This is an optimization exercise on Yosys and OpenROAD, whose aim is small area, not a production implementation. Function was checked by simulation only, so behaviour that the tests miss may differ from the original. Some runs may be left out. An edit can pass the tests and still lose a function that they never use. No activity file was given, so power comes from the tool's default toggle rates.

`flow/config.mk`:
```
export PLATFORM = sky130hd
export DESIGN_NAME = instruction_cache
export DESIGN_NICKNAME = instruction_cache
export VERILOG_FILES = /design/flow/design.v
export SDC_FILE = /design/flow/constraint.sdc
export NUM_CORES = 8
export LEC_CHECK = 0
export CAP_MARGIN = 20
export CORE_MARGIN = 2
export CORE_UTILIZATION = 30
export SLEW_MARGIN = 20
export SYNTH_MEMORY_MAX_BITS = 16384
```
`flow/run.sh`:
```
#!/bin/bash
# synth_recipe.tcl (not shown) runs the flow's synth.tcl, then flattens the netlist and writes it again
# the make line also repeats each setting of config.mk as NAME=value (left out here)
make -C /OpenROAD-flow-scripts/flow DESIGN_CONFIG=/design/flow/config.mk WORK_HOME=/design/flow/orfs CLKGATE_MAP_FILE= SYNTH_SCRIPT=/design/flow/synth_recipe.tcl finish
```
`flow/constraint.sdc`:
```
create_clock -name core_clock -period 15.0 [get_ports {clock}]
set_input_delay 3.0000 -clock core_clock [delete_from_list [all_inputs] [get_ports {clock}]]
set_output_delay 3.0000 -clock core_clock [all_outputs]
set_load 0.01 [all_outputs]
```
`flow/design.v`:
```
`timescale 1 ps / 1 ps
module instruction_cache (
		input  wire        clock,
		input  wire        reset,
		output wire [31:0] memory_address,
		output wire        memory_read,
		input  wire [63:0] memory_readdata,
		input  wire        memory_waitrequest,
		output wire [3:0]  memory_burstcount,
		input  wire        memory_readdatavalid,
		input  wire [31:0] core_inst_address,
		output wire [31:0] core_instruction,
		output wire        core_waitrequest,
		input  wire        core_read,
		output wire        core_inst_valid
	);
	integer i;
	genvar s, w, k;
	wire [23:0] tag    = core_inst_address[31:8];
	wire [1:0]  index  = core_inst_address[7:6];
	wire [2:0]  beat   = core_inst_address[5:3];
	wire [3:0]  word   = core_inst_address[5:2];
	reg        miss_recovery;
	reg [1:0]  active_index;
	reg [23:0] tag_t;
	reg [1:0]  transfer_state;
	reg [2:0]  burst_count;
	reg [7:0]  burst_state;
	reg [15:0] valid_lanes;		 
	reg [11:0] LRU;			 
	reg [2:0]  active_LRU;
	reg [23:0]  tags  [0:15];	 
	reg [511:0] lines [0:15];	 
	reg [511:0] new_lane;
	wire data_ready = (transfer_state == 2'd3);
	assign memory_read = (transfer_state == 2'd1);
	assign memory_burstcount = 4'd8;
	assign memory_address = {core_inst_address[31:3], 3'b000};
	wire [3:0] set_sel = 4'b0001 << active_index;
	wire [3:0] valid_act = valid_lanes[4*active_index+:4];
	wire [3:0] h;
	generate
		for (w = 0; w < 4; w = w + 1) begin : cmp
			wire [23:0] t = tags[{active_index, w[1:0]}];
			assign h[w] = (t == tag) & valid_act[w];
		end
	endgenerate
	wire [1:0] lane_add = {h[2] | h[3], h[1] | h[3]};
	wire index_hit = (active_index == index);
	wire hit = index_hit & (|h);
	wire [1:0] lane_to_replace =
		!valid_act[0] ? 2'd0 :
		!valid_act[1] ? 2'd1 :
		!valid_act[2] ? 2'd2 :
		!valid_act[3] ? 2'd3 :
		{active_LRU[1], active_LRU[1] ? active_LRU[2] : active_LRU[0]};
	wire [2:0] new_LRU = lane_add[1] ? {!lane_add[0], 1'b0, active_LRU[0]}
	                                 : {active_LRU[2], 1'b1, !lane_add[0]};
	wire switch_set = core_read & !hit & !index_hit & !miss_recovery;
	wire start_miss = core_read & !hit &  index_hit & !miss_recovery;
	always @(posedge clock or posedge reset) begin
		if (reset) begin
			miss_recovery <= 1'b0;
			active_index <= 2'd0;
			active_LRU <= 3'd0;
			valid_lanes <= 16'd0;
			LRU <= 12'd0;
		end else begin
			if (switch_set) begin
				active_index <= index;
				LRU[3*active_index+:3] <= active_LRU;
				active_LRU <= LRU[3*active_index+:3];
			end
			if (start_miss)
				miss_recovery <= 1'b1;
			if (hit && core_read)
				active_LRU <= new_LRU;
			if (data_ready) begin
				miss_recovery <= 1'b0;
				valid_lanes[{active_index, lane_to_replace}] <= 1'b1;
				active_LRU <= new_LRU;
			end
		end
	end
	always @(posedge clock)
		if (start_miss)
			tag_t <= tag;
	always @(posedge clock or posedge reset) begin
		if (reset) begin
			transfer_state <= 2'd0;
			burst_count <= 3'd0;
		end else begin
			case (transfer_state)
			2'd0: if (miss_recovery) begin
					burst_count <= beat;
					transfer_state <= 2'd1;
				end
			2'd1: if (!memory_waitrequest)
					transfer_state <= 2'd2;
			2'd2: begin
					if (&burst_state)
						transfer_state <= 2'd3;
					if (memory_readdatavalid)
						burst_count <= burst_count + 3'd1;
				end
			2'd3: transfer_state <= 2'd0;
			endcase
		end
	end
	always @(posedge clock) begin
		if (transfer_state == 2'd0) begin
			if (miss_recovery)
				burst_state <= 8'd0;
		end else if (transfer_state == 2'd2 && memory_readdatavalid)
			burst_state[burst_count] <= 1'b1;
	end
	generate
		for (k = 0; k < 8; k = k + 1) begin : fill
			always @(posedge clock)
				if (transfer_state == 2'd2 && memory_readdatavalid && burst_count == k)
					new_lane[64*k+:64] <= memory_readdata;
		end
	endgenerate
	generate
		for (s = 0; s < 4; s = s + 1) begin : wset
			for (w = 0; w < 4; w = w + 1) begin : wway
				wire we = data_ready & (active_index == s) & (lane_to_replace == w);
				always @(posedge clock)
					if (we) begin
						lines[4*s+w] <= new_lane;
						tags[4*s+w] <= tag_t;
					end
			end
		end
	endgenerate
	wire bypass_hit = (transfer_state != 2'd0) & index_hit & (tag == tag_t) & burst_state[beat];
	wire [16:0] line_sel;
	generate
		for (s = 0; s < 4; s = s + 1) begin : lsel
			for (w = 0; w < 4; w = w + 1) begin : lw
				assign line_sel[4*s+w] = set_sel[s] & h[w];
			end
		end
	endgenerate
	assign line_sel[16] = bypass_hit;
	wire [15:0] word_sel = 16'd1 << word;
	reg [31:0] rdata;
	integer j;
	always @(*) begin
		rdata = 32'd0;
		for (i = 0; i < 16; i = i + 1)
			for (j = 0; j < 16; j = j + 1)
				rdata = rdata | ({32{line_sel[i] & word_sel[j]}} & lines[i][32*j+:32]);
		for (j = 0; j < 16; j = j + 1)
			rdata = rdata | ({32{line_sel[16] & word_sel[j]}} & new_lane[32*j+:32]);
	end
	assign core_instruction = rdata;
	assign core_waitrequest = (!hit | miss_recovery) & !bypass_hit;
	assign core_inst_valid = hit | bypass_hit;
endmodule
```
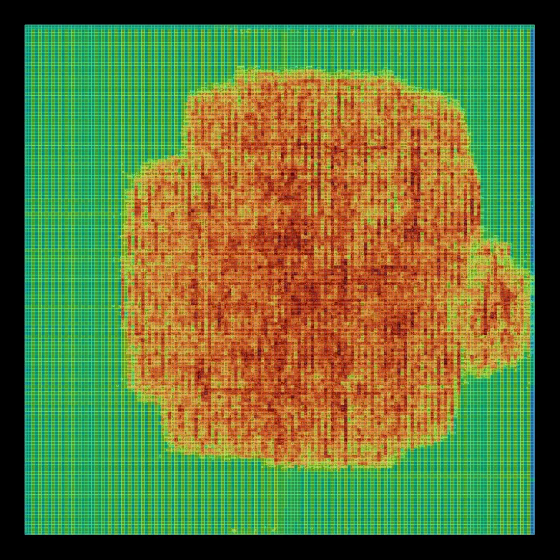
**Above:** run 1 (routing congestion map).
GRT Max-Usage Layer: met2
total global routing track utilization: 23.6%

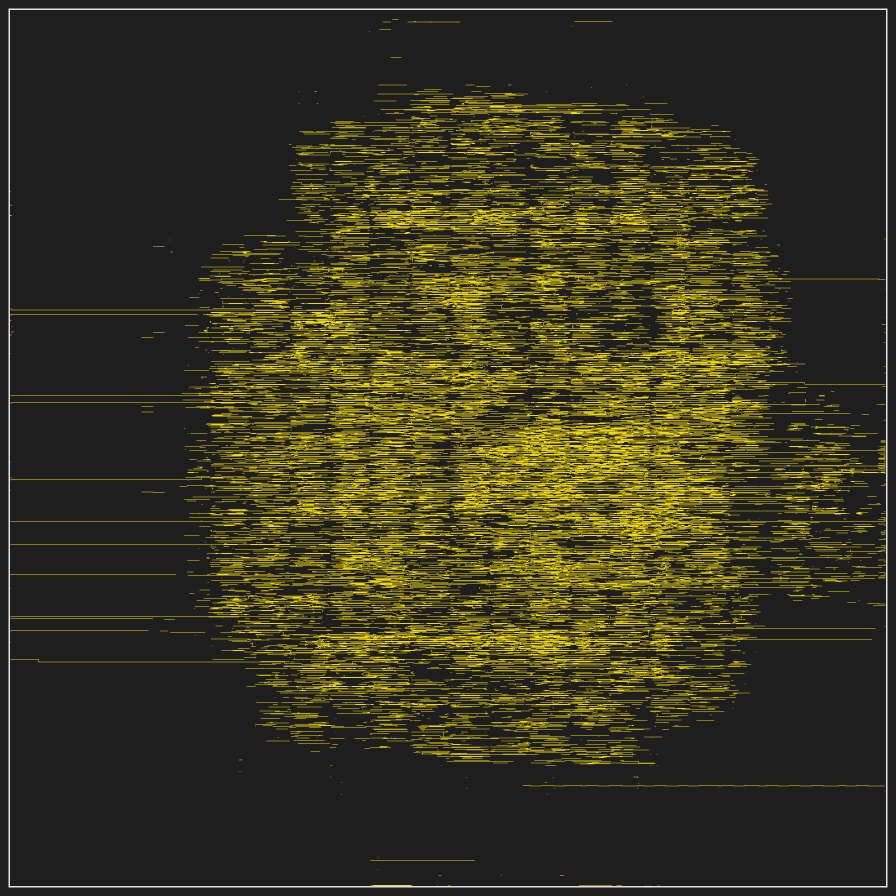
**Above:** run 1 (M3 wires).
nets with wire on the layer: 2629
longest straight run: 386 um
wire length on this layer: 239 mm
main direction: horizontal
share of all routed wire: 17%

==> flow_summary_export.csv, run 1 <==
group,metric,value,unit
global_routing,grt_pass1_wl,1830,mm
routing,drt_drc,0,
job,max-cap-violations,0,
global_routing,grt_max_degree,131,
yosys,mappedNetlistArea,333000,um^2
finish,design.final.nets,19000,
pwr,power.density,151,nW/um^2
timing,maxClockFrequency,74.2,MHz
placement,dp_hpwl,705,mm
placement,place.detailed.instances,32700,
routing,detail_route.wirelength,1390,mm
timing,final_period_minus_worst_setup_slack,13.48,ns
pwr,pwr-share-comb,10.0,%
worst_hold_path,worst_hold_path.num_cells,1,
finish,ff_latch_area,275000,um^2
yosys,synthDominantCellAreaShare,82.3,%
timing,layout_setup_ws,1.52,ns
finish,multi_input_comb_area,54100,um^2
timing,finalSetupViolCount,0,
routing,via_per_inst,6.33,
critical_path,path_cells,"inv_1, ha_4, or4_2, buf_4, nand3_1, mux2_2, nand4_1, nor4_2, buf_4, nand3_4, buf_4, o221ai_1, a2111oi_0, nand4_1, clkdlybuf4s50_1",
finish,final_cells,34600,
yosys,yosys_warnings,3,
yosys,number_of_synthesized_flops_with_an_enable_pin,9120,
placement,place_area,359000,um^2
timing,worst_hold_margin,0.453,ns
clock_tree,clkLatencyLatePin,1.23,ns
yosys,combinational_family_with_the_most_area_after_synthesis,"compound AO/OA/AOI/OAI gates",
yosys,synth.lib_cells_used.distinct,88,
pwr,dominant_power_group,"sequential cells",
yosys,synth.top_cells.by_area,"sky130_fd_sc_hd__edfxtp_1 82%, sky130_fd_sc_hd__a22oi_1 6.8%, sky130_fd_sc_hd__a22o_1 1.5%",
global_routing,grt.overflow.total,0,
yosys,synthCells,18000,
clock_tree,hold_buffers,0,
routing,via_count,219000,
critical_path,start_kind,"register",
routing,routedWlPerCell,40.1,um
pwr,power.clock.fraction,37.0,%
finish,final_core_utilization,35.0,%
clock_tree,worst_setup_hold_path_clk_slew,0.06,ns
die,design.die.area,1120000,um^2
global_routing,grt_pass1_vias,200000,
pwr,vdd.ir_drop.worst,167,uV
die,num_io_pins,172,
yosys,synthXorXnorAreaFrac,0.118,%
clock_tree,cts-buffers-inserted,880,
critical_path,max_stage_delay,0.98,ns
timing,max_slew.worst_pin.slew,1.31,ns
yosys,synth_top_cell_by_area,"sky130_fd_sc_hd__edfxtp_1",
placement,gp_routability_congestion,0.847,
die,die_y,1.06,mm
placement,dp_worst_setup_slack,2.35,ns
critical_path,worstPathMaxFanout,48,
timing,timing.slew.headroom,12.5,%
yosys,yosys_most_used_dff,"sky130_fd_sc_hd__edfxtp_1",
die,fp-row-count,386,
clock_tree,postCtsSetupBuffers,0,
yosys,synth.avg_cell_area,18.5,um^2
timing,post_route_setup_tns,0,ns
finish,drive_gt1_share,12.3,%
clock_tree,sink_count_of_the_clock_tree,9159,
finish,area.growth.synth_to_final,16.2,%
yosys,synth-simple-area-share,4.07,%
finish,layout.cells.most_common_list,"9120 x sky130_fd_sc_hd__edfxtp_1, 3028 x sky130_fd_sc_hd__a22oi_1, 886 x sky130_fd_sc_hd__clkbuf_16",
die,initial_utilization,30.1,%
finish,fillCellCount,102000,
routing,drt_iter0_drc,47700,
critical_path,crit_path_top_delay_cell,"sky130_fd_sc_hd__dfrtp_1",
pwr,power,58300,uW
critical_path,critPathCaptureType,"primary output",
yosys,synth_adder_area_share,0.0902,%
pwr,power.share.switching,25.9,%
yosys,ys_async_sr_fraction,0.426,%
yosys,mux_contribution_to_synthesized_area,0.111,%
critical_path,timing.setup.critical_path_class,"register to primary output",
critical_path,timing.critical_path.required,12.00,ns
critical_path,crit_arrival,10.48,ns
critical_path,r2r_worst_path_depth,14,
routing,drtAntennaViolNets,0,
timing,final_min_period_over_clock_period,89.9,%
timing,timing.final.max_slew_violations,0,
placement,port_buffers,162,
pwr,intPower,43200,uW
die,die_width,1.06,mm
pwr,clockNetworkPower,21600,uW
yosys,synth-seq-cells,9159,
clock_tree,tritoncts_clock_tree,"done",
critical_path,critPathMostFrequentCell,"sky130_fd_sc_hd__buf_4",
yosys,complex_gate_fraction_of_the_synthesized_area,11.6,%
routing,drtPass1Iterations,10,
pwr,pwr-share-seq,53.0,%
clock_tree,max-clock-path-buffers,4,
pwr,comb_cell_power,5830,uW
pwr,p_leak,0.119,uW
timing,finalHoldViolations,0,
worst_hold_path,worstHoldPathType,"register to register",
finish,stdcell_area,387000,um^2
timing,finalClockSkew,0.0880,ns
global_routing,antenna_found_initial,174,
clock_tree,cts_resized,0,
yosys,synth_seq_area_share,82.6,%
timing,grt_setup_unrepaired,"no",
finish,layout.cells.most_common,"sky130_fd_sc_hd__edfxtp_1",
clock_tree,cts_h_tree_depth,6,
pwr,sequentialPower,30900,uW
run_status,status,"timing/DRC/antenna clean",
pwr,power_switching,15100,uW
die,core_area,1110000,um^2
clock_tree,cts_root_buffer,"sky130_fd_sc_hd__clkbuf_16",
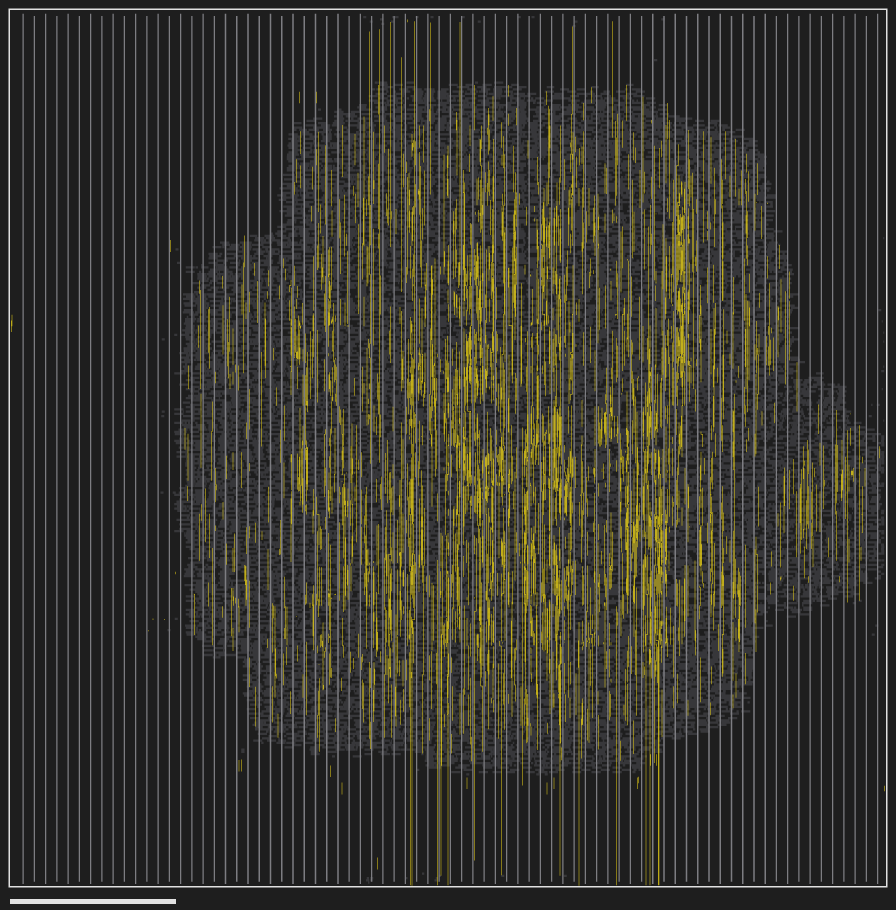
**Above:** run 1 (metal 4).
The bar under the picture is 200 um long. Supply wires on this layer in gray.
nets with wire on the layer: 836
main direction: vertical
share of all routed wire: 6.6%

==> run 1: cell usage after synthesis, drive strengths merged (70+ instances only) <==
library cell,number
a22o,565
nor2,179
nor3,135
a221oi,485
nand4,441
a2111oi,110
buf,363
nor4,179
nand2,713
a21oi,113
a222oi,153
o22ai,70
clkbuf,817
a22oi,3028
and3,306
edfxtp,9120
nand3,398
==> run 1: cells by family after synthesis <==
family	Yosys count
AO/OA/AOI/OAI	4903
XOR/XNOR	45
adder cells (fa/ha/maj)	24
buffers and inverters	1233
flip-flops	9159
multiplexers	25
other	2
AND/OR/NAND/NOR	2575
==> run 1: cell type report <==
type | instances | share of cell area [%]
diodes | 220 | 0.142
well taps | 14700 | 4.77
flip-flops and latches | 9159 | 71.1
clock buffers | 1093 | 5.94
inverters | 53 | 0.0521
repair buffers | 1178 | 2.83
clock inverters | 532 | 1.19
multi-input cells | 7579 | 14.0
==> run 1: sequential cells by signal, summed over array words and instances (netlist names), 3 cells and up <==
register / count
lines: 8192
new_lane: 512
tags: 384
tag_t: 24
valid_lanes: 16
LRU: 12
burst_state: 8
active_LRU: 3
burst_count: 3
==> run 1: critical path, delay by kind of cell, from the launching register on <==
family	cells	cell delay, ns
flip-flops	1	0.98
AND/OR/NAND/NOR	6	3.54
buffers and inverters	5	2.82
multiplexers	1	0.37
adder cells (fa/ha/maj)	1	0.38
AO/OA/AOI/OAI	2	1.10
==> run 1: worst paths after layout <==
kind	start	slack, ns	end
max	active_index[0]$_DFFE_PP0P_	1.52	core_instruction[9]
min	valid_lanes[9]$_DFFE_PP0P_	0.45	valid_lanes[9]$_DFFE_PP0P_
max reg2reg	active_index[0]$_DFFE_PP0P_	7.06	tag_t[12]$_DFFE_PP_
min reg2reg	valid_lanes[9]$_DFFE_PP0P_	0.45	valid_lanes[9]$_DFFE_PP0P_
max in group asynchronous	reset	12.16	burst_count[0]$_DFFE_PP0P_
min in group asynchronous	reset	2.31	active_index[1]$_DFFE_PP0P_
==> run 1: routing by layer <==
| layer | up-vias | GRT usage (%) | share of wire [%] |
|---|---|---|---|
| met4 | 81 | 13.3 | 6.6 |
| met3 | 4739 | 8.58 | 17 |
| li1 | 78200 | - | - |
| met2 | 24500 | 34.8 | 43 |
| met5 | - | 0.327 | 0.066 |
| met1 | 111000 | 30.1 | 33 |
**Run 1: sequential cells colored by netlist name**

Other sequential cells in the stronger gray, the rest of the logic in the fainter gray.
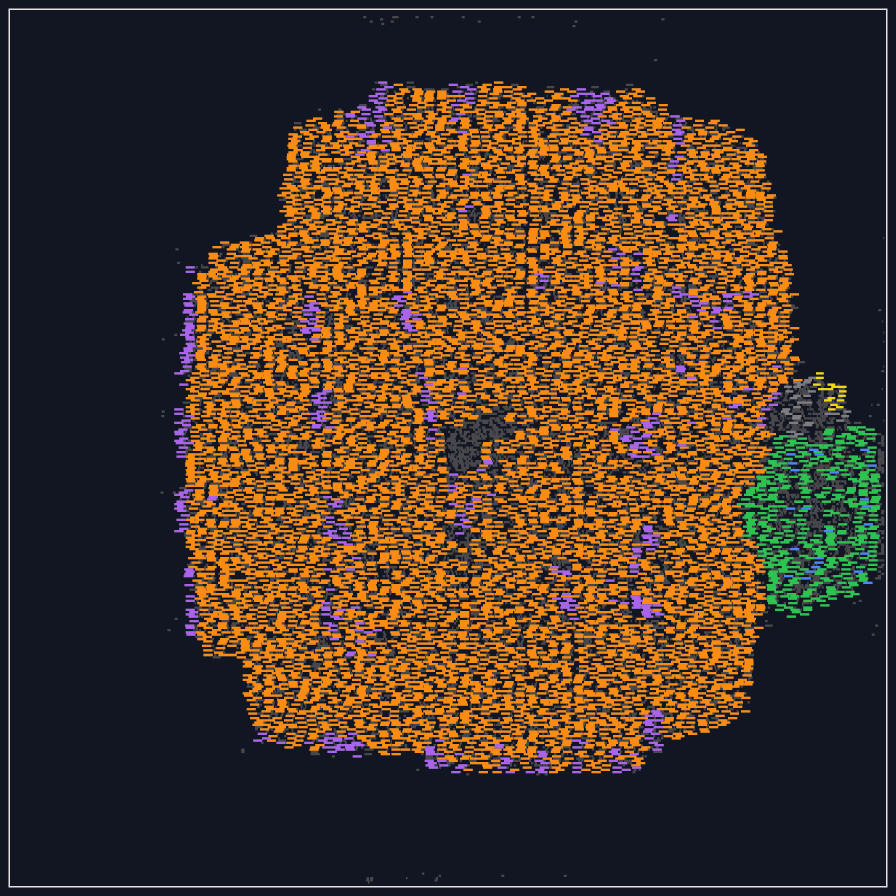

==> run 2: a larger rewrite; changed files in full <==
==> flow/design.v <==
`timescale 1 ps / 1 ps
module rd_aoi3 (
		input  wire d0, s0, d1, s1, d2, s2,
		output wire y
	);
	assign y = ~((d0 & s0) | (d1 & s1) | (d2 & s2));
endmodule
module rd_oh4 (
		input  wire [3:0] d, s,
		output wire y
	);
	assign y = |(d & s);
endmodule
module rd_bit #(
		parameter n = 272
	)(
		input  wire [n-1:0] d,
		input  wire [n-1:0] s,
		output wire y
	);
	localparam m = (n + 2) / 3;
	wire [3*m-1:0] dd, ss;
	wire [m-1:0] p;		 
	genvar i;
	generate
		if (3*m > n) begin : pad
			assign dd = {{(3*m-n){1'b0}}, d};
			assign ss = {{(3*m-n){1'b0}}, s};
		end else begin : nopad
			assign dd = d;
			assign ss = s;
		end
		for (i = 0; i < m; i = i + 1) begin : leaf
			rd_aoi3 a (.d0(dd[3*i]), .s0(ss[3*i]), .d1(dd[3*i+1]), .s1(ss[3*i+1]),
			           .d2(dd[3*i+2]), .s2(ss[3*i+2]), .y(p[i]));
		end
	endgenerate
	assign y = ~&p;
endmodule
`timescale 1 ps / 1 ps
module ring_mux (
		input  wire [3:0] a, b,
		input  wire       s, sn,
		output wire [3:0] y
	);
	assign y = (a & {4{sn}}) | (b & {4{s}});
endmodule
module sel_mux16 (
		input  wire [15:0] a, b,
		input  wire        s,
		output wire [15:0] y
	);
	assign y = s ? b : a;
endmodule
`timescale 1 ps / 1 ps
module instruction_cache (
		input  wire        clock,
		input  wire        reset,
		output wire [31:0] memory_address,
		output wire        memory_read,
		input  wire [63:0] memory_readdata,
		input  wire        memory_waitrequest,
		output wire [3:0]  memory_burstcount,
		input  wire        memory_readdatavalid,
		input  wire [31:0] core_inst_address,
		output wire [31:0] core_instruction,
		output wire        core_waitrequest,
		input  wire        core_read,
		output wire        core_inst_valid
	);
	genvar s, w, k, j;
	wire [23:0] tag   = core_inst_address[31:8];
	wire [1:0]  index = core_inst_address[7:6];
	wire [2:0]  beat  = core_inst_address[5:3];
	wire        half  = core_inst_address[2];
	reg        miss_recovery;
	reg [1:0]  active_index;
	reg [23:0] tag_t;		 
	reg [1:0]  transfer_state;
	reg [2:0]  burst_count;		 
	reg [7:0]  burst_state;		 
	reg [15:0] valid_lanes;		 
	reg [11:0] LRU;			 
	reg [2:0]  active_LRU;
	reg [2:0]  phase;		 
	reg [2:0]  off;			 
	reg [7:0]  cp_pend;		 
	reg [3:0]  cp_line;		 
	reg [2:0]  cp_first;		 
	reg [2:0]  cp_off;		 
	wire       cp_busy = |cp_pend;	 
	wire data_ready = (transfer_state == 2'd3);
	assign memory_read = (transfer_state == 2'd1);
	assign memory_burstcount = 4'd8;
	assign memory_address = {core_inst_address[31:3], 3'b000};
	wire [3:0] set_sel = 4'b0001 << active_index;
	wire [3:0] valid_act = valid_lanes[4*active_index+:4];
	wire tag_late = cp_pend[{1'b0, cp_line[3:2]}] & cp_pend[{1'b1, cp_line[3:2]}];
	wire eq_t = (tag == tag_t);
	wire [1:0] tslot = active_index - phase[1:0];
	wire [3:0] tslot_sel = 4'b0001 << tslot;
	wire [3:0] tins;
	wire [3:0] h;
	generate
		for (w = 0; w < 4; w = w + 1) begin : tway
			reg [95:0] tring;
			wire [23:0] tin;
			ring_mux tm [5:0] (.a(tring[23:0]), .b(tag_t), .s(tins[w]), .sn(~tins[w]), .y(tin));
			always @(posedge clock)
				tring <= {tin, tring[95:24]};
			wire [23:0] t;
			for (k = 0; k < 24; k = k + 1) begin : tb
				rd_oh4 m (.d({tring[72+k], tring[48+k], tring[24+k], tring[k]}), .s(tslot_sel), .y(t[k]));
			end
			wire over = tag_late & (cp_line == {active_index, w[1:0]});
			assign h[w] = (over ? eq_t : (t == tag)) & valid_act[w];
		end
	endgenerate
	wire [1:0] lane_add = {h[2] | h[3], h[1] | h[3]};
	wire index_hit = (active_index == index);
	wire hit = index_hit & (|h);
	wire [1:0] lane_to_replace =
		!valid_act[0] ? 2'd0 :
		!valid_act[1] ? 2'd1 :
		!valid_act[2] ? 2'd2 :
		!valid_act[3] ? 2'd3 :
		{active_LRU[1], active_LRU[1] ? active_LRU[2] : active_LRU[0]};
	wire [3:0] victim = {active_index, lane_to_replace};
	generate
		for (w = 0; w < 4; w = w + 1) begin : ti
			assign tins[w] = (data_ready & (lane_to_replace == w) & (phase[1:0] == active_index)) |
			                 (tag_late & (cp_line[1:0] == w) & (phase[1:0] == cp_line[3:2]));
		end
	endgenerate
	wire [2:0] new_LRU = lane_add[1] ? {!lane_add[0], 1'b0, active_LRU[0]}
	                                 : {active_LRU[2], 1'b1, !lane_add[0]};
	wire switch_set = core_read & !hit & !index_hit & !miss_recovery;
	wire start_miss = core_read & !hit &  index_hit & !miss_recovery;
	wire start_fill = (transfer_state == 2'd0) & miss_recovery;
	wire accept = (transfer_state == 2'd1) & !memory_waitrequest;
	always @(posedge clock or posedge reset) begin
		if (reset) begin
			miss_recovery <= 1'b0;
			active_index <= 2'd0;
			active_LRU <= 3'd0;
			valid_lanes <= 16'd0;
			LRU <= 12'd0;
		end else begin
			if (switch_set) begin
				active_index <= index;
				LRU[3*active_index+:3] <= active_LRU;
				active_LRU <= LRU[3*active_index+:3];
			end
			if (start_miss)
				miss_recovery <= 1'b1;
			if (hit && core_read)
				active_LRU <= new_LRU;
			if (data_ready) begin
				miss_recovery <= 1'b0;
				valid_lanes[victim] <= 1'b1;
				active_LRU <= new_LRU;
			end
		end
	end
	always @(posedge clock)
		if (accept)
			tag_t <= tag;
	always @(posedge clock or posedge reset) begin
		if (reset) begin
			transfer_state <= 2'd0;
			burst_count <= 3'd0;
		end else begin
			case (transfer_state)
			2'd0: if (miss_recovery) begin
					burst_count <= beat;
					transfer_state <= 2'd1;
				end
			2'd1: if (!memory_waitrequest)
					transfer_state <= 2'd2;
			2'd2: begin
					if (&burst_state)
						transfer_state <= 2'd3;
					if (memory_readdatavalid)
						burst_count <= burst_count + 3'd1;
				end
			2'd3: transfer_state <= 2'd0;
			endcase
		end
	end
	always @(posedge clock) begin
		if (start_fill)
			burst_state <= 8'd0;
		else if (transfer_state == 2'd2 && memory_readdatavalid)
			burst_state[burst_count] <= 1'b1;
	end
	wire [2:0] wslot = burst_count + off;
	wire [511:0] fbuf;
	generate
		for (k = 0; k < 8; k = k + 1) begin : fill
			reg [63:0] q;
			wire [63:0] d;
			wire we = (transfer_state == 2'd2) & memory_readdatavalid & (wslot == k);
			ring_mux fm [15:0] (.a(q), .b(memory_readdata), .s(we), .sn(~we), .y(d));
			always @(posedge clock)
				q <= d;
			assign fbuf[64*k+:64] = q;
		end
	endgenerate
	wire [2:0] roff = cp_busy ? cp_off : off;
	wire [2:0] rslot = phase + roff;
	wire [7:0] rslot_sel = 8'd1 << rslot;
	wire [63:0] copy_beat;
	generate
		for (k = 0; k < 64; k = k + 1) begin : cm
			wire [7:0] d;
			for (w = 0; w < 8; w = w + 1) begin : cw
				assign d[w] = fbuf[64*w+k];
			end
			rd_bit #(8) m (.d(d), .s(rslot_sel), .y(copy_beat[k]));
		end
	endgenerate
	always @(posedge clock or posedge reset) begin
		if (reset) begin
			phase <= 3'd0;
			off <= 3'd0;
			cp_pend <= 8'd0;
			cp_first <= 3'd0;
			cp_off <= 3'd0;
		end else begin
			phase <= phase + 3'd1;
			if (start_fill)
				off <= cp_first - beat;
			if (data_ready) begin
				cp_pend <= ~(8'd1 << phase);
				cp_first <= rslot;
				cp_off <= off;
			end else
				cp_pend <= cp_pend & ~(8'd1 << phase);
		end
	end
	always @(posedge clock)
		if (data_ready)
			cp_line <= victim;
	wire [15:0] ins;
	wire [511:0] ring_q [0:15];
	generate
		for (s = 0; s < 16; s = s + 1) begin : wline
			reg [511:0] ring;
			wire [63:0] ring_in;
			assign ring_q[s] = ring;
			assign ins[s] = (data_ready & (victim == s)) | (cp_busy & (cp_line == s));
			ring_mux m [15:0] (.a(ring[63:0]), .b(copy_beat), .s(ins[s]), .sn(~ins[s]), .y(ring_in));
			always @(posedge clock)
				ring <= {ring_in, ring[511:64]};
		end
	endgenerate
	wire bypass_hit = (transfer_state != 2'd0) & index_hit & eq_t & burst_state[beat];
	wire from_fbuf = cp_pend[beat];
	wire pend_hit = from_fbuf & (active_index == cp_line[3:2]) & h[cp_line[1:0]];
	wire [3:0] hq;
	generate
		for (w = 0; w < 4; w = w + 1) begin : hqw
			assign hq[w] = h[w] & ~(from_fbuf & (cp_line == {active_index, w[1:0]}));
		end
	endgenerate
	wire [2:0] rbeat = beat - phase;
	wire [2:0] fbeat_b = beat + off;	 
	wire [2:0] fbeat_p = beat + cp_off;	 
	wire [15:0] word_sel_r = 16'd1 << {rbeat, half};
	wire [15:0] word_sel_b = 16'd1 << {fbeat_b, half};
	wire [15:0] word_sel_p = 16'd1 << {fbeat_p, half};
	wire [15:0] word_sel_f;
	sel_mux16 fsel (.a(word_sel_p), .b(word_sel_b), .s(bypass_hit), .y(word_sel_f));
	wire fbuf_hit = bypass_hit | pend_hit;
	wire [63:0] sw;		 
	generate
		for (s = 0; s < 4; s = s + 1) begin : ssel
			for (w = 0; w < 16; w = w + 1) begin : wsel
				assign sw[16*s+w] = set_sel[s] & word_sel_r[w];
			end
		end
	endgenerate
	wire [31:0] rdata;
	generate
		for (k = 0; k < 32; k = k + 1) begin : rb
			wire [3:0] tw;		 
			wire tf;		 
			for (w = 0; w < 4; w = w + 1) begin : way
				wire [63:0] d;
				for (s = 0; s < 4; s = s + 1) begin : rl
					for (j = 0; j < 16; j = j + 1) begin : rw
						assign d[16*s+j] = ring_q[4*s+w][32*j+k];
					end
				end
				rd_bit #(64) m (.d(d), .s(sw), .y(tw[w]));
			end
			wire [15:0] df;
			for (j = 0; j < 16; j = j + 1) begin : fw
				assign df[j] = fbuf[32*j+k];
			end
			rd_bit #(16) mf (.d(df), .s(word_sel_f), .y(tf));
			assign rdata[k] = |({fbuf_hit, hq} & {tf, tw});
		end
	endgenerate
	assign core_instruction = rdata;
	assign core_waitrequest = (!hit | miss_recovery) & !bypass_hit;
	assign core_inst_valid = hit | bypass_hit;
endmodule
==> flow/config.mk <==
export PLATFORM = sky130hd
export DESIGN_NAME = instruction_cache
export DESIGN_NICKNAME = instruction_cache
export VERILOG_FILES = /design/flow/design.v
export SDC_FILE = /design/flow/constraint.sdc
export NUM_CORES = 8
export LEC_CHECK = 0
export CAP_MARGIN = 20
export CORE_MARGIN = 2
export CORE_UTILIZATION = 60
export CTS_CLUSTER_DIAMETER = 80
export CTS_CLUSTER_SIZE = 24
export SLEW_MARGIN = 20
export SYNTH_HIERARCHICAL = 1
export SYNTH_MEMORY_MAX_BITS = 16384
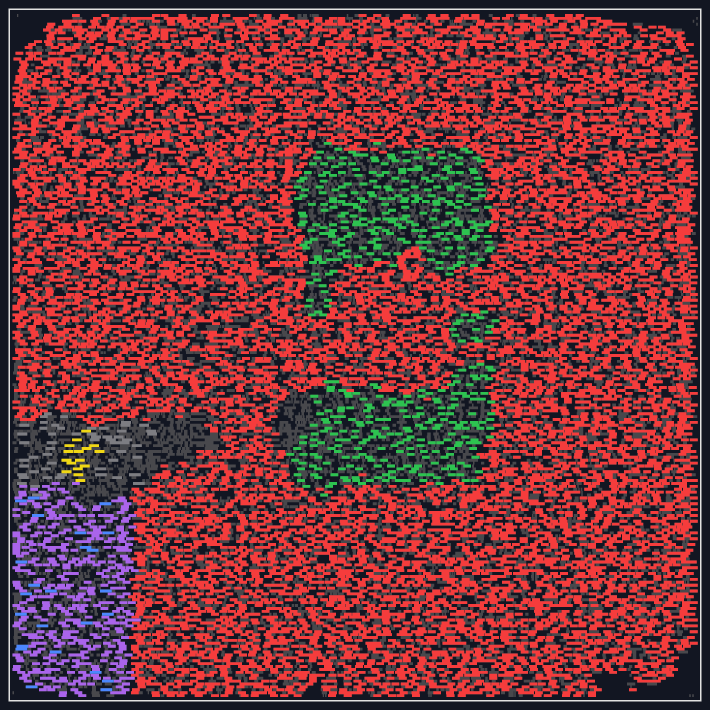
**Above:** run 2 (sequential cells colored by netlist name).
Other sequential cells in the stronger gray, the rest of the logic in the fainter gray.
[green] fill.q | flops: 512
[blue] tag_t | flops: 24 | where: lower left
[purple] tway.tring | flops: 384 | where: lower left
[red] wline.ring | flops: 8192 | where: all over the die
[yellow] valid_lanes | flops: 16

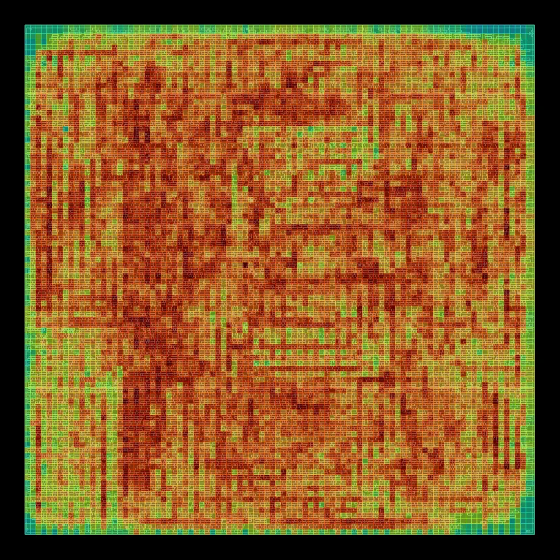
**Above:** run 2 (routing congestion map).
total global routing track utilization: 45.1%
core utilization of the finished layout: 66.6%
routed wirelength normalized by instance count: 41.8 um

==> run 2 against run 1 <==
Still clean. Maximum frequency up 7.6%. Cell count down 32%. Via count fell by 18%. First-iteration DRC count decreased by 3.0%. Final area is 29% lower. Setup slack improved by 0.95 ns. Sequential share of layout area decreased by 3.5 points. Hold slack got worse by 0.13 ns. Wire length down 29%. Largest cell class unchanged.
==> flow_summary_export.csv, run 2 <==
group,metric,value,unit
finish,drive_gt1_share,5.96,%
critical_path,path_cells,"clkdlybuf4s50_1, xor2_1, nor4_1, nand4_1, or2_1, nor4b_4, buf_4, mux2_2, a222oi_1, and4_1, nand3_1, inv_1, o211ai_1, clkdlybuf4s50_1",
die,design.die.area,417000,um^2
yosys,mappedNetlistArea,247000,um^2
pwr,power.density,222,nW/um^2
global_routing,grt.overflow.total,0,
job,max-cap-violations,0,
timing,grt_setup_unrepaired,"no",
clock_tree,clkLatencyLatePin,1.08,ns
clock_tree,sink_count_of_the_clock_tree,9183,
critical_path,timing.setup.critical_path_class,"input pin to primary output",
finish,final_cells,23500,
finish,regMostFlops,"wline.ring",
critical_path,critical-path-top-delay-family,"simple AND/OR/NAND/NOR gates",
yosys,ys_async_sr_fraction,0.642,%
critical_path,r2r_worst_path_depth,15,
clock_tree,cts-buffers-inserted,421,
critical_path,start_kind,"input pin",
critical_path,critPathLaunch,"core_inst_address[23]",
clock_tree,cts_root_buffer,"sky130_fd_sc_hd__clkbuf_16",
yosys,mux_contribution_to_synthesized_area,0.256,%
critical_path,critPathCaptureType,"primary output",
placement,port_buffers,162,
pwr,power,60500,uW
die,die_y,646,um
critical_path,crit-reg2reg-capture,"wline[8].ring[498]$_DFF_P_",
run_status,status,"timing/DRC/antenna clean",
placement,dp_hpwl,532,mm
pwr,vdd.ir_drop.worst,159,uV
clock_tree,postCtsSetupBuffers,0,
clock_tree,hold_buffers,0,
timing,finalSetupViolCount,0,
routing,drt_drc,0,
finish,layout.cells.most_common_list,"9096 x sky130_fd_sc_hd__dfxtp_1, 3200 x sky130_fd_sc_hd__a222oi_1, 1641 x sky130_fd_sc_hd__a22o_1",
placement,place.detailed.instances,23000,
timing,finalClockSkew,0.0479,ns
timing,final_min_period_over_clock_period,83.5,%
global_routing,antenna_found_initial,96,
finish,design.final.nets,18100,
yosys,synth.lib_cells_used.distinct,74,
critical_path,critPathCapture,"core_instruction[30]",
finish,multi_input_comb_area,64200,um^2
finish,largest_register_ffs,8192,
die,initial_utilization,60.3,%
finish,area.growth.synth_to_final,10.5,%
finish,layout.cells.most_common,"sky130_fd_sc_hd__dfxtp_1",
critical_path,crit_path_top_delay_cell,"sky130_fd_sc_hd__mux2_2",
critical_path,max_stage_delay,1.02,ns
routing,detail_route.wirelength,983,mm
timing,maxClockFrequency,79.8,MHz
yosys,yosys_most_used_dff,"sky130_fd_sc_hd__dfxtp_1",
yosys,most_frequent_cell_after_synthesis,"sky130_fd_sc_hd__dfxtp_1",
yosys,complex_gate_fraction_of_the_synthesized_area,20.0,%
clock_tree,tritoncts_clock_tree,"done",
finish,fillCellCount,30300,
finish,ff_latch_area,184000,um^2
critical_path,worst-path-stages,14,
clock_tree,cts_resized,0,
routing,drt_iter0_drc,46300,
routing,drtAntennaViolNets,0,
timing,worst_hold_margin,0.322,ns
yosys,number_of_synthesized_flops_with_an_enable_pin,28,
clock_tree,worst_setup_hold_path_clk_slew,0.09,ns
pwr,p_leak,0.103,uW
yosys,combinational_family_with_the_most_area_after_synthesis,"compound AO/OA/AOI/OAI gates",
yosys,synth.avg_cell_area,14.9,um^2
die,core_area,410000,um^2
timing,timing.final.max_slew_violations,0,
yosys,synth_adder_area_share,0.206,%
critical_path,crit-reg2reg-launch,"cp_pend[4]$_DFF_PP0_",
global_routing,grt_pass1_wl,1320,mm
timing,layout_setup_ws,2.47,ns
placement,dp_worst_setup_slack,2.72,ns
yosys,synth_top_cell_by_area,"sky130_fd_sc_hd__dfxtp_1",
yosys,synthDominantCellAreaShare,73.7,%
die,fp-row-count,235,
worst_hold_path,worstHoldPathType,"register to register",
placement,place_area,262000,um^2
finish,stdcell_area,273000,um^2
finish,reg_top3,"wline.ring (8192), fill.q (512), tway.tring (384)",
timing,max_slew.worst_pin.slew,1.30,ns
die,num_io_pins,172,
critical_path,crit_buf_inv,4,
yosys,synthCells,16500,
clock_tree,max-clock-path-buffers,4,
placement,gp_routability_congestion,0.894,
global_routing,grt_max_degree,97,
critical_path,crit_arrival,9.53,ns
yosys,synth.cells.most_frequent,"9096 x sky130_fd_sc_hd__dfxtp_1, 3200 x sky130_fd_sc_hd__a222oi_1, 1649 x sky130_fd_sc_hd__a22o_1, 649 x sky130_fd_sc_hd__nand4_1, 258 x sky130_fd_sc_hd__a22oi_1",
yosys,synthXorXnorAreaFrac,0.511,%
routing,drtPass1Iterations,13,
timing,finalHoldViolations,0,
routing,via_count,180000,
yosys,synth-seq-cells,9183,
yosys,yosys_warnings,7,
timing,timing.slew.headroom,13.1,%
timing,post_route_setup_tns,0,ns
die,die_width,646,um
critical_path,critPathMostFrequentCell,"sky130_fd_sc_hd__clkdlybuf4s50_1",
critical_path,worstPathMaxFanout,22,
yosys,synth-simple-area-share,3.59,%
critical_path,timing.reg2reg.setup_slack,9.43,ns
yosys,synth.top_cells.by_area,"sky130_fd_sc_hd__dfxtp_1 74%, sky130_fd_sc_hd__a222oi_1 13%, sky130_fd_sc_hd__a22o_1 5.8%",
global_routing,grt_pass1_vias,168000,
routing,via_per_inst,7.65,
timing,final_period_minus_worst_setup_slack,12.53,ns
worst_hold_path,worst_hold_path.num_cells,0,
clock_tree,cts_h_tree_depth,5,
yosys,synth_seq_area_share,74.6,%
critical_path,timing.critical_path.required,12.00,ns
## run 2: changes by cell type in the layout (fill, tap and decap cells not counted), moves of 571 or more
cell / before / now
sky130_fd_sc_hd__dfxtp_1: 0 / 9096
sky130_fd_sc_hd__edfxtp_1: 9120 / 28
sky130_fd_sc_hd__a222oi_1: 153 / 3200
sky130_fd_sc_hd__a22oi_1: 3028 / 258
sky130_fd_sc_hd__a22o_1: 565 / 1641
sky130_fd_sc_hd__conb_1: 7 / 775
sky130_fd_sc_hd__buf_4: 879 / 308
## run 2: worst min-delay path by stage
stage / from / to
2_1_floorplan: wline[0].ring[192]$_DFF_P_ / wline[0].ring[128]$_DFF_P_
3_3_place_gp: wline[13].ring[100]$_DFF_P_ / wline[13].ring[36]$_DFF_P_
3_5_place_dp: wline[5].ring[259]$_DFF_P_ / wline[5].ring[195]$_DFF_P_
4_1_cts: tway[3].tring[31]$_DFF_P_ / tway[3].tring[7]$_DFF_P_
5_1_grt: wline[13].ring[363]$_DFF_P_ / wline[13].ring[299]$_DFF_P_
6_report: wline[11].ring[411]$_DFF_P_ / wline[11].ring[347]$_DFF_P_
## run 2: logic make-up after synthesis
family,after synthesis
AO/OA/AOI/OAI,5241
XOR/XNOR,144
adder cells (fa/ha/maj),37
buffers and inverters,190
flip-flops,9183
multiplexers,41
other,226
AND/OR/NAND/NOR,1470
## run 2: per-module statistics from Yosys, one instance, submodules excluded, excerpt
module | area (um^2) | flops+latches
sel_mux16 | 249 | 0
ring_mux | 35.0 | 0
rd_oh4 | 18.8 | 0
rd_aoi3 | 10.0 | 0
instruction_cache | 191000 | 9183
## run 2: cell type report
class                           count  share of cell area (%)
Tap cell                         5451                    2.50
Clock buffer                      445                    3.93
Sequential cell                  9183                    67.6
Multi-Input combinational cell   7708                    23.5
Timing Repair Buffer              563                    2.13
Antenna cell                       88                  0.0807
Inverter                           81                   0.144
Clock inverter                     22                   0.106
## run 2: metal layers
metal | GRT usage [%] | vias to the layer above | wire, um
met5 | 0.127 | - | 199
met4 | 25.4 | 18 | 62800
met3 | 15.2 | 3010 | 154000
met2 | 63.4 | 15800 | 401000
met1 | 60.9 | 90200 | 365000
li1 | - | 71100 | -
## run 2: where the power goes
group | total (uW) | leakage (uW) | internal, uW | switching, uW
logic | 11100 | 0.0215 | 3300 | 7800
registers | 36800 | 0.0757 | 32400 | 4440
clock network | 12600 | 0.00540 | 5130 | 7470
**Run 2: M3 wires**

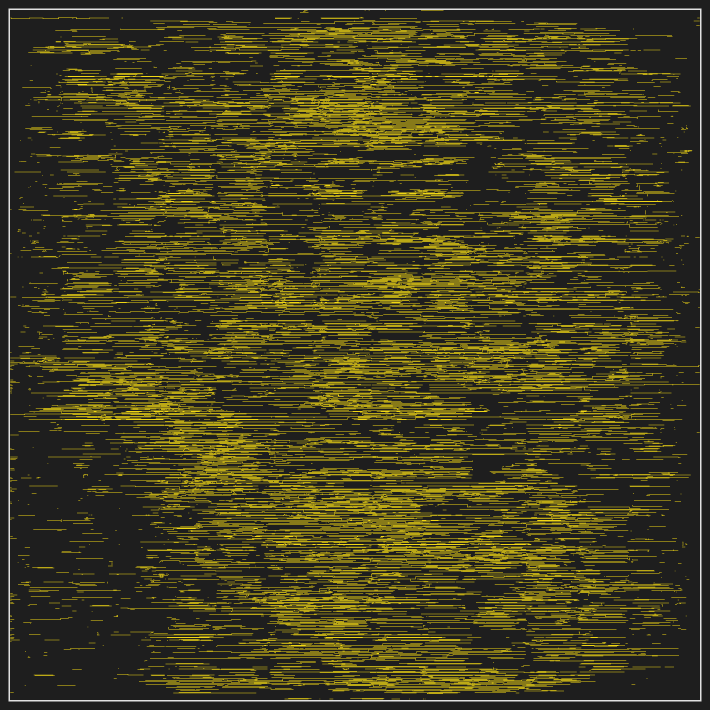

==> run 3, diff against run 2 <==
--- a/flow/design.v
+++ b/flow/design.v
@@ -45,13 +45,6 @@
 	);
 	assign y = (a & {4{sn}}) | (b & {4{s}});
 endmodule
-module sel_mux16 (
-		input  wire [15:0] a, b,
-		input  wire        s,
-		output wire [15:0] y
-	);
-	assign y = s ? b : a;
-endmodule
 `timescale 1 ps / 1 ps
 module instruction_cache (
 		input  wire        clock,
@@ -162,33 +155,33 @@
 			end
 		end
 	end
+	wire [23:0] tag_t_in;
+	ring_mux ttm [5:0] (.a(tag_t), .b(tag), .s(accept), .sn(~accept), .y(tag_t_in));
 	always @(posedge clock)
-		if (accept)
-			tag_t <= tag;
+		tag_t <= tag_t_in;
 	always @(posedge clock or posedge reset) begin
 		if (reset) begin
 			transfer_state <= 2'd0;
-			burst_count <= 3'd0;
 		end else begin
 			case (transfer_state)
-			2'd0: if (miss_recovery) begin
-					burst_count <= beat;
+			2'd0: if (miss_recovery)
 					transfer_state <= 2'd1;
-				end
 			2'd1: if (!memory_waitrequest)
 					transfer_state <= 2'd2;
-			2'd2: begin
-					if (&burst_state)
-						transfer_state <= 2'd3;
-					if (memory_readdatavalid)
-						burst_count <= burst_count + 3'd1;
-				end
+			2'd2: if (&burst_state)
+					transfer_state <= 2'd3;
 			2'd3: transfer_state <= 2'd0;
 			endcase
 		end
 	end
 	always @(posedge clock) begin
 		if (start_fill)
+			burst_count <= beat;
+		else if (transfer_state == 2'd2 && memory_readdatavalid)
+			burst_count <= burst_count + 3'd1;
+	end
+	always @(posedge clock) begin
+		if (start_fill)
 			burst_state <= 8'd0;
 		else if (transfer_state == 2'd2 && memory_readdatavalid)
 			burst_state[burst_count] <= 1'b1;
@@ -270,7 +263,7 @@
 	wire [15:0] word_sel_b = 16'd1 << {fbeat_b, half};
 	wire [15:0] word_sel_p = 16'd1 << {fbeat_p, half};
 	wire [15:0] word_sel_f;
-	sel_mux16 fsel (.a(word_sel_p), .b(word_sel_b), .s(bypass_hit), .y(word_sel_f));
+	ring_mux fsel [3:0] (.a(word_sel_p), .b(word_sel_b), .s(bypass_hit), .sn(~bypass_hit), .y(word_sel_f));
 	wire fbuf_hit = bypass_hit | pend_hit;
 	wire [63:0] sw;		 
 	generate
--- a/flow/config.mk
+++ b/flow/config.mk
@@ -7,9 +7,9 @@
 export LEC_CHECK = 0
 export CAP_MARGIN = 20
 export CORE_MARGIN = 2
-export CORE_UTILIZATION = 60
-export CTS_CLUSTER_DIAMETER = 80
-export CTS_CLUSTER_SIZE = 24
+export CORE_UTILIZATION = 70
+export CTS_CLUSTER_DIAMETER = 70
+export CTS_CLUSTER_SIZE = 28
 export SLEW_MARGIN = 20
 export SYNTH_HIERARCHICAL = 1
 export SYNTH_MEMORY_MAX_BITS = 16384
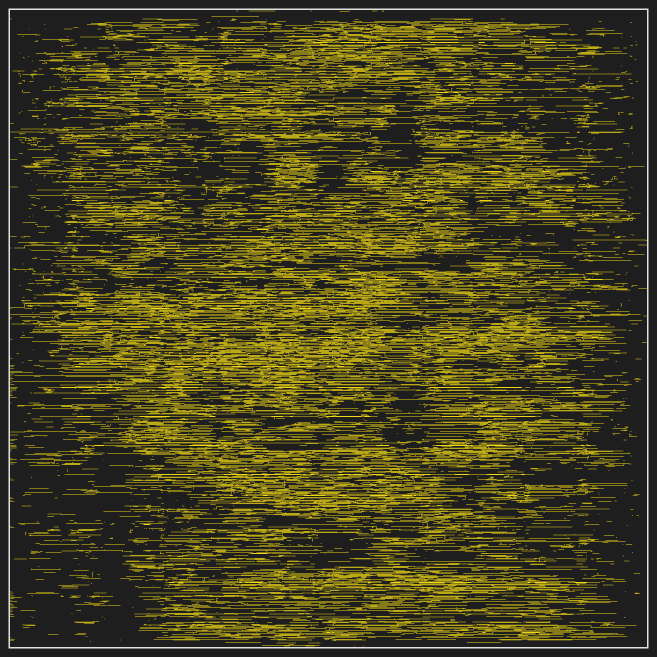
**Above:** run 3 (M3 wires).
wire length on this layer: 160 mm
longest straight run: 285 um

==> run 3 against run 2 <==
Still clean on timing, DRC and antenna. Clock skew rose by 0.0084 ns. First-iteration DRC count is 5.6% higher. Final area down 0.95%. Sequential power barely moved. Power down 1.4%. Maximum frequency is 3.1% higher. Sequential cell count unchanged.
==> flow_summary_export.csv, run 3 <==
group,metric,value,unit
yosys,yosys_most_used_dff,"sky130_fd_sc_hd__dfxtp_1",
global_routing,grt.overflow.total,0,
yosys,synth_seq_area_share,74.7,%
critical_path,timing.reg2reg.setup_slack,9.41,ns
routing,routedWlPerCell,41.6,um
finish,reg_top3,"wline.ring (8192), fill.q (512), tway.tring (384)",
finish,layout.cells.most_common,"sky130_fd_sc_hd__dfxtp_1",
pwr,power.clock.fraction,20.3,%
critical_path,timing.critical_path.required,12.00,ns
clock_tree,cts_h_tree_depth,5,
yosys,most_frequent_cell_after_synthesis,"sky130_fd_sc_hd__dfxtp_1",
timing,finalHoldViolations,0,
die,num_io_pins,172,
yosys,synth.cells.most_frequent,"9120 x sky130_fd_sc_hd__dfxtp_1, 3201 x sky130_fd_sc_hd__a222oi_1, 1681 x sky130_fd_sc_hd__a22o_1, 681 x sky130_fd_sc_hd__nand4_1, 258 x sky130_fd_sc_hd__a22oi_1",
pwr,pwr-share-comb,17.5,%
routing,drtAntennaViolNets,0,
worst_hold_path,worst_hold_path.num_cells,0,
timing,final_min_period_over_clock_period,81.1,%
routing,drt_iter0_drc,48900,
placement,place_area,260000,um^2
yosys,synth_top_cell_by_area,"sky130_fd_sc_hd__dfxtp_1",
yosys,synth.top_cells.by_area,"sky130_fd_sc_hd__dfxtp_1 74%, sky130_fd_sc_hd__a222oi_1 13%, sky130_fd_sc_hd__a22o_1 6.0%",
pwr,vdd.ir_drop.worst,231,uV
clock_tree,hold_buffers,0,
die,die_width,598,um
die,die_y,598,um
timing,max_slew.worst_pin.slew,1.36,ns
finish,stdcell_area,270000,um^2
routing,detail_route.wirelength,942,mm
run_status,status,"timing/DRC/antenna clean",
finish,largest_register_ffs,8192,
critical_path,crit-reg2reg-capture,"active_LRU[0]$_DFFE_PP0P_",
critical_path,critPathLaunch,"core_inst_address[3]",
critical_path,critPathCapture,"core_instruction[26]",
critical_path,path_cells,"clkdlybuf4s50_1, buf_4, inv_1, ha_1, inv_1, fa_1, xnor2_1, xnor2_1, or2_2, nor3_1, and2_4, buf_4, a222oi_1, and4_1, nand4_1, a22oi_1, nand3_1, clkdlybuf4s50_1",
die,core_area,350000,um^2
critical_path,crit-reg2reg-launch,"active_index[0]$_DFFE_PP0P_",
yosys,synth.lib_cells_used.distinct,60,
finish,layout.cells.most_common_list,"9120 x sky130_fd_sc_hd__dfxtp_1, 3201 x sky130_fd_sc_hd__a222oi_1, 1665 x sky130_fd_sc_hd__a22o_1",
job,max-cap-violations,0,
critical_path,critical-path-top-delay-family,"simple AND/OR/NAND/NOR gates",
die,fp-row-count,217,
finish,area.growth.synth_to_final,9.60,%
clock_tree,sink_count_of_the_clock_tree,9183,
global_routing,grt_pass1_wl,1280,mm
global_routing,grt_pass1_vias,171000,
clock_tree,cts-buffers-inserted,374,
clock_tree,max-clock-path-buffers,4,
critical_path,max_stage_delay,0.92,ns
die,initial_utilization,70.5,%
clock_tree,worst_setup_hold_path_clk_slew,0.10,ns
finish,regMostFlops,"wline.ring",
routing,drtPass1Iterations,22,
clock_tree,cts_resized,0,
timing,timing.slew.headroom,9.48,%
timing,finalSetupViolCount,0,
yosys,number_of_synthesized_flops_with_an_enable_pin,7,
critical_path,r2r_worst_path_depth,16,
timing,post_route_setup_tns,0,ns
pwr,power,59700,uW
pwr,power.share.switching,32.3,%
timing,final_period_minus_worst_setup_slack,12.16,ns
timing,finalClockSkew,0.0563,ns
critical_path,crit_buf_inv,6,
critical_path,crit_path_top_delay_cell,"sky130_fd_sc_hd__and2_4",
pwr,power_switching,19200,uW
pwr,pwr-share-seq,62.2,%
clock_tree,clkLatencyLatePin,1.05,ns
pwr,p_leak,0.101,uW
yosys,ys_async_sr_fraction,0.610,%
placement,gp_routability_congestion,0.908,
timing,layout_setup_ws,2.84,ns
routing,via_per_inst,8.09,
finish,design.final.nets,18000,
global_routing,global_route.usage.total,50.5,%
yosys,synth.avg_cell_area,14.9,um^2
yosys,synthCells,16600,
placement,port_buffers,162,
critical_path,timing.setup.critical_path_class,"input pin to primary output",
critical_path,worstPathMaxFanout,37,
worst_hold_path,whs_endpoint,"wline[6].ring[262]$_DFF_P_",
pwr,power.density,221,nW/um^2
clock_tree,tritoncts_clock_tree,"done",
critical_path,critPathCaptureType,"primary output",
pwr,intPower,40400,uW
worst_hold_path,worstHoldPathType,"register to register",
timing,timing.final.max_slew_violations,0,
routing,via_count,183000,
yosys,mappedNetlistArea,247000,um^2
die,design.die.area,357000,um^2
clock_tree,postCtsSetupBuffers,0,
yosys,synth-seq-cells,9183,
yosys,yosys_warnings,7,
finish,drive_gt1_share,5.55,%
critical_path,start_kind,"input pin",
routing,drt_drc,0,
clock_tree,cts_root_buffer,"sky130_fd_sc_hd__clkbuf_16",
global_routing,antenna_found_initial,86,
placement,dp_worst_setup_slack,3.23,ns
timing,maxClockFrequency,82.2,MHz
worst_hold_path,timing.hold.worst.start,"wline[6].ring[326]$_DFF_P_",
pwr,clockNetworkPower,12100,uW
critical_path,worst-path-stages,18,
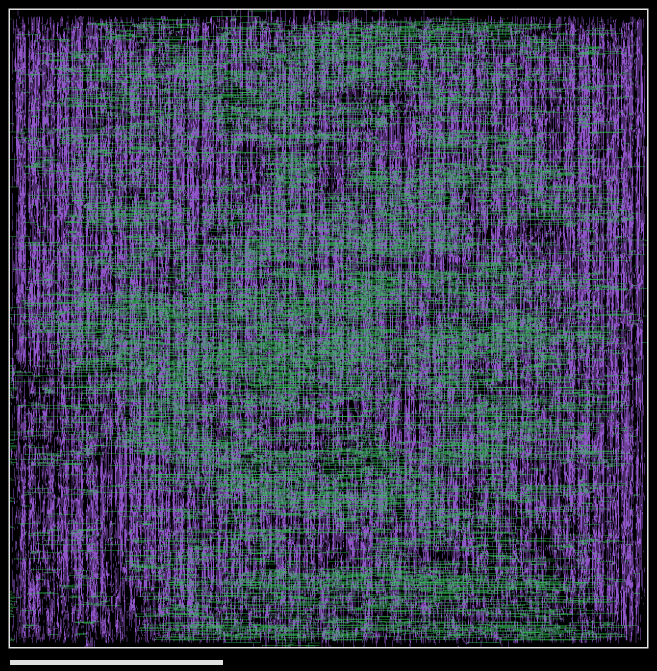
**Above:** run 3 (wiring by layer).
The bar under the picture is 200 um long. Only two layers are drawn.
[green] metal 3 | wire length: 160 mm
[purple] metal 2 | wire length: 382 mm

==> run 3: cell types whose count changed in the layout (fill, tap and decap cells not counted), moves of 24 or more <==
| cell | before | now |
|---|---|---|
| sky130_fd_sc_hd__buf_4 | 308 | 268 |
| sky130_fd_sc_hd__dfxtp_1 | 9096 | 9120 |
| sky130_fd_sc_hd__nor4_1 | 168 | 139 |
| sky130_fd_sc_hd__clkbuf_16 | 426 | 386 |
| sky130_fd_sc_hd__xor2_1 | 127 | 6 |
| sky130_fd_sc_hd__o211ai_2 | 30 | 0 |
| sky130_fd_sc_hd__xnor2_1 | 17 | 140 |
| sky130_fd_sc_hd__inv_1 | 56 | 32 |
| sky130_fd_sc_hd__a22o_1 | 1641 | 1665 |
| sky130_fd_sc_hd__nand4_1 | 649 | 681 |
==> run 3: kinds of logic after synthesis <==
kind of cell / Yosys count / synth area share (%)
compound gates: 5240 / 20.0
fa+ha+maj: 37 / 0.206
mux: 25 / 0.170
buf+inv: 166 / 0.335
simple gates: 1535 / 3.72
xor+xnor: 146 / 0.518
flops: 9183 / 74.7
other cells: 226 / 0.344
==> run 3: per-layer routing <==
| layer | global-route usage (%) | part of all wire [%] | vias up |
|---|---|---|---|
| met5 | 0.374 | 0.032 | - |
| met4 | 35.4 | 8.3 | 38 |
| met3 | 20.3 | 17 | 4395 |
| met2 | 70.4 | 41 | 18200 |
| met1 | 63.9 | 34 | 89700 |
| li1 | - | - | 71100 |
==> run 3: cell type report <==
type / instances / area [um^2]
antenna: 103 / 258
clock buffer: 402 / 9790
clock inverter: 44 / 449
fill: 21800 / 79700
inverter: 58 / 305
multi-input combinational: 7758 / 64300
sequential: 9183 / 184000
tap: 4599 / 5750
timing repair buffer: 513 / 5290
==> run 3: modules after synthesis (local to each module, per instance), a selection <==
module | area (um^2) | flops+latches | times used | cells
instruction_cache | 191000 | 9183 | 1 | 10200
ring_mux | 35.0 | 0 | 418 | 4
rd_oh4 | 18.8 | 0 | 96 | 3
rd_aoi3 | 10.0 | 0 | 3200 | 1
==> run 3: metrics by stage <==
step | instances | utilization, % | hold WS [ns]
finish | 22700 | 77.2 | 0.318
CTS | 22600 | 77.1 | 0.327
floorplan | 17100 | - | 0.330
global route | 22600 | 77.2 | 0.336
global placement | 22100 | 74.2 | 0.331
detailed placement | 22100 | 74.2 | 0.334
**Run 3: routing congestion map**

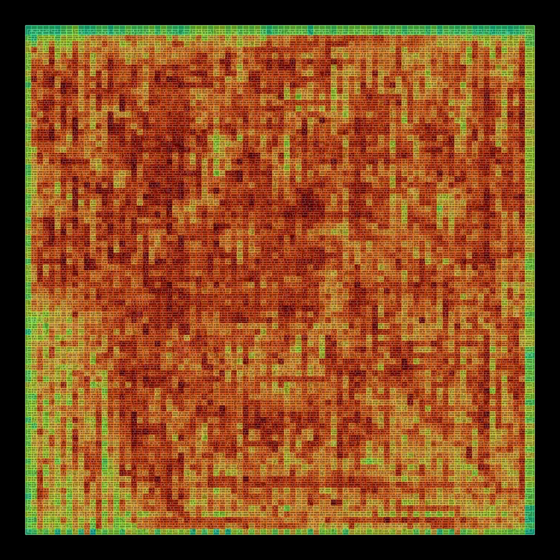

==> run 4, diff against run 3 <==
--- a/flow/design.v
+++ b/flow/design.v
@@ -11,6 +11,12 @@
 	);
 	assign y = |(d & s);
 endmodule
+module rd_nand (
+		input  wire d0, s0,
+		output wire y
+	);
+	assign y = ~(d0 & s0);
+endmodule
 module rd_bit #(
 		parameter n = 272
 	)(
@@ -18,21 +24,17 @@
 		input  wire [n-1:0] s,
 		output wire y
 	);
-	localparam m = (n + 2) / 3;
-	wire [3*m-1:0] dd, ss;
-	wire [m-1:0] p;		 
+	localparam m3 = n / 3;		 
+	localparam m1 = n % 3;		 
+	wire [m3+m1-1:0] p;		 
 	genvar i;
 	generate
-		if (3*m > n) begin : pad
-			assign dd = {{(3*m-n){1'b0}}, d};
-			assign ss = {{(3*m-n){1'b0}}, s};
-		end else begin : nopad
-			assign dd = d;
-			assign ss = s;
+		for (i = 0; i < m3; i = i + 1) begin : leaf
+			rd_aoi3 a (.d0(d[3*i]), .s0(s[3*i]), .d1(d[3*i+1]), .s1(s[3*i+1]),
+			           .d2(d[3*i+2]), .s2(s[3*i+2]), .y(p[i]));
 		end
-		for (i = 0; i < m; i = i + 1) begin : leaf
-			rd_aoi3 a (.d0(dd[3*i]), .s0(ss[3*i]), .d1(dd[3*i+1]), .s1(ss[3*i+1]),
-			           .d2(dd[3*i+2]), .s2(ss[3*i+2]), .y(p[i]));
+		for (i = 0; i < m1; i = i + 1) begin : one
+			rd_nand a (.d0(d[3*m3+i]), .s0(s[3*m3+i]), .y(p[m3+i]));
 		end
 	endgenerate
 	assign y = ~&p;
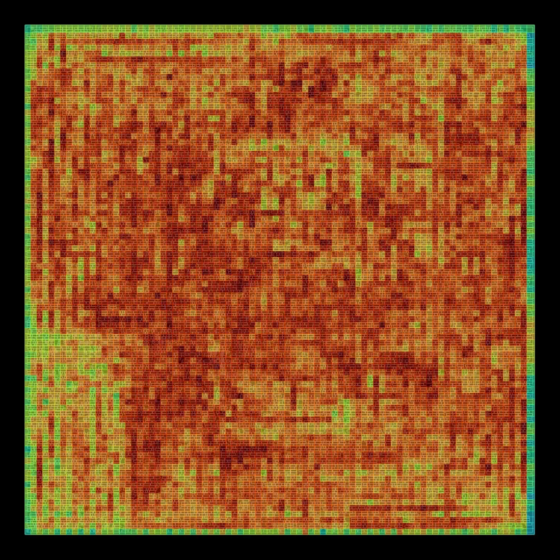
**Above:** run 4 (routing congestion map).
total global routing track utilization: 50.6%
routed wirelength normalized by instance count: 42.7 um

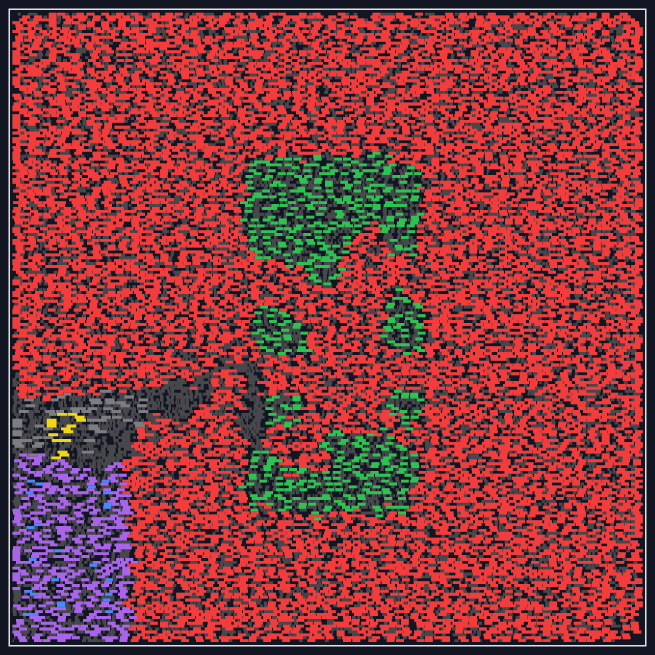
**Above:** run 4 (sequential cells colored by netlist name).
Other sequential cells in the stronger gray, the rest of the logic in the fainter gray.
[red] wline.ring | flops: 8192 | where: all over the die
[purple] tway.tring | flops: 384 | where: lower left
[green] fill.q | flops: 512
[yellow] valid_lanes | flops: 16
[blue] tag_t | flops: 24 | where: lower left
not colored: 55

==> run 4 against run 3 <==
The layout now fails its checks (max-slew violations). Sequential share of layout area is 0.97 points higher. Die area down 0.73%. Synthesized area decreased by 0.73%. Largest cell class unchanged. Power rose by 2.0%. Clock power is essentially flat. Highest routed layer unchanged. Hold slack better by 0.0033 ns. Critical endpoint unchanged. Combinational power rose by 5%. Setup slack got worse by 0.25 ns. Cell count shrank 2.9%. Non-clock buffer count is 25 higher. Register-to-register slack got worse by 0.28 ns. Synthesized cell count is 1.0% lower.
==> flow_summary_export.csv, run 4 <==
group,metric,value,unit
yosys,synth.avg_cell_area,14.9,um^2
timing,timing.final.max_slew_violations,17,
routing,met2_length,373,mm
timing,final_period_minus_worst_setup_slack,12.41,ns
finish,drive_gt1_share,5.77,%
run_status,status,"finished with violations",
global_routing,grt_max_degree,88,
global_routing,grt_pass1_vias,169000,
placement,port_buffers,162,
timing,max_slew.worst_pin.slew,1.53,ns
pwr,sequentialPower,37700,uW
pwr,power_switching,19900,uW
yosys,complex_gate_fraction_of_the_synthesized_area,19.3,%
yosys,synth_seq_area_share,75.2,%
routing,drtPass1Iterations,15,
pwr,dominant_power_group,"sequential cells",
yosys,synth-seq-cells,9183,
run_status,checkFailReasons,"max-slew violations",
clock_tree,postCtsSetupBuffers,0,
pwr,clockNetworkPower,12200,uW
finish,layout.cells.most_common,"sky130_fd_sc_hd__dfxtp_1",
pwr,pwr-share-comb,18.1,%
die,initial_utilization,70.2,%
yosys,number_of_synthesized_flops_with_an_enable_pin,7,
die,num_io_pins,172,
timing,post_route_setup_tns,0,ns
yosys,most_frequent_cell_after_synthesis,"sky130_fd_sc_hd__dfxtp_1",
yosys,synth-simple-area-share,4.20,%
yosys,yosys_warnings,7,
finish,area.growth.synth_to_final,8.85,%
pwr,power.density,228,nW/um^2
routing,met3_wirelength,168,mm
critical_path,start_kind,"input pin",
yosys,synth.cells.most_frequent,"9120 x sky130_fd_sc_hd__dfxtp_1, 2977 x sky130_fd_sc_hd__a222oi_1, 1682 x sky130_fd_sc_hd__a22o_1, 744 x sky130_fd_sc_hd__nand4_1, 485 x sky130_fd_sc_hd__nand2_1",
finish,largest_register_ffs,8192,
critical_path,crit_arrival,9.41,ns
clock_tree,cts_resized,0,
routing,detail_route.wirelength,940,mm
timing,finalSetupViolCount,0,
finish,reg_top3,"wline.ring (8192), fill.q (512), tway.tring (384)",
clock_tree,cts_h_tree_depth,5,
routing,routedLengthMet1,324,mm
pwr,p_leak,0.0981,uW
yosys,mappedNetlistArea,245000,um^2
clock_tree,max-clock-path-buffers,4,
die,die_y,595,um
global_routing,grt.overflow.total,0,
critical_path,worst-path-stages,17,
clock_tree,clkLatencyLatePin,1.07,ns
pwr,intPower,41000,uW
timing,maxClockFrequency,80.6,MHz
yosys,synth_top_cell_by_area,"sky130_fd_sc_hd__dfxtp_1",
timing,finalHoldViolations,0,
critical_path,timing.critical_path.required,12.00,ns
yosys,synth.lib_cells_used.distinct,66,
critical_path,worstPathMaxFanout,34,
timing,grt_setup_unrepaired,"no",
pwr,comb_cell_power,11000,uW
yosys,yosys_most_used_dff,"sky130_fd_sc_hd__dfxtp_1",
clock_tree,cts_root_buffer,"sky130_fd_sc_hd__clkbuf_16",
==> run 4: per-layer routing <==
layer / vias to the layer above / track usage (%)
met5: - / 0.690
met4: 52 / 34.5
met3: 4136 / 22.1
met2: 18300 / 68.8
met1: 88600 / 64.9
li1: 69700 / -
==> run 4: cell type report <==
cell class / instances / area (um^2)
diodes: 122 / 305
clock buffers: 402 / 9760
clock inverters: 50 / 614
fillers: 22000 / 82400
inverters: 58 / 308
multi-input cells: 7047 / 60300
flip-flops and latches: 9183 / 184000
well taps: 4599 / 5750
repair buffers: 538 / 5330
==> run 4: worst paths after layout <==
path	from	end	slack [ns]
setup / recovery	core_inst_address[3]	core_instruction[26]	2.59
hold / removal	wline[12].ring[310]$_DFF_P_	wline[12].ring[246]$_DFF_P_	0.32
setup reg to reg	active_index[0]$_DFFE_PP0P_	active_LRU[2]$_DFFE_PP0P_	9.13
hold reg to reg	wline[12].ring[310]$_DFF_P_	wline[12].ring[246]$_DFF_P_	0.32
max in group asynchronous	reset	off[2]$_DFFE_PP0P_	12.02
min in group asynchronous	reset	transfer_state[1]$_DFFE_PP0P_	2.47
==> run 4: cell families (layout without fill, tap and decap cells) <==
family / after synthesis / in the layout
other: 2 / 129
adder cells (fa/ha/maj): 37 / 37
flip-flops: 9183 / 9183
AO/OA/AOI/OAI: 5015 / 5015
multiplexers: 26 / 26
AND/OR/NAND/NOR: 1816 / 1816
buffers and inverters: 166 / 1048
XOR/XNOR: 146 / 146
==> run 4: per-module statistics from Yosys, one instance, submodules excluded, a selection <==
| module | area (um^2) | flip-flops and latches | cells | copies in the design |
|---|---|---|---|---|
| rd_nand | 3.75 | 0 | 1 | 288 |
| rd_oh4 | 18.8 | 0 | 3 | 96 |
| ring_mux | 35.0 | 0 | 4 | 418 |
| rd_aoi3 | 10.0 | 0 | 1 | 2976 |
| instruction_cache | 191000 | 9183 | 10100 | 1 |
==> run 4: through the flow <==
stage / setup WS [ns] / cell area (um^2) / hold slack (ns) / std cells
finish: 2.59 / 267000 / 0.321 / 22000
global route: 2.83 / 266000 / 0.336 / 21900
CTS: 3.09 / 266000 / 0.329 / 21900
detailed placement: 3.11 / 256000 / 0.335 / 21400
global placement: 3.21 / 256000 / 0.330 / 21400
floorplan: 4.39 / 245000 / 0.330 / 16400
**Run 4: M3 wires**

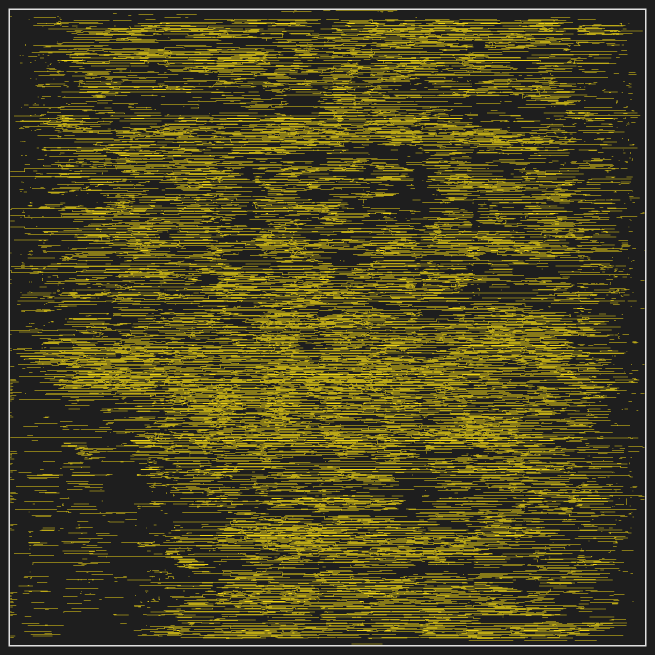

==> run 5, diff against run 4 <==
--- a/flow/config.mk
+++ b/flow/config.mk
@@ -8,8 +8,8 @@
 export CAP_MARGIN = 20
 export CORE_MARGIN = 2
 export CORE_UTILIZATION = 70
-export CTS_CLUSTER_DIAMETER = 70
-export CTS_CLUSTER_SIZE = 28
-export SLEW_MARGIN = 20
+export CTS_CLUSTER_DIAMETER = 80
+export CTS_CLUSTER_SIZE = 24
+export SLEW_MARGIN = 35
 export SYNTH_HIERARCHICAL = 1
 export SYNTH_MEMORY_MAX_BITS = 16384
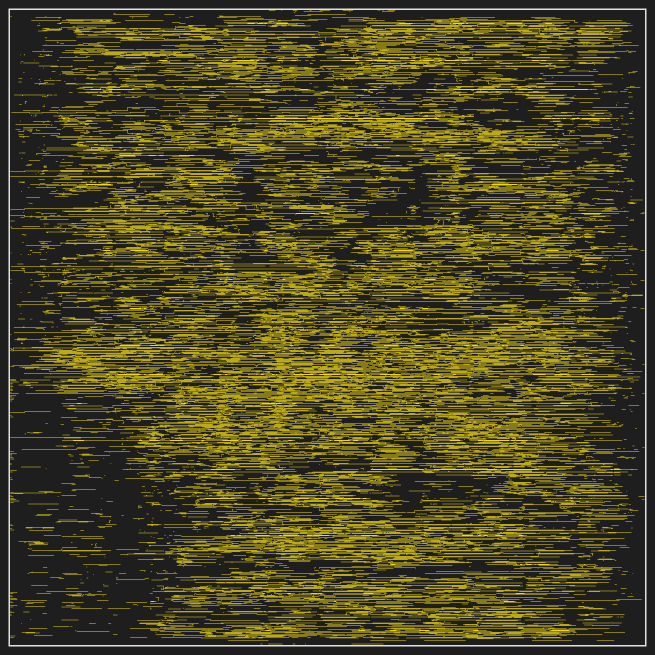
**Above:** run 5 (M3 wires).
longest straight run: 226 um
wire length on this layer: 167 mm
share of all routed wire: 18%
nets with wire on the layer: 2975

==> run 5 against run 4 <==
Now clean on timing, DRC and antenna. Clock-buffer cell count rose by 38. Maximum frequency rose by 0.54%. First-iteration DRC count is 1.5% lower. Setup slack better by 0.067 ns. Sequential share of layout area shrank 0.33 points. Critical path depth rose by 2.
==> flow_summary_export.csv, run 5 <==
group,metric,value,unit
pwr,power.density,229,nW/um^2
yosys,mappedNetlistArea,245000,um^2
yosys,synth_seq_area_share,75.2,%
timing,final_min_period_over_clock_period,82.3,%
timing,maxClockFrequency,81.0,MHz
timing,finalSetupViolCount,0,
yosys,yosys_most_used_dff,"sky130_fd_sc_hd__dfxtp_1",
job,max-cap-violations,0,
placement,dp_hpwl,502,mm
yosys,synth-seq-cells,9183,
yosys,synth.top_cells.by_area,"sky130_fd_sc_hd__dfxtp_1 75%, sky130_fd_sc_hd__a222oi_1 12%, sky130_fd_sc_hd__a22o_1 6.0%",
routing,drt_iter0_drc,47900,
critical_path,critPathLaunch,"core_inst_address[3]",
global_routing,grt_pass1_vias,170000,
global_routing,grt.overflow.total,0,
yosys,ys_async_sr_fraction,0.610,%
routing,drt_drc,0,
placement,port_buffers,162,
yosys,synth_top_cell_by_area,"sky130_fd_sc_hd__dfxtp_1",
finish,fillCellCount,21700,
global_routing,global_route.usage.total,50.8,%
clock_tree,hold_buffers,0,
critical_path,crit_arrival,9.34,ns
clock_tree,cts_h_tree_depth,5,
yosys,synth.avg_cell_area,14.9,um^2
die,num_io_pins,172,
pwr,power_switching,20000,uW
clock_tree,worst_setup_hold_path_clk_slew,0.09,ns
global_routing,grt_max_degree,88,
placement,dp_worst_setup_slack,3.13,ns
timing,final_period_minus_worst_setup_slack,12.34,ns
worst_hold_path,timing.hold.worst.start,"wline[15].ring[292]$_DFF_P_",
critical_path,worstPathMaxFanout,35,
die,die_width,595,um
critical_path,timing.setup.critical_path_class,"input pin to primary output",
die,initial_utilization,70.2,%
worst_hold_path,worstHoldPathType,"register to register",
timing,finalClockSkew,0.0673,ns
critical_path,max_stage_delay,0.66,ns
pwr,power.clock.fraction,20.5,%
global_routing,grt_pass1_wl,1280,mm
routing,drtAntennaViolNets,0,
timing,grt_setup_unrepaired,"no",
clock_tree,max-clock-path-buffers,4,
pwr,pwr-share-seq,61.4,%
critical_path,crit_path_top_delay_cell,"sky130_fd_sc_hd__a222oi_1",
finish,largest_register_ffs,8192,
clock_tree,tritoncts_clock_tree,"done",
timing,finalHoldViolations,0,
critical_path,path_cells,"clkdlybuf4s50_1, buf_4, inv_1, ha_1, inv_1, fa_1, xnor2_1, xnor2_1, nand2b_1, nor3_1, and2_4, buf_4, a222oi_1, nand4_1, nor4_1, nand4_1, a22oi_1, nand3_1, clkdlybuf4s50_1",
timing,timing.slew.headroom,22.5,%
critical_path,crit-reg2reg-launch,"active_index[0]$_DFFE_PP0P_",
die,core_area,349000,um^2
yosys,synthCells,16400,
pwr,power.share.switching,32.6,%
clock_tree,postCtsSetupBuffers,0,
finish,area.growth.synth_to_final,9.38,%
run_status,status,"timing/DRC/antenna clean",
yosys,number_of_synthesized_flops_with_an_enable_pin,7,
critical_path,critPathCaptureType,"primary output",
clock_tree,cts_root_buffer,"sky130_fd_sc_hd__clkbuf_16",
routing,detail_route.wirelength,943,mm
critical_path,crit_buf_inv,6,
clock_tree,clkLatencyLatePin,1.07,ns
timing,max_slew.worst_pin.slew,1.16,ns
clock_tree,sink_count_of_the_clock_tree,9183,
yosys,synthDominantCellAreaShare,74.6,%
die,die_y,595,um
routing,via_per_inst,8.24,
critical_path,critical-path-top-delay-family,"simple AND/OR/NAND/NOR gates",
pwr,vdd.ir_drop.worst,172,uV
yosys,yosys_warnings,7,
clock_tree,cts_resized,0,
die,design.die.area,355000,um^2
critical_path,timing.critical_path.required,12.00,ns
placement,gp_routability_congestion,0.915,
pwr,intPower,41400,uW
clock_tree,cts-buffers-inserted,422,
yosys,synth.cells.most_frequent,"9120 x sky130_fd_sc_hd__dfxtp_1, 2977 x sky130_fd_sc_hd__a222oi_1, 1682 x sky130_fd_sc_hd__a22o_1, 744 x sky130_fd_sc_hd__nand4_1, 485 x sky130_fd_sc_hd__nand2_1",
critical_path,start_kind,"input pin",
finish,design.final.nets,17400,
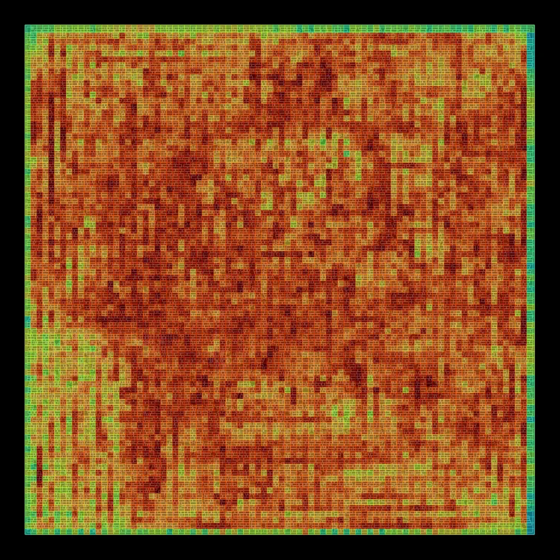
**Above:** run 5 (routing congestion map).
routed wirelength normalized by instance count: 42.8 um
GRT met3 Usage: 21.5%

==> run 5: cell counts after synthesis <==
No cell type changed its count.
==> run 5: metrics by stage <==
stage	util, %	hold slack [ns]	cells	area [um^2]	power, uW
after floorplan	-	0.330	16400	245000	41500
after global placement	73.3	0.330	21400	256000	47400
after detailed placement	73.5	0.335	21400	256000	48000
after CTS	76.7	0.318	21900	267000	60100
after global routing	76.7	0.324	22000	268000	62500
final	76.8	0.304	22000	268000	61400
==> run 5: path summary, 6_finish.rpt <==
| kind | endpoint | depth (start not counted) |
|---|---|---|
| min | wline[15].ring[228]$_DFF_P_ | 0 |
| min reg2reg | wline[15].ring[228]$_DFF_P_ | 0 |
| max | core_instruction[30] | 19 |
| min in group asynchronous | transfer_state[0]$_DFFE_PP0P_ | 3 |
| max reg2reg | active_LRU[0]$_DFFE_PP0P_ | 16 |
| max in group asynchronous | off[0]$_DFFE_PP0P_ | 3 |
==> run 5: logic make-up after synthesis <==
logic type / after synthesis / share of synthesized area (%)
xor+xnor: 146 / 0.522
flops: 9183 / 75.2
simple gates: 1816 / 4.20
fa+ha+maj: 37 / 0.207
buf+inv: 166 / 0.388
compound gates: 5015 / 19.3
mux: 26 / 0.179
other cells: 2 / 0.00307
==> run 5: final cells by class <==
class / instances / area (um^2) / share of cell area, %
repair buffers: 564 / 5890 / 2.20
flip-flops and latches: 9183 / 184000 / 68.8
multi-input cells: 7047 / 60300 / 22.5
diodes: 112 / 280 / 0.105
inverters: 58 / 313 / 0.117
well taps: 4599 / 5750 / 2.15
clock inverters: 20 / 259 / 0.0967
clock buffers: 440 / 10900 / 4.05
==> run 5: Yosys stat by module, one instance, submodules excluded, excerpt <==
| module | flops+latches | times used | cell area (um^2) |
|---|---|---|---|
| instruction_cache | 9183 | 1 | 191000 |
| rd_aoi3 | 0 | 2976 | 10.0 |
| rd_nand | 0 | 288 | 3.75 |
| rd_oh4 | 0 | 96 | 18.8 |
| ring_mux | 0 | 418 | 35.0 |
==> run 5: layer usage <==
layer	wire [um]	share of wire, %	track usage (%)
met1	325000	34	65.3
met2	376000	40	68.9
met3	167000	18	21.5
met4	74700	7.9	35.3
met5	421	0.045	0.987
==> run 5: power groups by stage <==
stage	Sequential [uW]	Clock, uW	Combinational (uW)
finish	37700	12600	11100
floorplan	36200	0	5280
global placement	37400	0	9970
detailed placement	37700	0	10200
CTS	37300	12400	10300
global route	38300	13300	10900
**Run 5: wiring by layer**

The bar under the picture is 200 um long. Only two layers are drawn.
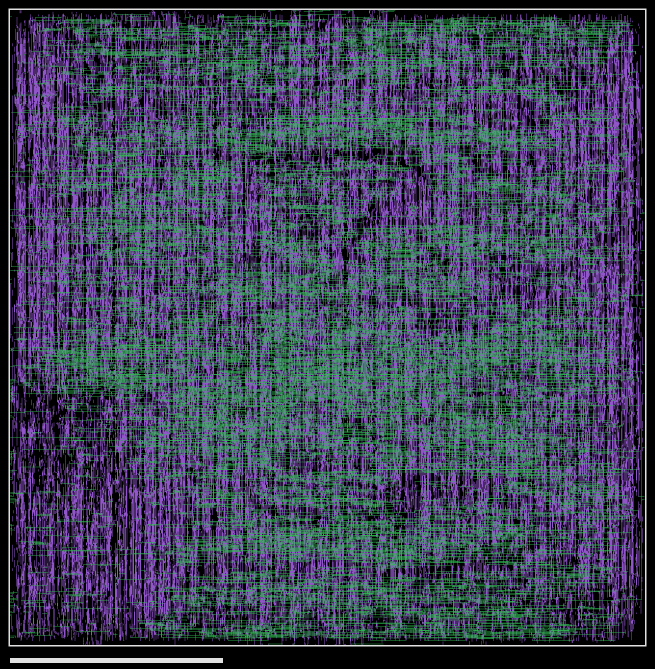

==> run 6, diff against run 5 <==
==> flow/flow/run.sh (new file) <==
#!/bin/bash
# Layout flow: the standard flow (standard.sh, unchanged synthesis and
# every other step) with two settings passed to ORFS through the
# environment:
#  - the clock tree is built without dummy loads (same clustering as
#    config.mk's CTS_CLUSTER_SIZE / CTS_CLUSTER_DIAMETER);
#  - the input and output ports are buffered with buf_1 cells.
# standard.sh's full output goes to standard.log in the work folder.
set -o pipefail
export CTS_ARGS="-sink_clustering_enable -repair_clock_nets -sink_clustering_size 24 -sink_clustering_max_diameter 80 -dont_use_dummy_load"
export BUFFER_PORTS_ARGS="-buffer_cell sky130_fd_sc_hd__buf_1"
bash standard.sh > standard.log 2>&1
==> flow/standard.sh (new file) <==
#!/bin/bash
# synth_recipe.tcl (not shown) runs the flow's synth.tcl, then flattens the netlist and writes it again
# the make line also repeats each setting of config.mk as NAME=value (left out here)
make -C /OpenROAD-flow-scripts/flow DESIGN_CONFIG=/design/flow/config.mk WORK_HOME=/design/flow/orfs CLKGATE_MAP_FILE= SYNTH_SCRIPT=/design/flow/synth_recipe.tcl "${@:-finish}"
--- a/flow/config.mk
+++ b/flow/config.mk
@@ -10,6 +10,6 @@
 export CORE_UTILIZATION = 70
 export CTS_CLUSTER_DIAMETER = 80
 export CTS_CLUSTER_SIZE = 24
-export SLEW_MARGIN = 35
+export SLEW_MARGIN = 45
 export SYNTH_HIERARCHICAL = 1
 export SYNTH_MEMORY_MAX_BITS = 16384
removed: flow/run.sh
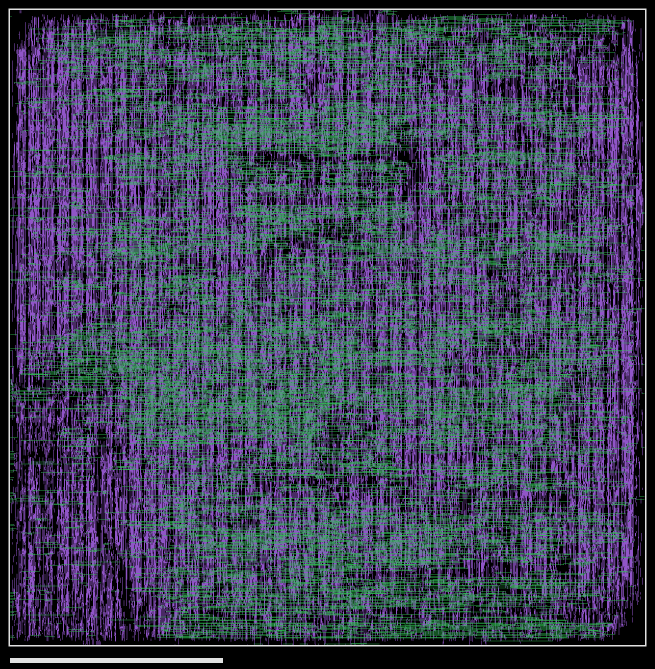
**Above:** run 6 (wiring by layer).
The bar under the picture is 200 um long. Only two layers are drawn.
[green] metal 3 | wire length: 163 mm
[purple] metal 2 | wire length: 380 mm

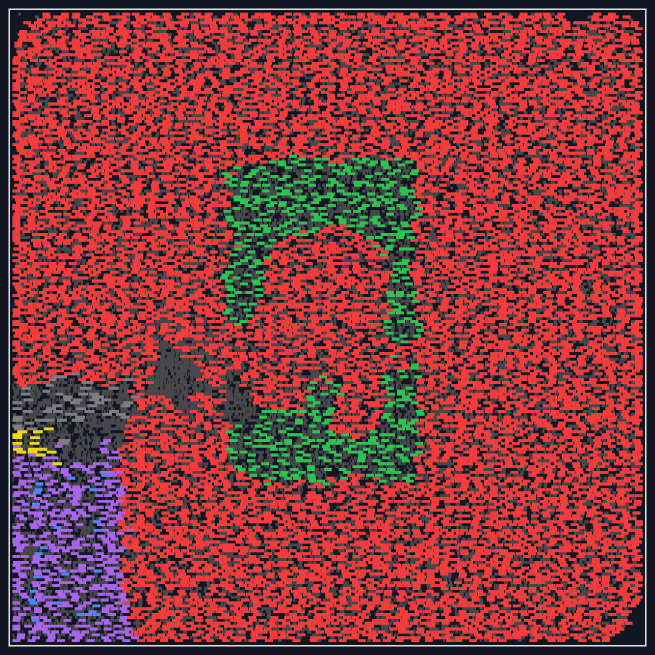
**Above:** run 6 (sequential cells colored by netlist name).
Other sequential cells in the stronger gray, the rest of the logic in the fainter gray.
[blue] tag_t | flops: 24 | where: lower left
[purple] tway.tring | flops: 384 | where: lower left
[green] fill.q | flops: 512
[yellow] valid_lanes | flops: 16
[red] wline.ring | flops: 8192 | where: all over the die

==> run 6 against run 5 <==
Synthesized area unchanged. Sequential power about the same. Sequential share of layout area grew 0.10 points. Clock-buffer cell count is 19 lower. Now fails the layout checks on antenna violations. Register-to-register slack improved by 0.35 ns. Non-clock buffer count increased by 53. Combinational power barely moved. Power decreased by 0.50%.
==> flow_summary_export.csv, run 6 <==
group,metric,value,unit
yosys,most_frequent_cell_after_synthesis,"sky130_fd_sc_hd__dfxtp_1",
critical_path,start_kind,"input pin",
die,core_area,349000,um^2
clock_tree,cts_root_buffer,"sky130_fd_sc_hd__clkbuf_16",
yosys,synth-seq-cells,9183,
timing,maxClockFrequency,83.4,MHz
pwr,pwr-share-comb,18.1,%
yosys,synth_top_cell_by_area,"sky130_fd_sc_hd__dfxtp_1",
die,die_y,595,um
global_routing,grt.overflow.total,0,
yosys,number_of_synthesized_flops_with_an_enable_pin,7,
timing,finalClockSkew,0.0682,ns
clock_tree,sink_count_of_the_clock_tree,9183,
timing,final_period_minus_worst_setup_slack,12.00,ns
placement,place_area,256000,um^2
finish,design.final.nets,17500,
global_routing,antenna_found_initial,101,
critical_path,critPathCapture,"core_instruction[30]",
critical_path,timing.critical_path.required,12.00,ns
finish,reg_top3,"wline.ring (8192), fill.q (512), tway.tring (384)",
finish,layout.cells.most_common,"sky130_fd_sc_hd__dfxtp_1",
yosys,synth.top_cells.by_area,"sky130_fd_sc_hd__dfxtp_1 75%, sky130_fd_sc_hd__a222oi_1 12%, sky130_fd_sc_hd__a22o_1 6.0%",
timing,grt_setup_unrepaired,"no",
worst_hold_path,whs_endpoint,"wline[7].ring[270]$_DFF_P_",
pwr,pwr-share-seq,61.8,%
run_status,status,"finished with violations",
timing,final_min_period_over_clock_period,80.0,%
clock_tree,worst_setup_hold_path_clk_slew,0.09,ns
clock_tree,cts-buffers-inserted,421,
run_status,checkFailReasons,"antenna violations",
routing,via_count,181000,
critical_path,timing.reg2reg.setup_slack,9.55,ns
timing,finalSetupViolCount,0,
pwr,intPower,41200,uW
global_routing,grt_pass1_vias,171000,
timing,max_slew.worst_pin.slew,1.31,ns
critical_path,r2r_worst_path_depth,15,
yosys,synthCells,16400,
worst_hold_path,worstHoldPathType,"register to register",
die,fp-row-count,217,
clock_tree,cts_resized,0,
critical_path,crit-reg2reg-capture,"active_LRU[0]$_DFFE_PP0P_",
die,num_io_pins,172,
job,max-cap-violations,0,
routing,detail_route.wirelength,941,mm
pwr,power.share.switching,32.5,%
clock_tree,cts_h_tree_depth,5,
yosys,yosys_warnings,7,
pwr,power.density,228,nW/um^2
placement,place.detailed.instances,21500,
yosys,synth.lib_cells_used.distinct,66,
clock_tree,max-clock-path-buffers,4,
finish,drive_gt1_share,6.16,%
finish,fillCellCount,21700,
finish,regMostFlops,"wline.ring",
critical_path,critPathLaunch,"core_inst_address[3]",
yosys,yosys_most_used_dff,"sky130_fd_sc_hd__dfxtp_1",
finish,multi_input_comb_area,60300,um^2
timing,timing.final.max_slew_violations,0,
pwr,comb_cell_power,11000,uW
yosys,synth.avg_cell_area,14.9,um^2
yosys,mappedNetlistArea,245000,um^2
routing,drtPass1Iterations,14,
placement,dp_hpwl,509,mm
finish,area.growth.synth_to_final,9.22,%
finish,final_cells,22000,
placement,gp_routability_congestion,0.913,
pwr,sequentialPower,37700,uW
pwr,vdd.ir_drop.worst,178,uV
placement,port_buffers,162,
routing,drt_iter0_drc,48600,
timing,post_route_setup_tns,0,ns
routing,via_per_inst,8.22,
timing,finalHoldViolations,0,
critical_path,crit-reg2reg-launch,"active_index[0]$_DFFE_PP0P_",
critical_path,worstPathMaxFanout,30,
clock_tree,tritoncts_clock_tree,"done",
pwr,p_leak,0.0985,uW
clock_tree,hold_buffers,0,
finish,largest_register_ffs,8192,
worst_hold_path,worst_hold_path.num_cells,0,
finish,ff_latch_area,184000,um^2
die,initial_utilization,70.2,%
routing,drtAntennaViolNets,1,
routing,drt_drc,0,
finish,final_core_utilization,76.6,%
pwr,power.clock.fraction,20.1,%
clock_tree,clkLatencyLatePin,1.07,ns
yosys,synthDominantCellAreaShare,74.6,%
critical_path,crit_arrival,9.00,ns
pwr,dominant_power_group,"sequential cells",
critical_path,timing.setup.critical_path_class,"input pin to primary output",
clock_tree,postCtsSetupBuffers,0,
die,die_width,595,um
global_routing,global_route.usage.total,50.9,%
worst_hold_path,timing.hold.worst.start,"wline[7].ring[334]$_DFF_P_",
routing,routedWlPerCell,42.7,um
finish,layout.cells.most_common_list,"9120 x sky130_fd_sc_hd__dfxtp_1, 2977 x sky130_fd_sc_hd__a222oi_1, 1666 x sky130_fd_sc_hd__a22o_1",
global_routing,grt_pass1_wl,1280,mm
finish,stdcell_area,267000,um^2
yosys,ys_async_sr_fraction,0.610,%
timing,timing.slew.headroom,12.9,%
critical_path,critPathCaptureType,"primary output",
yosys,synth.cells.most_frequent,"9120 x sky130_fd_sc_hd__dfxtp_1, 2977 x sky130_fd_sc_hd__a222oi_1, 1682 x sky130_fd_sc_hd__a22o_1, 744 x sky130_fd_sc_hd__nand4_1, 485 x sky130_fd_sc_hd__nand2_1",
yosys,synth_seq_area_share,75.2,%
global_routing,grt_max_degree,97,
-- run 6: cell counts after synthesis --
No cell type changed its count.
-- run 6: stage by stage --
step	hold slack, ns	setup slack, ns	total power [uW]
floorplan	0.330	4.39	41500
global placement	0.331	3.53	47300
detailed placement	0.334	3.57	47900
CTS	0.301	3.56	59700
global route	0.314	3.21	62200
finish	0.302	3.00	61100
-- run 6: cell families after synthesis --
| logic type | Yosys count | synth area share, % |
|---|---|---|
| buffers and inverters | 166 | 0.388 |
| AOI/OAI and AO/OA | 5015 | 19.3 |
| DFF | 9183 | 75.2 |
| and+or+nand+nor | 1816 | 4.20 |
| other | 2 | 0.00307 |
| xor gates and xnor gates | 146 | 0.522 |
| muxes | 26 | 0.179 |
| adders and majority gates | 37 | 0.207 |
-- run 6: worst max-delay path, cell delays in order --
cell	delay [ns]
sky130_fd_sc_hd__buf_1	0.07
sky130_fd_sc_hd__buf_4	0.19
sky130_fd_sc_hd__inv_1	0.08
sky130_fd_sc_hd__ha_1	0.13
sky130_fd_sc_hd__inv_1	0.05
sky130_fd_sc_hd__fa_1	0.38
sky130_fd_sc_hd__xnor2_1	0.16
sky130_fd_sc_hd__xnor2_1	0.43
sky130_fd_sc_hd__nand2_1	0.21
sky130_fd_sc_hd__nor2_1	0.27
sky130_fd_sc_hd__and2_4	0.67
sky130_fd_sc_hd__buf_4	0.81
sky130_fd_sc_hd__buf_4	0.84
sky130_fd_sc_hd__a222oi_1	0.27
sky130_fd_sc_hd__nand4_1	0.18
sky130_fd_sc_hd__nor4_1	0.07
sky130_fd_sc_hd__nand4_1	0.15
sky130_fd_sc_hd__a22oi_1	0.12
sky130_fd_sc_hd__nand3_1	0.64
sky130_fd_sc_hd__buf_1	0.24
-- run 6: final cells by class --
| type | count | share of cell area (%) |
|---|---|---|
| multi-input cells | 7047 | 22.6 |
| inverters | 58 | 0.121 |
| clock buffers | 421 | 3.94 |
| well taps | 4599 | 2.15 |
| repair buffers | 617 | 2.24 |
| flip-flops and latches | 9183 | 68.9 |
| diodes | 117 | 0.109 |
-- run 6: routing by layer --
metal  global-route usage (%)  up-vias  wire [um]  part of all wire [%]
li1                         -    69900          -                     -
met1                     65.3    88800     323000                    34
met2                     69.8    18400     380000                    40
met3                     20.8     4140     163000                    17
met4                     35.2       50      74200                   7.9
met5                     1.19        -        798                 0.085
**Run 6: metal 4**

The bar under the picture is 200 um long. Supply wires on this layer in gray.
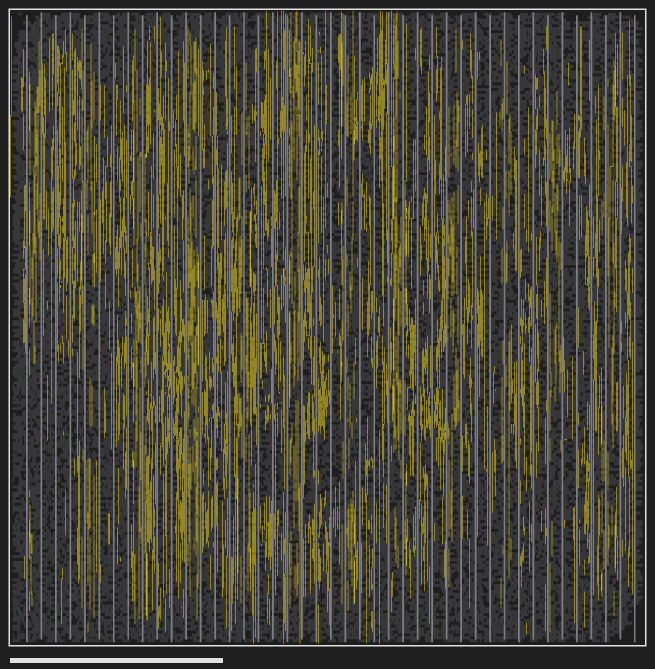

==> run 7, diff against run 6 <==
--- a/flow/design.v
+++ b/flow/design.v
@@ -11,6 +11,12 @@
 	);
 	assign y = |(d & s);
 endmodule
+module sel_and (
+		input  wire a, b,
+		output wire y
+	);
+	assign y = a & b;
+endmodule
 module rd_nand (
 		input  wire d0, s0,
 		output wire y
@@ -267,11 +273,13 @@
 	wire [15:0] word_sel_f;
 	ring_mux fsel [3:0] (.a(word_sel_p), .b(word_sel_b), .s(bypass_hit), .sn(~bypass_hit), .y(word_sel_f));
 	wire fbuf_hit = bypass_hit | pend_hit;
-	wire [63:0] sw;		 
+	wire [63:0] sw [0:3];	 
 	generate
-		for (s = 0; s < 4; s = s + 1) begin : ssel
-			for (w = 0; w < 16; w = w + 1) begin : wsel
-				assign sw[16*s+w] = set_sel[s] & word_sel_r[w];
+		for (k = 0; k < 4; k = k + 1) begin : swy
+			for (s = 0; s < 4; s = s + 1) begin : ssel
+				for (w = 0; w < 16; w = w + 1) begin : wsel
+					sel_and a (.a(set_sel[s]), .b(word_sel_r[w]), .y(sw[k][16*s+w]));
+				end
 			end
 		end
 	endgenerate
@@ -287,7 +295,7 @@
 						assign d[16*s+j] = ring_q[4*s+w][32*j+k];
 					end
 				end
-				rd_bit #(64) m (.d(d), .s(sw), .y(tw[w]));
+				rd_bit #(64) m (.d(d), .s(sw[w]), .y(tw[w]));
 			end
 			wire [15:0] df;
 			for (j = 0; j < 16; j = j + 1) begin : fw
--- a/flow/config.mk
+++ b/flow/config.mk
@@ -10,6 +10,6 @@
 export CORE_UTILIZATION = 70
 export CTS_CLUSTER_DIAMETER = 80
 export CTS_CLUSTER_SIZE = 24
-export SLEW_MARGIN = 45
+export SLEW_MARGIN = 30
 export SYNTH_HIERARCHICAL = 1
 export SYNTH_MEMORY_MAX_BITS = 16384
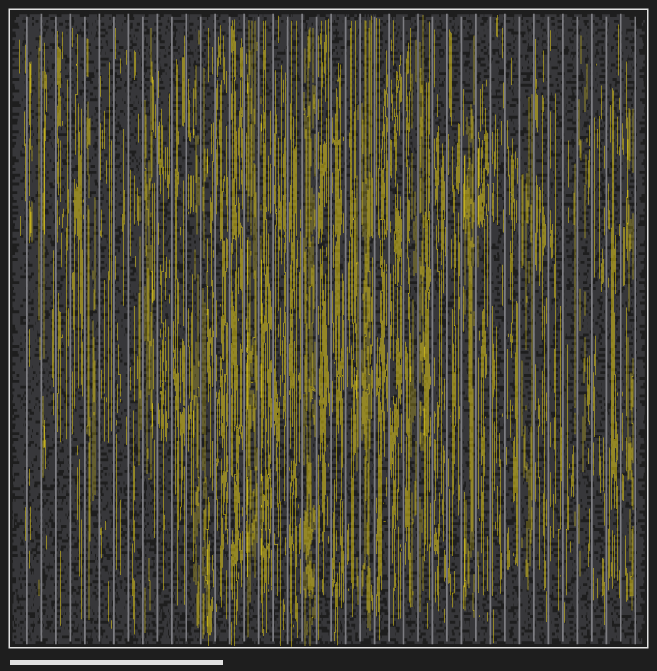
**Above:** run 7 (metal 4).
The bar under the picture is 200 um long. Supply wires on this layer in gray.
longest straight run: 384 um
wire length on this layer: 82.5 mm
share of all routed wire: 9.0%
nets with wire on the layer: 687

==> run 7 against run 6 <==
Now clean on timing, DRC and antenna. Combinational power increased by 12%. Synthesized area increased by 0.48%. Synthesized cell count increased by 0.88%. Die area increased by 0.47%. Power increased by 1.8%. Maximum frequency decreased by 9.4%. Hold slack got worse by 0.020 ns. Clock power about the same. Critical path type unchanged.
==> flow_summary_export.csv, run 7 <==
group,metric,value,unit
run_status,status,"timing/DRC/antenna clean",
worst_hold_path,timing.hold.worst.start,"wline[10].ring[141]$_DFF_P_",
yosys,synthCells,16500,
critical_path,max_stage_delay,0.99,ns
yosys,synth.avg_cell_area,14.9,um^2
routing,drtPass1Iterations,14,
critical_path,crit_path_top_delay_cell,"sky130_fd_sc_hd__nor2_2",
die,die_y,597,um
critical_path,crit-reg2reg-launch,"active_index[0]$_DFFE_PP0P_",
timing,worst_hold_margin,0.282,ns
clock_tree,cts-buffers-inserted,421,
die,design.die.area,356000,um^2
yosys,yosys_warnings,7,
yosys,mappedNetlistArea,246000,um^2
global_routing,grt_pass1_vias,166000,
worst_hold_path,worst_hold_path.num_cells,0,
die,initial_utilization,70.3,%
finish,largest_register_ffs,8192,
critical_path,r2r_worst_path_depth,17,
yosys,synth.top_cells.by_area,"sky130_fd_sc_hd__dfxtp_1 74%, sky130_fd_sc_hd__a222oi_1 12%, sky130_fd_sc_hd__a22o_1 6.0%",
timing,final_min_period_over_clock_period,88.3,%
placement,gp_routability_congestion,0.966,
yosys,number_of_synthesized_flops_with_an_enable_pin,7,
yosys,synth.lib_cells_used.distinct,78,
routing,via_count,177000,
pwr,p_leak,0.0987,uW
global_routing,grt.overflow.total,0,
critical_path,timing.critical_path.required,12.00,ns
clock_tree,cts_h_tree_depth,5,
critical_path,crit-reg2reg-capture,"active_LRU[2]$_DFFE_PP0P_",
placement,dp_worst_setup_slack,2.41,ns
die,die_width,597,um
yosys,most_frequent_cell_after_synthesis,"sky130_fd_sc_hd__dfxtp_1",
global_routing,global_route.usage.total,49.2,%
routing,via_per_inst,7.97,
clock_tree,postCtsSetupBuffers,0,
critical_path,start_kind,"input pin",
finish,drive_gt1_share,7.38,%
timing,grt_setup_unrepaired,"no",
pwr,power.density,233,nW/um^2
critical_path,timing.setup.critical_path_class,"input pin to primary output",
worst_hold_path,whs_endpoint,"wline[10].ring[77]$_DFF_P_",
timing,timing.slew.headroom,20.2,%
critical_path,path_cells,"buf_1, inv_1, ha_1, inv_1, fa_1, xnor2_1, xnor2_1, nand2_1, nor2_2, buf_4, and2_2, buf_4, a222oi_1, nand4_1, nor4_1, nand4_1, a221o_2, a221o_1, buf_1",
timing,max_slew.worst_pin.slew,1.20,ns
placement,place_area,256000,um^2
pwr,intPower,40800,uW
routing,drt_drc,0,
finish,layout.cells.most_common,"sky130_fd_sc_hd__dfxtp_1",
yosys,synth_seq_area_share,74.9,%
routing,routedWlPerCell,41.3,um
critical_path,timing.reg2reg.setup_slack,8.42,ns
timing,final_period_minus_worst_setup_slack,13.24,ns
yosys,synth.cells.most_frequent,"9120 x sky130_fd_sc_hd__dfxtp_1, 2977 x sky130_fd_sc_hd__a222oi_1, 1689 x sky130_fd_sc_hd__a22o_1, 732 x sky130_fd_sc_hd__nand4_1, 449 x sky130_fd_sc_hd__nand2_1",
critical_path,worstPathMaxFanout,19,
clock_tree,clkLatencyLatePin,1.08,ns
worst_hold_path,worstHoldPathType,"register to register",
finish,area.growth.synth_to_final,8.42,%
finish,layout.cells.most_common_list,"9120 x sky130_fd_sc_hd__dfxtp_1, 2977 x sky130_fd_sc_hd__a222oi_1, 1665 x sky130_fd_sc_hd__a22o_1",
job,max-cap-violations,0,
critical_path,critPathCaptureType,"primary output",
global_routing,antenna_found_initial,87,
yosys,yosys_most_used_dff,"sky130_fd_sc_hd__dfxtp_1",
clock_tree,sink_count_of_the_clock_tree,9183,
pwr,power.share.switching,34.3,%
timing,post_route_setup_tns,0,ns
timing,finalClockSkew,0.0954,ns
clock_tree,cts_root_buffer,"sky130_fd_sc_hd__clkbuf_16",
yosys,synthDominantCellAreaShare,74.2,%
finish,reg_top3,"wline.ring (8192), fill.q (512), tway.tring (384)",
finish,regMostFlops,"wline.ring",
yosys,synth-seq-cells,9183,
pwr,power.clock.fraction,19.8,%
finish,design.final.nets,17600,
die,fp-row-count,217,
clock_tree,cts_resized,0,
yosys,ys_async_sr_fraction,0.610,%
clock_tree,max-clock-path-buffers,4,
pwr,vdd.ir_drop.worst,405,uV
timing,layout_setup_ws,1.76,ns
placement,dp_hpwl,520,mm
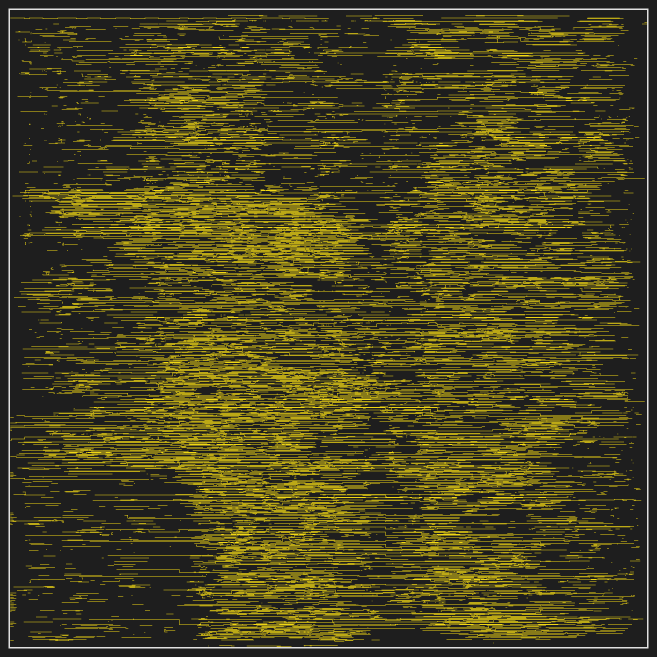
**Above:** run 7 (M3 wires).
main direction: horizontal
share of all routed wire: 17%
longest straight run: 344 um
nets with wire on the layer: 3053
wire length on this layer: 152 mm

-- run 7: through the flow --
| stage | util, % | total power, uW | cells |
|---|---|---|---|
| 5_1_grt | 76.2 | 63100 | 22100 |
| 3_5_place_dp | 73.2 | 48900 | 21700 |
| 4_1_cts | 76.2 | 60700 | 22100 |
| 3_3_place_gp | 73.2 | 48400 | 21700 |
| 6_report | 76.3 | 62200 | 22200 |
| 2_1_floorplan | - | 41000 | 16500 |
-- run 7: kinds of logic after synthesis --
family | after synthesis | share of synthesized area, %
other | 2 | 0.00305
XOR/XNOR | 146 | 0.520
buffers and inverters | 155 | 0.354
multiplexers | 24 | 0.164
flip-flops | 9183 | 74.9
AND/OR/NAND/NOR | 1972 | 4.62
adder cells (fa/ha/maj) | 37 | 0.206
AO/OA/AOI/OAI | 5017 | 19.3
-- run 7: worst max-delay path: cells and delay by family --
family	cells	cell delay, ns
buf+inv	6	1.84
fa+ha+maj	2	0.40
simple gates	6	3.07
compound gates	3	0.93
xor+xnor	2	0.95
-- run 7: final cells by class --
cell class	instances	area, um^2
repair buffers	621	4120
clock buffers	421	10500
fillers	22200	83000
multi-input cells	7203	61700
flip-flops and latches	9183	184000
inverters	54	205
well taps	4599	5750
diodes	71	178
-- run 7: how the worst max path moves through the flow --
stage / start / endpoint / slack, ns / cells after the start
after detailed placement: core_inst_address[3] / core_instruction[13] / 2.41 / 19
after global placement: core_inst_address[3] / core_instruction[13] / 2.45 / 19
after floorplan: core_inst_address[3] / core_instruction[13] / 5.56 / 17
after CTS: core_inst_address[3] / core_instruction[13] / 2.37 / 19
final: core_inst_address[3] / core_instruction[13] / 1.76 / 19
after global routing: core_inst_address[3] / core_instruction[13] / 2.05 / 19
-- run 7: per-layer routing --
layer  track usage [%]  vias up  part of all wire, %
li1                  -    70400                    -
met1              62.0    86700                   35
met2              67.1    16100                   40
met3              19.7     3444                   17
met4              38.4       54                  9.0
met5                 0        -                0.043
-- run 7: power groups by stage --
stage	clock network [uW]	registers [uW]	logic [uW]
after floorplan	0	36100	4920
after global placement	0	37400	11100
after detailed placement	0	37700	11200
after CTS	12200	37300	11200
after global routing	13000	38300	11800
final	12300	37600	12300
**Run 7: sequential cells colored by netlist name**

Other sequential cells in the stronger gray, the rest of the logic in the fainter gray.
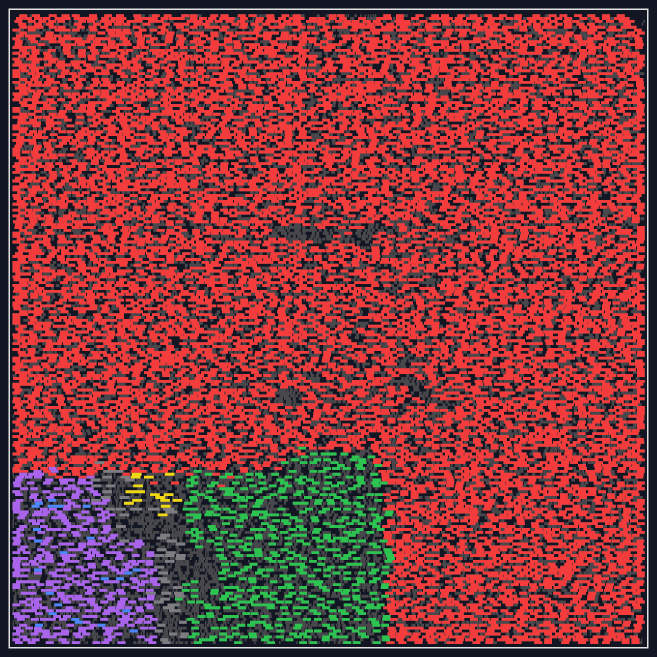

==> run 8, diff against run 7 <==
--- a/flow/design.v
+++ b/flow/design.v
@@ -11,11 +11,11 @@
 	);
 	assign y = |(d & s);
 endmodule
-module sel_and (
-		input  wire a, b,
+module sel_nor (
+		input  wire an, bn,
 		output wire y
 	);
-	assign y = a & b;
+	assign y = ~(an | bn);
 endmodule
 module rd_nand (
 		input  wire d0, s0,
@@ -278,7 +278,7 @@
 		for (k = 0; k < 4; k = k + 1) begin : swy
 			for (s = 0; s < 4; s = s + 1) begin : ssel
 				for (w = 0; w < 16; w = w + 1) begin : wsel
-					sel_and a (.a(set_sel[s]), .b(word_sel_r[w]), .y(sw[k][16*s+w]));
+					sel_nor a (.an(~set_sel[s]), .bn(~word_sel_r[w]), .y(sw[k][16*s+w]));
 				end
 			end
 		end
--- a/flow/flow/run.sh
+++ b/flow/flow/run.sh
@@ -7,6 +7,6 @@
 #  - the input and output ports are buffered with buf_1 cells.
 # standard.sh's full output goes to standard.log in the work folder.
 set -o pipefail
-export CTS_ARGS="-sink_clustering_enable -repair_clock_nets -sink_clustering_size 24 -sink_clustering_max_diameter 80 -dont_use_dummy_load"
+export CTS_ARGS="-sink_clustering_enable -repair_clock_nets -sink_clustering_size 26 -sink_clustering_max_diameter 75 -dont_use_dummy_load"
 export BUFFER_PORTS_ARGS="-buffer_cell sky130_fd_sc_hd__buf_1"
 bash standard.sh > standard.log 2>&1
--- a/flow/config.mk
+++ b/flow/config.mk
@@ -8,8 +8,8 @@
 export CAP_MARGIN = 20
 export CORE_MARGIN = 2
 export CORE_UTILIZATION = 70
-export CTS_CLUSTER_DIAMETER = 80
-export CTS_CLUSTER_SIZE = 24
+export CTS_CLUSTER_DIAMETER = 75
+export CTS_CLUSTER_SIZE = 26
 export SLEW_MARGIN = 30
 export SYNTH_HIERARCHICAL = 1
 export SYNTH_MEMORY_MAX_BITS = 16384
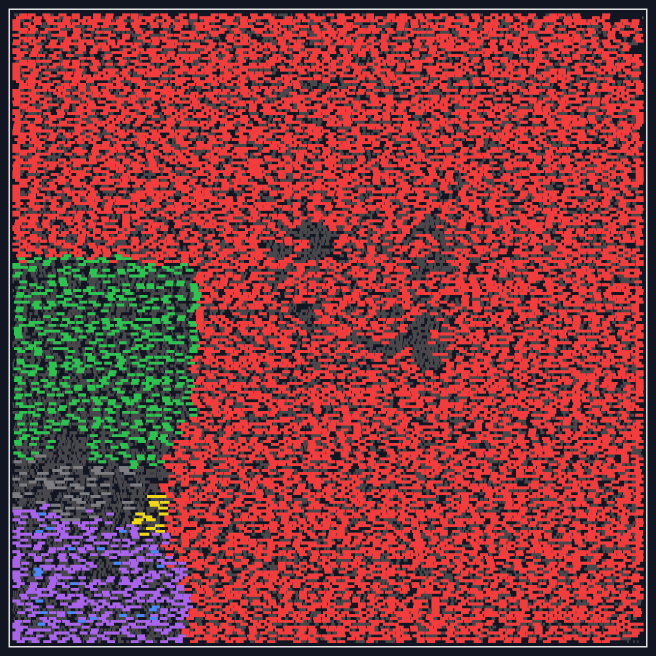
**Above:** run 8 (sequential cells colored by netlist name).
Other sequential cells in the stronger gray, the rest of the logic in the fainter gray.
[blue] tag_t | flops: 24 | where: lower left
[green] fill.q | flops: 512 | where: middle left
[red] wline.ring | flops: 8192 | where: all over the die
[purple] tway.tring | flops: 384 | where: lower left
[yellow] valid_lanes | flops: 16 | where: lower left
not colored: 55

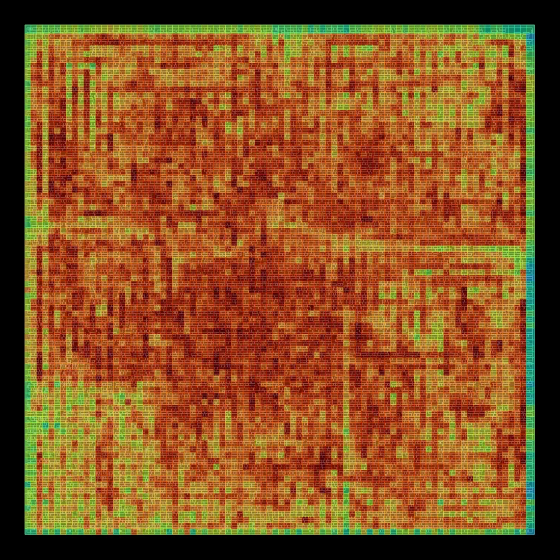
**Above:** run 8 (routing congestion map).
core utilization of the finished layout: 76.8%
GRT met3 Usage: 22.6%

==> run 8 against run 7 <==
Largest power group unchanged. Sequential cell count is the same. Clock power decreased by 3%. Via count up 1.2%. Sequential share of layout area down 0.35 points. Synthesized area is 0.22% lower. Clock-buffer cell count decreased by 29. Power grew 1.4%. Clock skew fell by 0.0068 ns. Utilization grew 0.51 points. Critical endpoint is now core_instruction[3]. Die area down 0.21%.
==> flow_summary_export.csv, run 8 <==
group,metric,value,unit
run_status,status,"timing/DRC/antenna clean",
global_routing,grt_pass1_wl,1250,mm
placement,gp_routability_congestion,0.994,
die,design.die.area,355000,um^2
timing,post_route_setup_tns,0,ns
finish,design.final.nets,17800,
clock_tree,hold_buffers,0,
critical_path,worstPathMaxFanout,32,
global_routing,grt_max_degree,66,
clock_tree,sink_count_of_the_clock_tree,9183,
timing,final_min_period_over_clock_period,91.1,%
yosys,synthDominantCellAreaShare,74.4,%
yosys,mappedNetlistArea,245000,um^2
critical_path,critical-path-top-delay-family,"simple AND/OR/NAND/NOR gates",
timing,grt_setup_unrepaired,"no",
critical_path,max_stage_delay,1.14,ns
finish,largest_register_ffs,8192,
routing,drtAntennaViolNets,0,
routing,top_signal_layer_used,"met5",
critical_path,timing.setup.critical_path_class,"input pin to primary output",
routing,routedWlPerCell,41.0,um
finish,drive_gt1_share,7.54,%
routing,drtPass1Iterations,22,
placement,port_buffers,162,
yosys,synth.avg_cell_area,14.8,um^2
yosys,yosys_warnings,7,
routing,via_per_inst,8.01,
routing,detail_route.wirelength,914,mm
global_routing,global_route.usage.total,49.2,%
pwr,power.density,235,nW/um^2
timing,finalHoldViolations,0,
finish,layout.cells.most_common,"sky130_fd_sc_hd__dfxtp_1",
global_routing,grt.overflow.total,0,
clock_tree,cts_root_buffer,"sky130_fd_sc_hd__clkbuf_16",
clock_tree,cts_resized,0,
clock_tree,cts-buffers-inserted,392,
global_routing,grt-busiest-layer,"met2",
die,core_area,349000,um^2
finish,final_cells,22300,
timing,finalSetupViolCount,0,
critical_path,path_cells,"buf_1, buf_4, inv_1, ha_1, inv_1, fa_1, xnor2_1, xnor2_2, nor2b_1, nand3_2, buf_4, nor2_4, buf_4, a222oi_1, nand4_1, nor4_1, nand4_1, a22oi_1, nand4_1, buf_1",
yosys,most_frequent_cell_after_synthesis,"sky130_fd_sc_hd__dfxtp_1",
die,initial_utilization,70.3,%
routing,routedLengthMet1,315,mm
worst_hold_path,worstHoldPathType,"register to register",
yosys,synth-seq-cells,9183,
critical_path,worst-path-stages,20,
yosys,synth_seq_area_share,75.0,%
yosys,synthCells,16600,
placement,place.detailed.instances,21800,
finish,regMostFlops,"wline.ring",
yosys,synth.cells.most_frequent,"9120 x sky130_fd_sc_hd__dfxtp_1, 2977 x sky130_fd_sc_hd__a222oi_1, 1681 x sky130_fd_sc_hd__a22o_1, 758 x sky130_fd_sc_hd__nand4_1, 503 x sky130_fd_sc_hd__nand2_1",
critical_path,crit_arrival,10.67,ns
yosys,synth.top_cells.by_area,"sky130_fd_sc_hd__dfxtp_1 74%, sky130_fd_sc_hd__a222oi_1 12%, sky130_fd_sc_hd__a22o_1 6.0%",
yosys,number_of_synthesized_flops_with_an_enable_pin,7,
global_routing,met1_usage,61.6,%
clock_tree,postCtsSetupBuffers,0,
global_routing,grt_pass1_vias,169000,
die,die_y,596,um
routing,met2_length,363,mm
clock_tree,tritoncts_clock_tree,"done",
timing,timing.slew.headroom,21.6,%
placement,dp_hpwl,516,mm
yosys,synth_top_cell_by_area,"sky130_fd_sc_hd__dfxtp_1",
clock_tree,max-clock-path-buffers,4,
yosys,synth.lib_cells_used.distinct,58,
timing,final_period_minus_worst_setup_slack,13.67,ns
die,num_io_pins,172,
die,fp-row-count,217,
yosys,yosys_most_used_dff,"sky130_fd_sc_hd__dfxtp_1",
finish,reg_top3,"wline.ring (8192), fill.q (512), tway.tring (384)",
routing,via_count,179000,
timing,timing.final.max_slew_violations,0,
pwr,vdd.ir_drop.worst,242,uV
global_routing,antenna_found_initial,81,
clock_tree,worst_setup_hold_path_clk_slew,0.10,ns
critical_path,critPathCaptureType,"primary output",
critical_path,r2r_worst_path_depth,14,
critical_path,crit_buf_inv,7,
[run 8: cell types whose count changed in the layout (fill, tap and decap cells not counted), moves of 31 or more]
cell / before / now
sky130_fd_sc_hd__and2_1: 40 / 7
sky130_fd_sc_hd__nand3_1: 37 / 68
sky130_fd_sc_hd__nor2_4: 8 / 259
sky130_fd_sc_hd__a221o_1: 57 / 0
sky130_fd_sc_hd__nand2_1: 444 / 486
sky130_fd_sc_hd__and2_2: 259 / 3
sky130_fd_sc_hd__a22oi_1: 193 / 258
sky130_fd_sc_hd__buf_4: 448 / 501
[run 8: power breakdown]
part | leakage, uW | internal [uW] | switching (uW)
logic | 0.0186 | 3290 | 10100
clock network | 0.00483 | 4690 | 7210
registers | 0.0749 | 32900 | 4880
total | 0.0984 | 40800 | 22200
[run 8: per-stage QoR]
step           hold WS [ns]  power [uW]  utilization (%)  worst slack, ns  area (um^2)
6_report              0.296       63000             76.8             1.33       268000
5_1_grt               0.305       64100             76.7             1.50       268000
4_1_cts               0.300       61300             76.6             2.15       268000
3_5_place_dp          0.334       49900             73.8             2.17       258000
3_3_place_gp          0.331       49400             73.8             2.23       258000
2_1_floorplan         0.330       41600                -             5.38       245000
[run 8: cell families (layout without fill, tap and decap cells)]
group,count (synthesis),in the layout,share of synthesized area (%)
DFF,9183,9183,75.0
AOI/OAI and AO/OA,5014,5014,19.2
and+or+nand+nor,2056,2056,4.52
buffers and inverters,164,1149,0.339
xor gates and xnor gates,146,146,0.521
adders and majority gates,40,40,0.222
muxes,26,26,0.176
other,2,91,0.00306
[run 8: final cells by class]
class,count,area [um^2]
multi-input cells,7289,62900
clock buffers,392,9810
repair buffers,699,4990
well taps,4599,5750
inverters,58,241
diodes,84,210
fillers,22000,81100
flip-flops and latches,9183,184000
[run 8: path summary, 6_finish.rpt]
path | slack (ns) | endpoint | start
worst min register to register | 0.30 | wline[5].ring[307]$_DFF_P_ | wline[5].ring[371]$_DFF_P_
max in group asynchronous | 12.31 | cp_off[1]$_DFFE_PP0P_ | reset
worst max register to register | 9.16 | active_LRU[2]$_DFFE_PP0P_ | active_index[1]$_DFFE_PP0P_
min in group asynchronous | 2.15 | transfer_state[0]$_DFFE_PP0P_ | reset
worst min-delay path | 0.30 | wline[5].ring[307]$_DFF_P_ | wline[5].ring[371]$_DFF_P_
worst max-delay path | 1.33 | core_instruction[3] | core_inst_address[3]
**Run 8: metal 4**

The bar under the picture is 200 um long. Supply wires on this layer in gray.
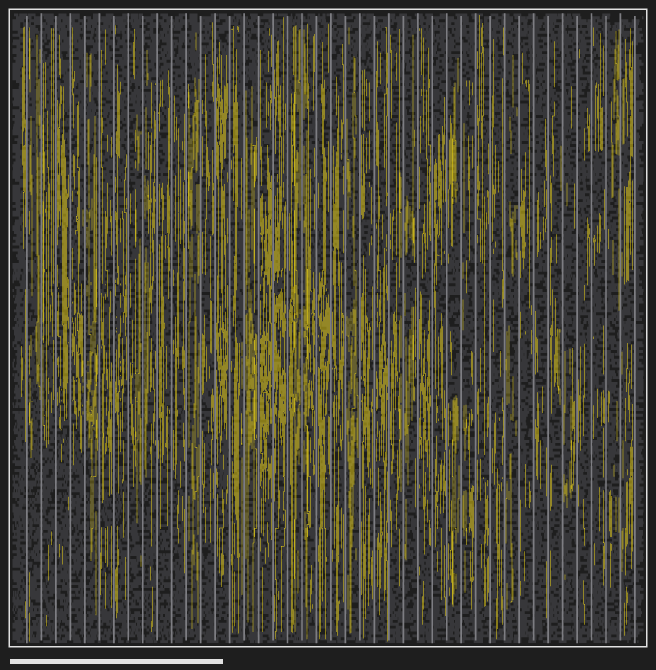

==> run 9, diff against run 8 <==
--- a/flow/design.v
+++ b/flow/design.v
@@ -5,17 +5,11 @@
 	);
 	assign y = ~((d0 & s0) | (d1 & s1) | (d2 & s2));
 endmodule
-module rd_oh4 (
-		input  wire [3:0] d, s,
+module sel_and (
+		input  wire a, b,
 		output wire y
 	);
-	assign y = |(d & s);
-endmodule
-module sel_nor (
-		input  wire an, bn,
-		output wire y
-	);
-	assign y = ~(an | bn);
+	assign y = a & b;
 endmodule
 module rd_nand (
 		input  wire d0, s0,
@@ -111,7 +105,7 @@
 				tring <= {tin, tring[95:24]};
 			wire [23:0] t;
 			for (k = 0; k < 24; k = k + 1) begin : tb
-				rd_oh4 m (.d({tring[72+k], tring[48+k], tring[24+k], tring[k]}), .s(tslot_sel), .y(t[k]));
+				rd_bit #(4) m (.d({tring[72+k], tring[48+k], tring[24+k], tring[k]}), .s(tslot_sel), .y(t[k]));
 			end
 			wire over = tag_late & (cp_line == {active_index, w[1:0]});
 			assign h[w] = (over ? eq_t : (t == tag)) & valid_act[w];
@@ -278,7 +272,7 @@
 		for (k = 0; k < 4; k = k + 1) begin : swy
 			for (s = 0; s < 4; s = s + 1) begin : ssel
 				for (w = 0; w < 16; w = w + 1) begin : wsel
-					sel_nor a (.an(~set_sel[s]), .bn(~word_sel_r[w]), .y(sw[k][16*s+w]));
+					sel_and a (.a(set_sel[s]), .b(word_sel_r[w]), .y(sw[k][16*s+w]));
 				end
 			end
 		end
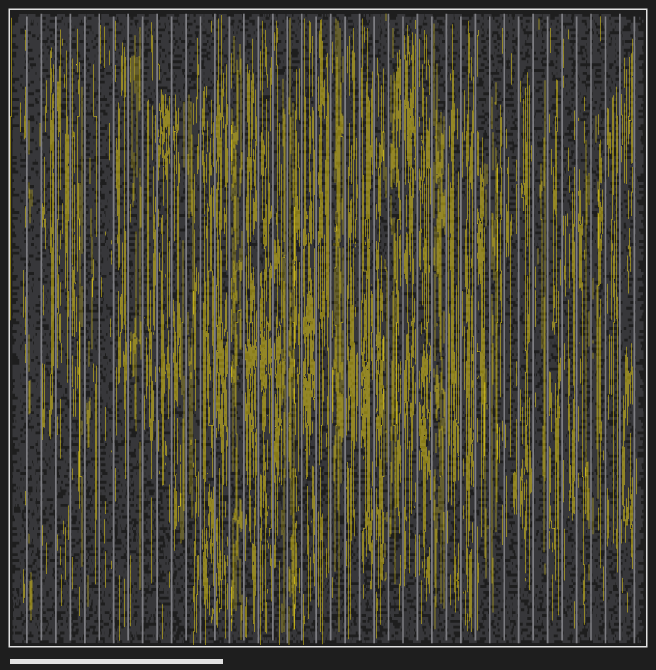
**Above:** run 9 (metal 4).
The bar under the picture is 200 um long. Supply wires on this layer in gray.
nets with wire on the layer: 716
longest straight run: 376 um
main direction: vertical
share of all routed wire: 9.2%

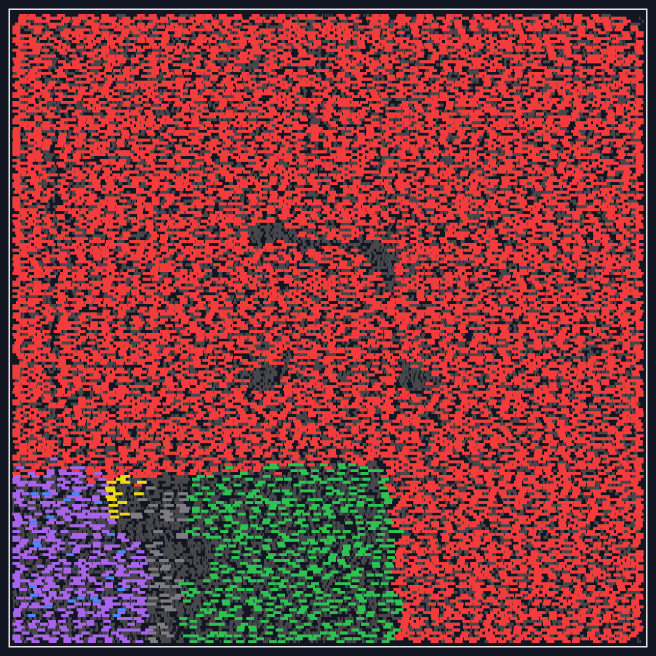
**Above:** run 9 (sequential cells colored by netlist name).
Other sequential cells in the stronger gray, the rest of the logic in the fainter gray.
[purple] tway.tring | flops: 384 | where: lower left
[blue] tag_t | flops: 24 | where: lower left
[green] fill.q | flops: 512 | where: bottom center
[red] wline.ring | flops: 8192 | where: all over the die
[yellow] valid_lanes | flops: 16 | where: lower left
not colored: 55

==> run 9 against run 8 <==
First-iteration DRC count increased by 0.21%. Maximum frequency increased by 5.2%. Sequential power about the same. Wire length increased by 0.83%. Register-to-register slack got worse by 0.43 ns. Critical path depth decreased by 2. Sequential share of layout area increased by 0.54 points. Combinational power decreased by 8%. Setup slack improved by 0.68 ns. Largest cell class unchanged. Largest power group unchanged.
==> flow_summary_export.csv, run 9 <==
group,metric,value,unit
global_routing,grt.overflow.total,0,
die,initial_utilization,70.4,%
global_routing,grt_pass1_vias,167000,
yosys,yosys_warnings,7,
critical_path,timing.critical_path.required,12.00,ns
clock_tree,cts_h_tree_depth,5,
finish,layout.cells.most_common,"sky130_fd_sc_hd__dfxtp_1",
finish,final_core_utilization,76.1,%
global_routing,global_route.usage.total,49.6,%
routing,drtPass1Iterations,14,
die,die_width,597,um
finish,fillCellCount,22300,
pwr,vdd.ir_drop.worst,317,uV
finish,final_cells,22100,
finish,layout.cells.most_common_list,"9120 x sky130_fd_sc_hd__dfxtp_1, 3073 x sky130_fd_sc_hd__a222oi_1, 1665 x sky130_fd_sc_hd__a22o_1",
yosys,yosys_most_used_dff,"sky130_fd_sc_hd__dfxtp_1",
routing,routedWlPerCell,41.6,um
global_routing,grt_max_degree,70,
timing,timing.slew.headroom,18.8,%
worst_hold_path,timing.hold.worst.start,"wline[3].ring[211]$_DFF_P_",
global_routing,grt-busiest-layer,"met2",
die,num_io_pins,172,
timing,final_period_minus_worst_setup_slack,12.99,ns
clock_tree,cts_root_buffer,"sky130_fd_sc_hd__clkbuf_16",
pwr,power_switching,21300,uW
placement,port_buffers,162,
critical_path,timing.reg2reg.setup_slack,8.73,ns
routing,routedLengthMet1,316,mm
yosys,synth_top_cell_by_area,"sky130_fd_sc_hd__dfxtp_1",
pwr,pwr-share-comb,19.9,%
yosys,synth-seq-cells,9183,
timing,finalSetupViolCount,0,
timing,finalHoldViolations,0,
pwr,power.share.switching,34.5,%
global_routing,grt_pass1_wl,1250,mm
placement,place_area,256000,um^2
timing,timing.final.max_slew_violations,0,
worst_hold_path,whs_endpoint,"wline[3].ring[147]$_DFF_P_",
clock_tree,hold_buffers,0,
yosys,ys_async_sr_fraction,0.610,%
die,core_area,349000,um^2
clock_tree,max-clock-path-buffers,4,
routing,top_signal_layer_used,"met5",
pwr,intPower,40500,uW
die,design.die.area,356000,um^2
timing,max_slew.worst_pin.slew,1.22,ns
critical_path,crit_buf_inv,6,
routing,drt_iter0_drc,44800,
finish,reg_top3,"wline.ring (8192), fill.q (512), tway.tring (384)",
die,fp-row-count,217,
routing,detail_route.wirelength,921,mm
finish,multi_input_comb_area,61700,um^2
finish,drive_gt1_share,7.28,%
finish,design.final.nets,17600,
pwr,pwr-share-seq,60.9,%
routing,drt_drc,0,
timing,worst_hold_margin,0.301,ns
timing,grt_setup_unrepaired,"no",
global_routing,grtUsageMet3,20.8,%
placement,dp_hpwl,525,mm
yosys,synth.avg_cell_area,14.9,um^2
routing,drtAntennaViolNets,0,
worst_hold_path,worstHoldPathType,"register to register",
critical_path,crit-reg2reg-capture,"active_LRU[2]$_DFFE_PP0P_",
placement,place.detailed.instances,21700,
finish,stdcell_area,266000,um^2
critical_path,critical-path-top-delay-family,"simple AND/OR/NAND/NOR gates",
placement,dp_worst_setup_slack,2.66,ns
clock_tree,cts_resized,0,
yosys,most_frequent_cell_after_synthesis,"sky130_fd_sc_hd__dfxtp_1",
pwr,power.clock.fraction,19.3,%
routing,via_count,178000,
pwr,p_leak,0.0985,uW
timing,final_min_period_over_clock_period,86.6,%
finish,ff_latch_area,184000,um^2
critical_path,r2r_worst_path_depth,17,
critical_path,start_kind,"input pin",
critical_path,timing.setup.critical_path_class,"input pin to primary output",
critical_path,crit-reg2reg-launch,"active_index[0]$_DFFE_PP0P_",
job,max-cap-violations,0,
die,die_y,597,um
timing,maxClockFrequency,77.0,MHz
yosys,synth.cells.most_frequent,"9120 x sky130_fd_sc_hd__dfxtp_1, 3073 x sky130_fd_sc_hd__a222oi_1, 1689 x sky130_fd_sc_hd__a22o_1, 732 x sky130_fd_sc_hd__nand4_1, 545 x sky130_fd_sc_hd__nand2_1",
routing,via_per_inst,8.04,
global_routing,antenna_found_initial,85,
finish,regMostFlops,"wline.ring",
routing,met3_wirelength,156,mm
worst_hold_path,worst_hold_path.num_cells,0,
yosys,number_of_synthesized_flops_with_an_enable_pin,7,
critical_path,critPathCaptureType,"primary output",
yosys,synth.lib_cells_used.distinct,78,
global_routing,met1_usage,62.5,%
critical_path,crit_path_top_delay_cell,"sky130_fd_sc_hd__and2_2",
finish,largest_register_ffs,8192,
routing,met2_length,364,mm
clock_tree,tritoncts_clock_tree,"done",
yosys,synthCells,16500,
pwr,power.density,232,nW/um^2
critical_path,crit_arrival,9.99,ns
run_status,status,"timing/DRC/antenna clean",
clock_tree,postCtsSetupBuffers,0,
timing,layout_setup_ws,2.01,ns
clock_tree,worst_setup_hold_path_clk_slew,0.10,ns
critical_path,max_stage_delay,0.93,ns
clock_tree,cts-buffers-inserted,392,
placement,gp_routability_congestion,0.956,
global_routing,use_met2,67.1,%
yosys,synth.top_cells.by_area,"sky130_fd_sc_hd__dfxtp_1 74%, sky130_fd_sc_hd__a222oi_1 13%, sky130_fd_sc_hd__a22o_1 6.0%",
critical_path,worstPathMaxFanout,24,
yosys,mappedNetlistArea,246000,um^2
timing,finalClockSkew,0.0853,ns
clock_tree,sink_count_of_the_clock_tree,9183,
finish,area.growth.synth_to_final,8.17,%
pwr,power,61800,uW
yosys,synthDominantCellAreaShare,74.3,%
yosys,synth_seq_area_share,74.9,%
critical_path,path_cells,"buf_1, inv_1, ha_1, inv_1, fa_1, xnor2_1, xnor2_1, nand2_1, nor3_2, buf_4, and2_2, buf_4, a222oi_1, and4_1, nand4_1, a221o_1, a221o_1, buf_1",
clock_tree,clkLatencyLatePin,1.07,ns
timing,post_route_setup_tns,0,ns
[run 9: changes by cell type after synthesis, moves of 22 or more]
cell | before | now
sky130_fd_sc_hd__xnor2_1 | 90 | 112
sky130_fd_sc_hd__nand3_1 | 76 | 41
sky130_fd_sc_hd__a22oi_1 | 258 | 1
sky130_fd_sc_hd__nor2_1 | 330 | 87
sky130_fd_sc_hd__xor2_1 | 56 | 34
sky130_fd_sc_hd__nand4_1 | 758 | 732
sky130_fd_sc_hd__a221o_1 | 0 | 57
sky130_fd_sc_hd__nand2_1 | 503 | 545
sky130_fd_sc_hd__a222oi_1 | 2977 | 3073
sky130_fd_sc_hd__and2_1 | 12 | 298
[run 9: kinds of logic (layout without fill, tap and decap cells)]
logic type / after synthesis / after routing / synth area share (%)
AND/OR/NAND/NOR: 2068 / 2068 / 4.77
flip-flops: 9183 / 9183 / 74.9
XOR/XNOR: 146 / 146 / 0.520
multiplexers: 24 / 24 / 0.164
AO/OA/AOI/OAI: 4921 / 4921 / 19.1
buffers and inverters: 155 / 1077 / 0.355
adder cells (fa/ha/maj): 37 / 37 / 0.207
other: 2 / 66 / 0.00305
[run 9: power by group through the flow]
stage,logic (uW),clock network (uW),registers [uW]
6_report,12300,11900,37600
5_1_grt,11900,12600,38300
4_1_cts,11200,11800,37300
3_5_place_dp,11200,0,37700
3_3_place_gp,11100,0,37400
2_1_floorplan,4920,0,36100
[run 9: worst max path at each step]
stage	from	to	cells past startpoint
2_1_floorplan	core_inst_address[3]	core_instruction[13]	17
3_3_place_gp	core_inst_address[3]	core_instruction[7]	18
3_5_place_dp	core_inst_address[3]	core_instruction[7]	18
4_1_cts	core_inst_address[3]	core_instruction[7]	18
5_1_grt	core_inst_address[3]	core_instruction[7]	18
6_report	core_inst_address[3]	core_instruction[7]	18
[run 9: layout make-up]
type | count | share of cell area, %
Inverter | 54 | 0.0776
Sequential cell | 9183 | 69.3
Tap cell | 4599 | 2.16
Multi-Input combinational cell | 7203 | 23.2
Timing Repair Buffer | 631 | 1.58
Antenna cell | 59 | 0.0555
Clock buffer | 392 | 3.69
[run 9: per-module statistics from Yosys (local to each module, per instance), a selection]
module | cells | times used | cell area (um^2) | flops+latches
instruction_cache | 10000 | 1 | 190000 | 9183
rd_aoi3 | 1 | 3072 | 10.0 | 0
rd_nand | 1 | 384 | 3.75 | 0
ring_mux | 4 | 418 | 35.0 | 0
sel_and | 1 | 256 | 6.26 | 0

==> separate check: timing with driven ports <==
The flow's constraints put no driver on any port. The routed layouts listed below were extracted and timed again, unchanged, in two steps. Step 1 sets driving cells, clkbuf_16 on the clock port and buf_2 on the other inputs (assumed; they add their load-dependent delay and slew). Step 2 times the ports against the registers' clock, not the clock port: input delays grow and output delays shrink by t, the midpoint of the rising clock arrivals with the driver on. Three values: ideal ports, drivers, drivers and shift; two values: the first two.
run	shift t [ns]	setup slack, ns	worst setup path at the end
run 1	1.333	1.521 / 1.371 / 1.574	input to output
run 2	1.190	2.468 / 2.445 / 2.445	input to output
run 3	1.154	2.839 / 2.818 / 2.818	input to output
run 4	1.155	2.594 / 2.571 / 2.571	input to output
run 5	1.161	2.660 / 2.639 / 2.639	input to output
run 6	1.154	3.004 / 2.983 / 2.983	input to output
run 7	1.159	1.755 / 1.728 / 1.728	input to output
run 8	1.145	1.330 / 1.309 / 1.309	input to output
run 9	1.143	2.009 / 1.983 / 1.983	input to output
For run 7, which loses most, drivers alone change the setup slack by -0.027 ns; drivers and shift together by -0.027 ns.
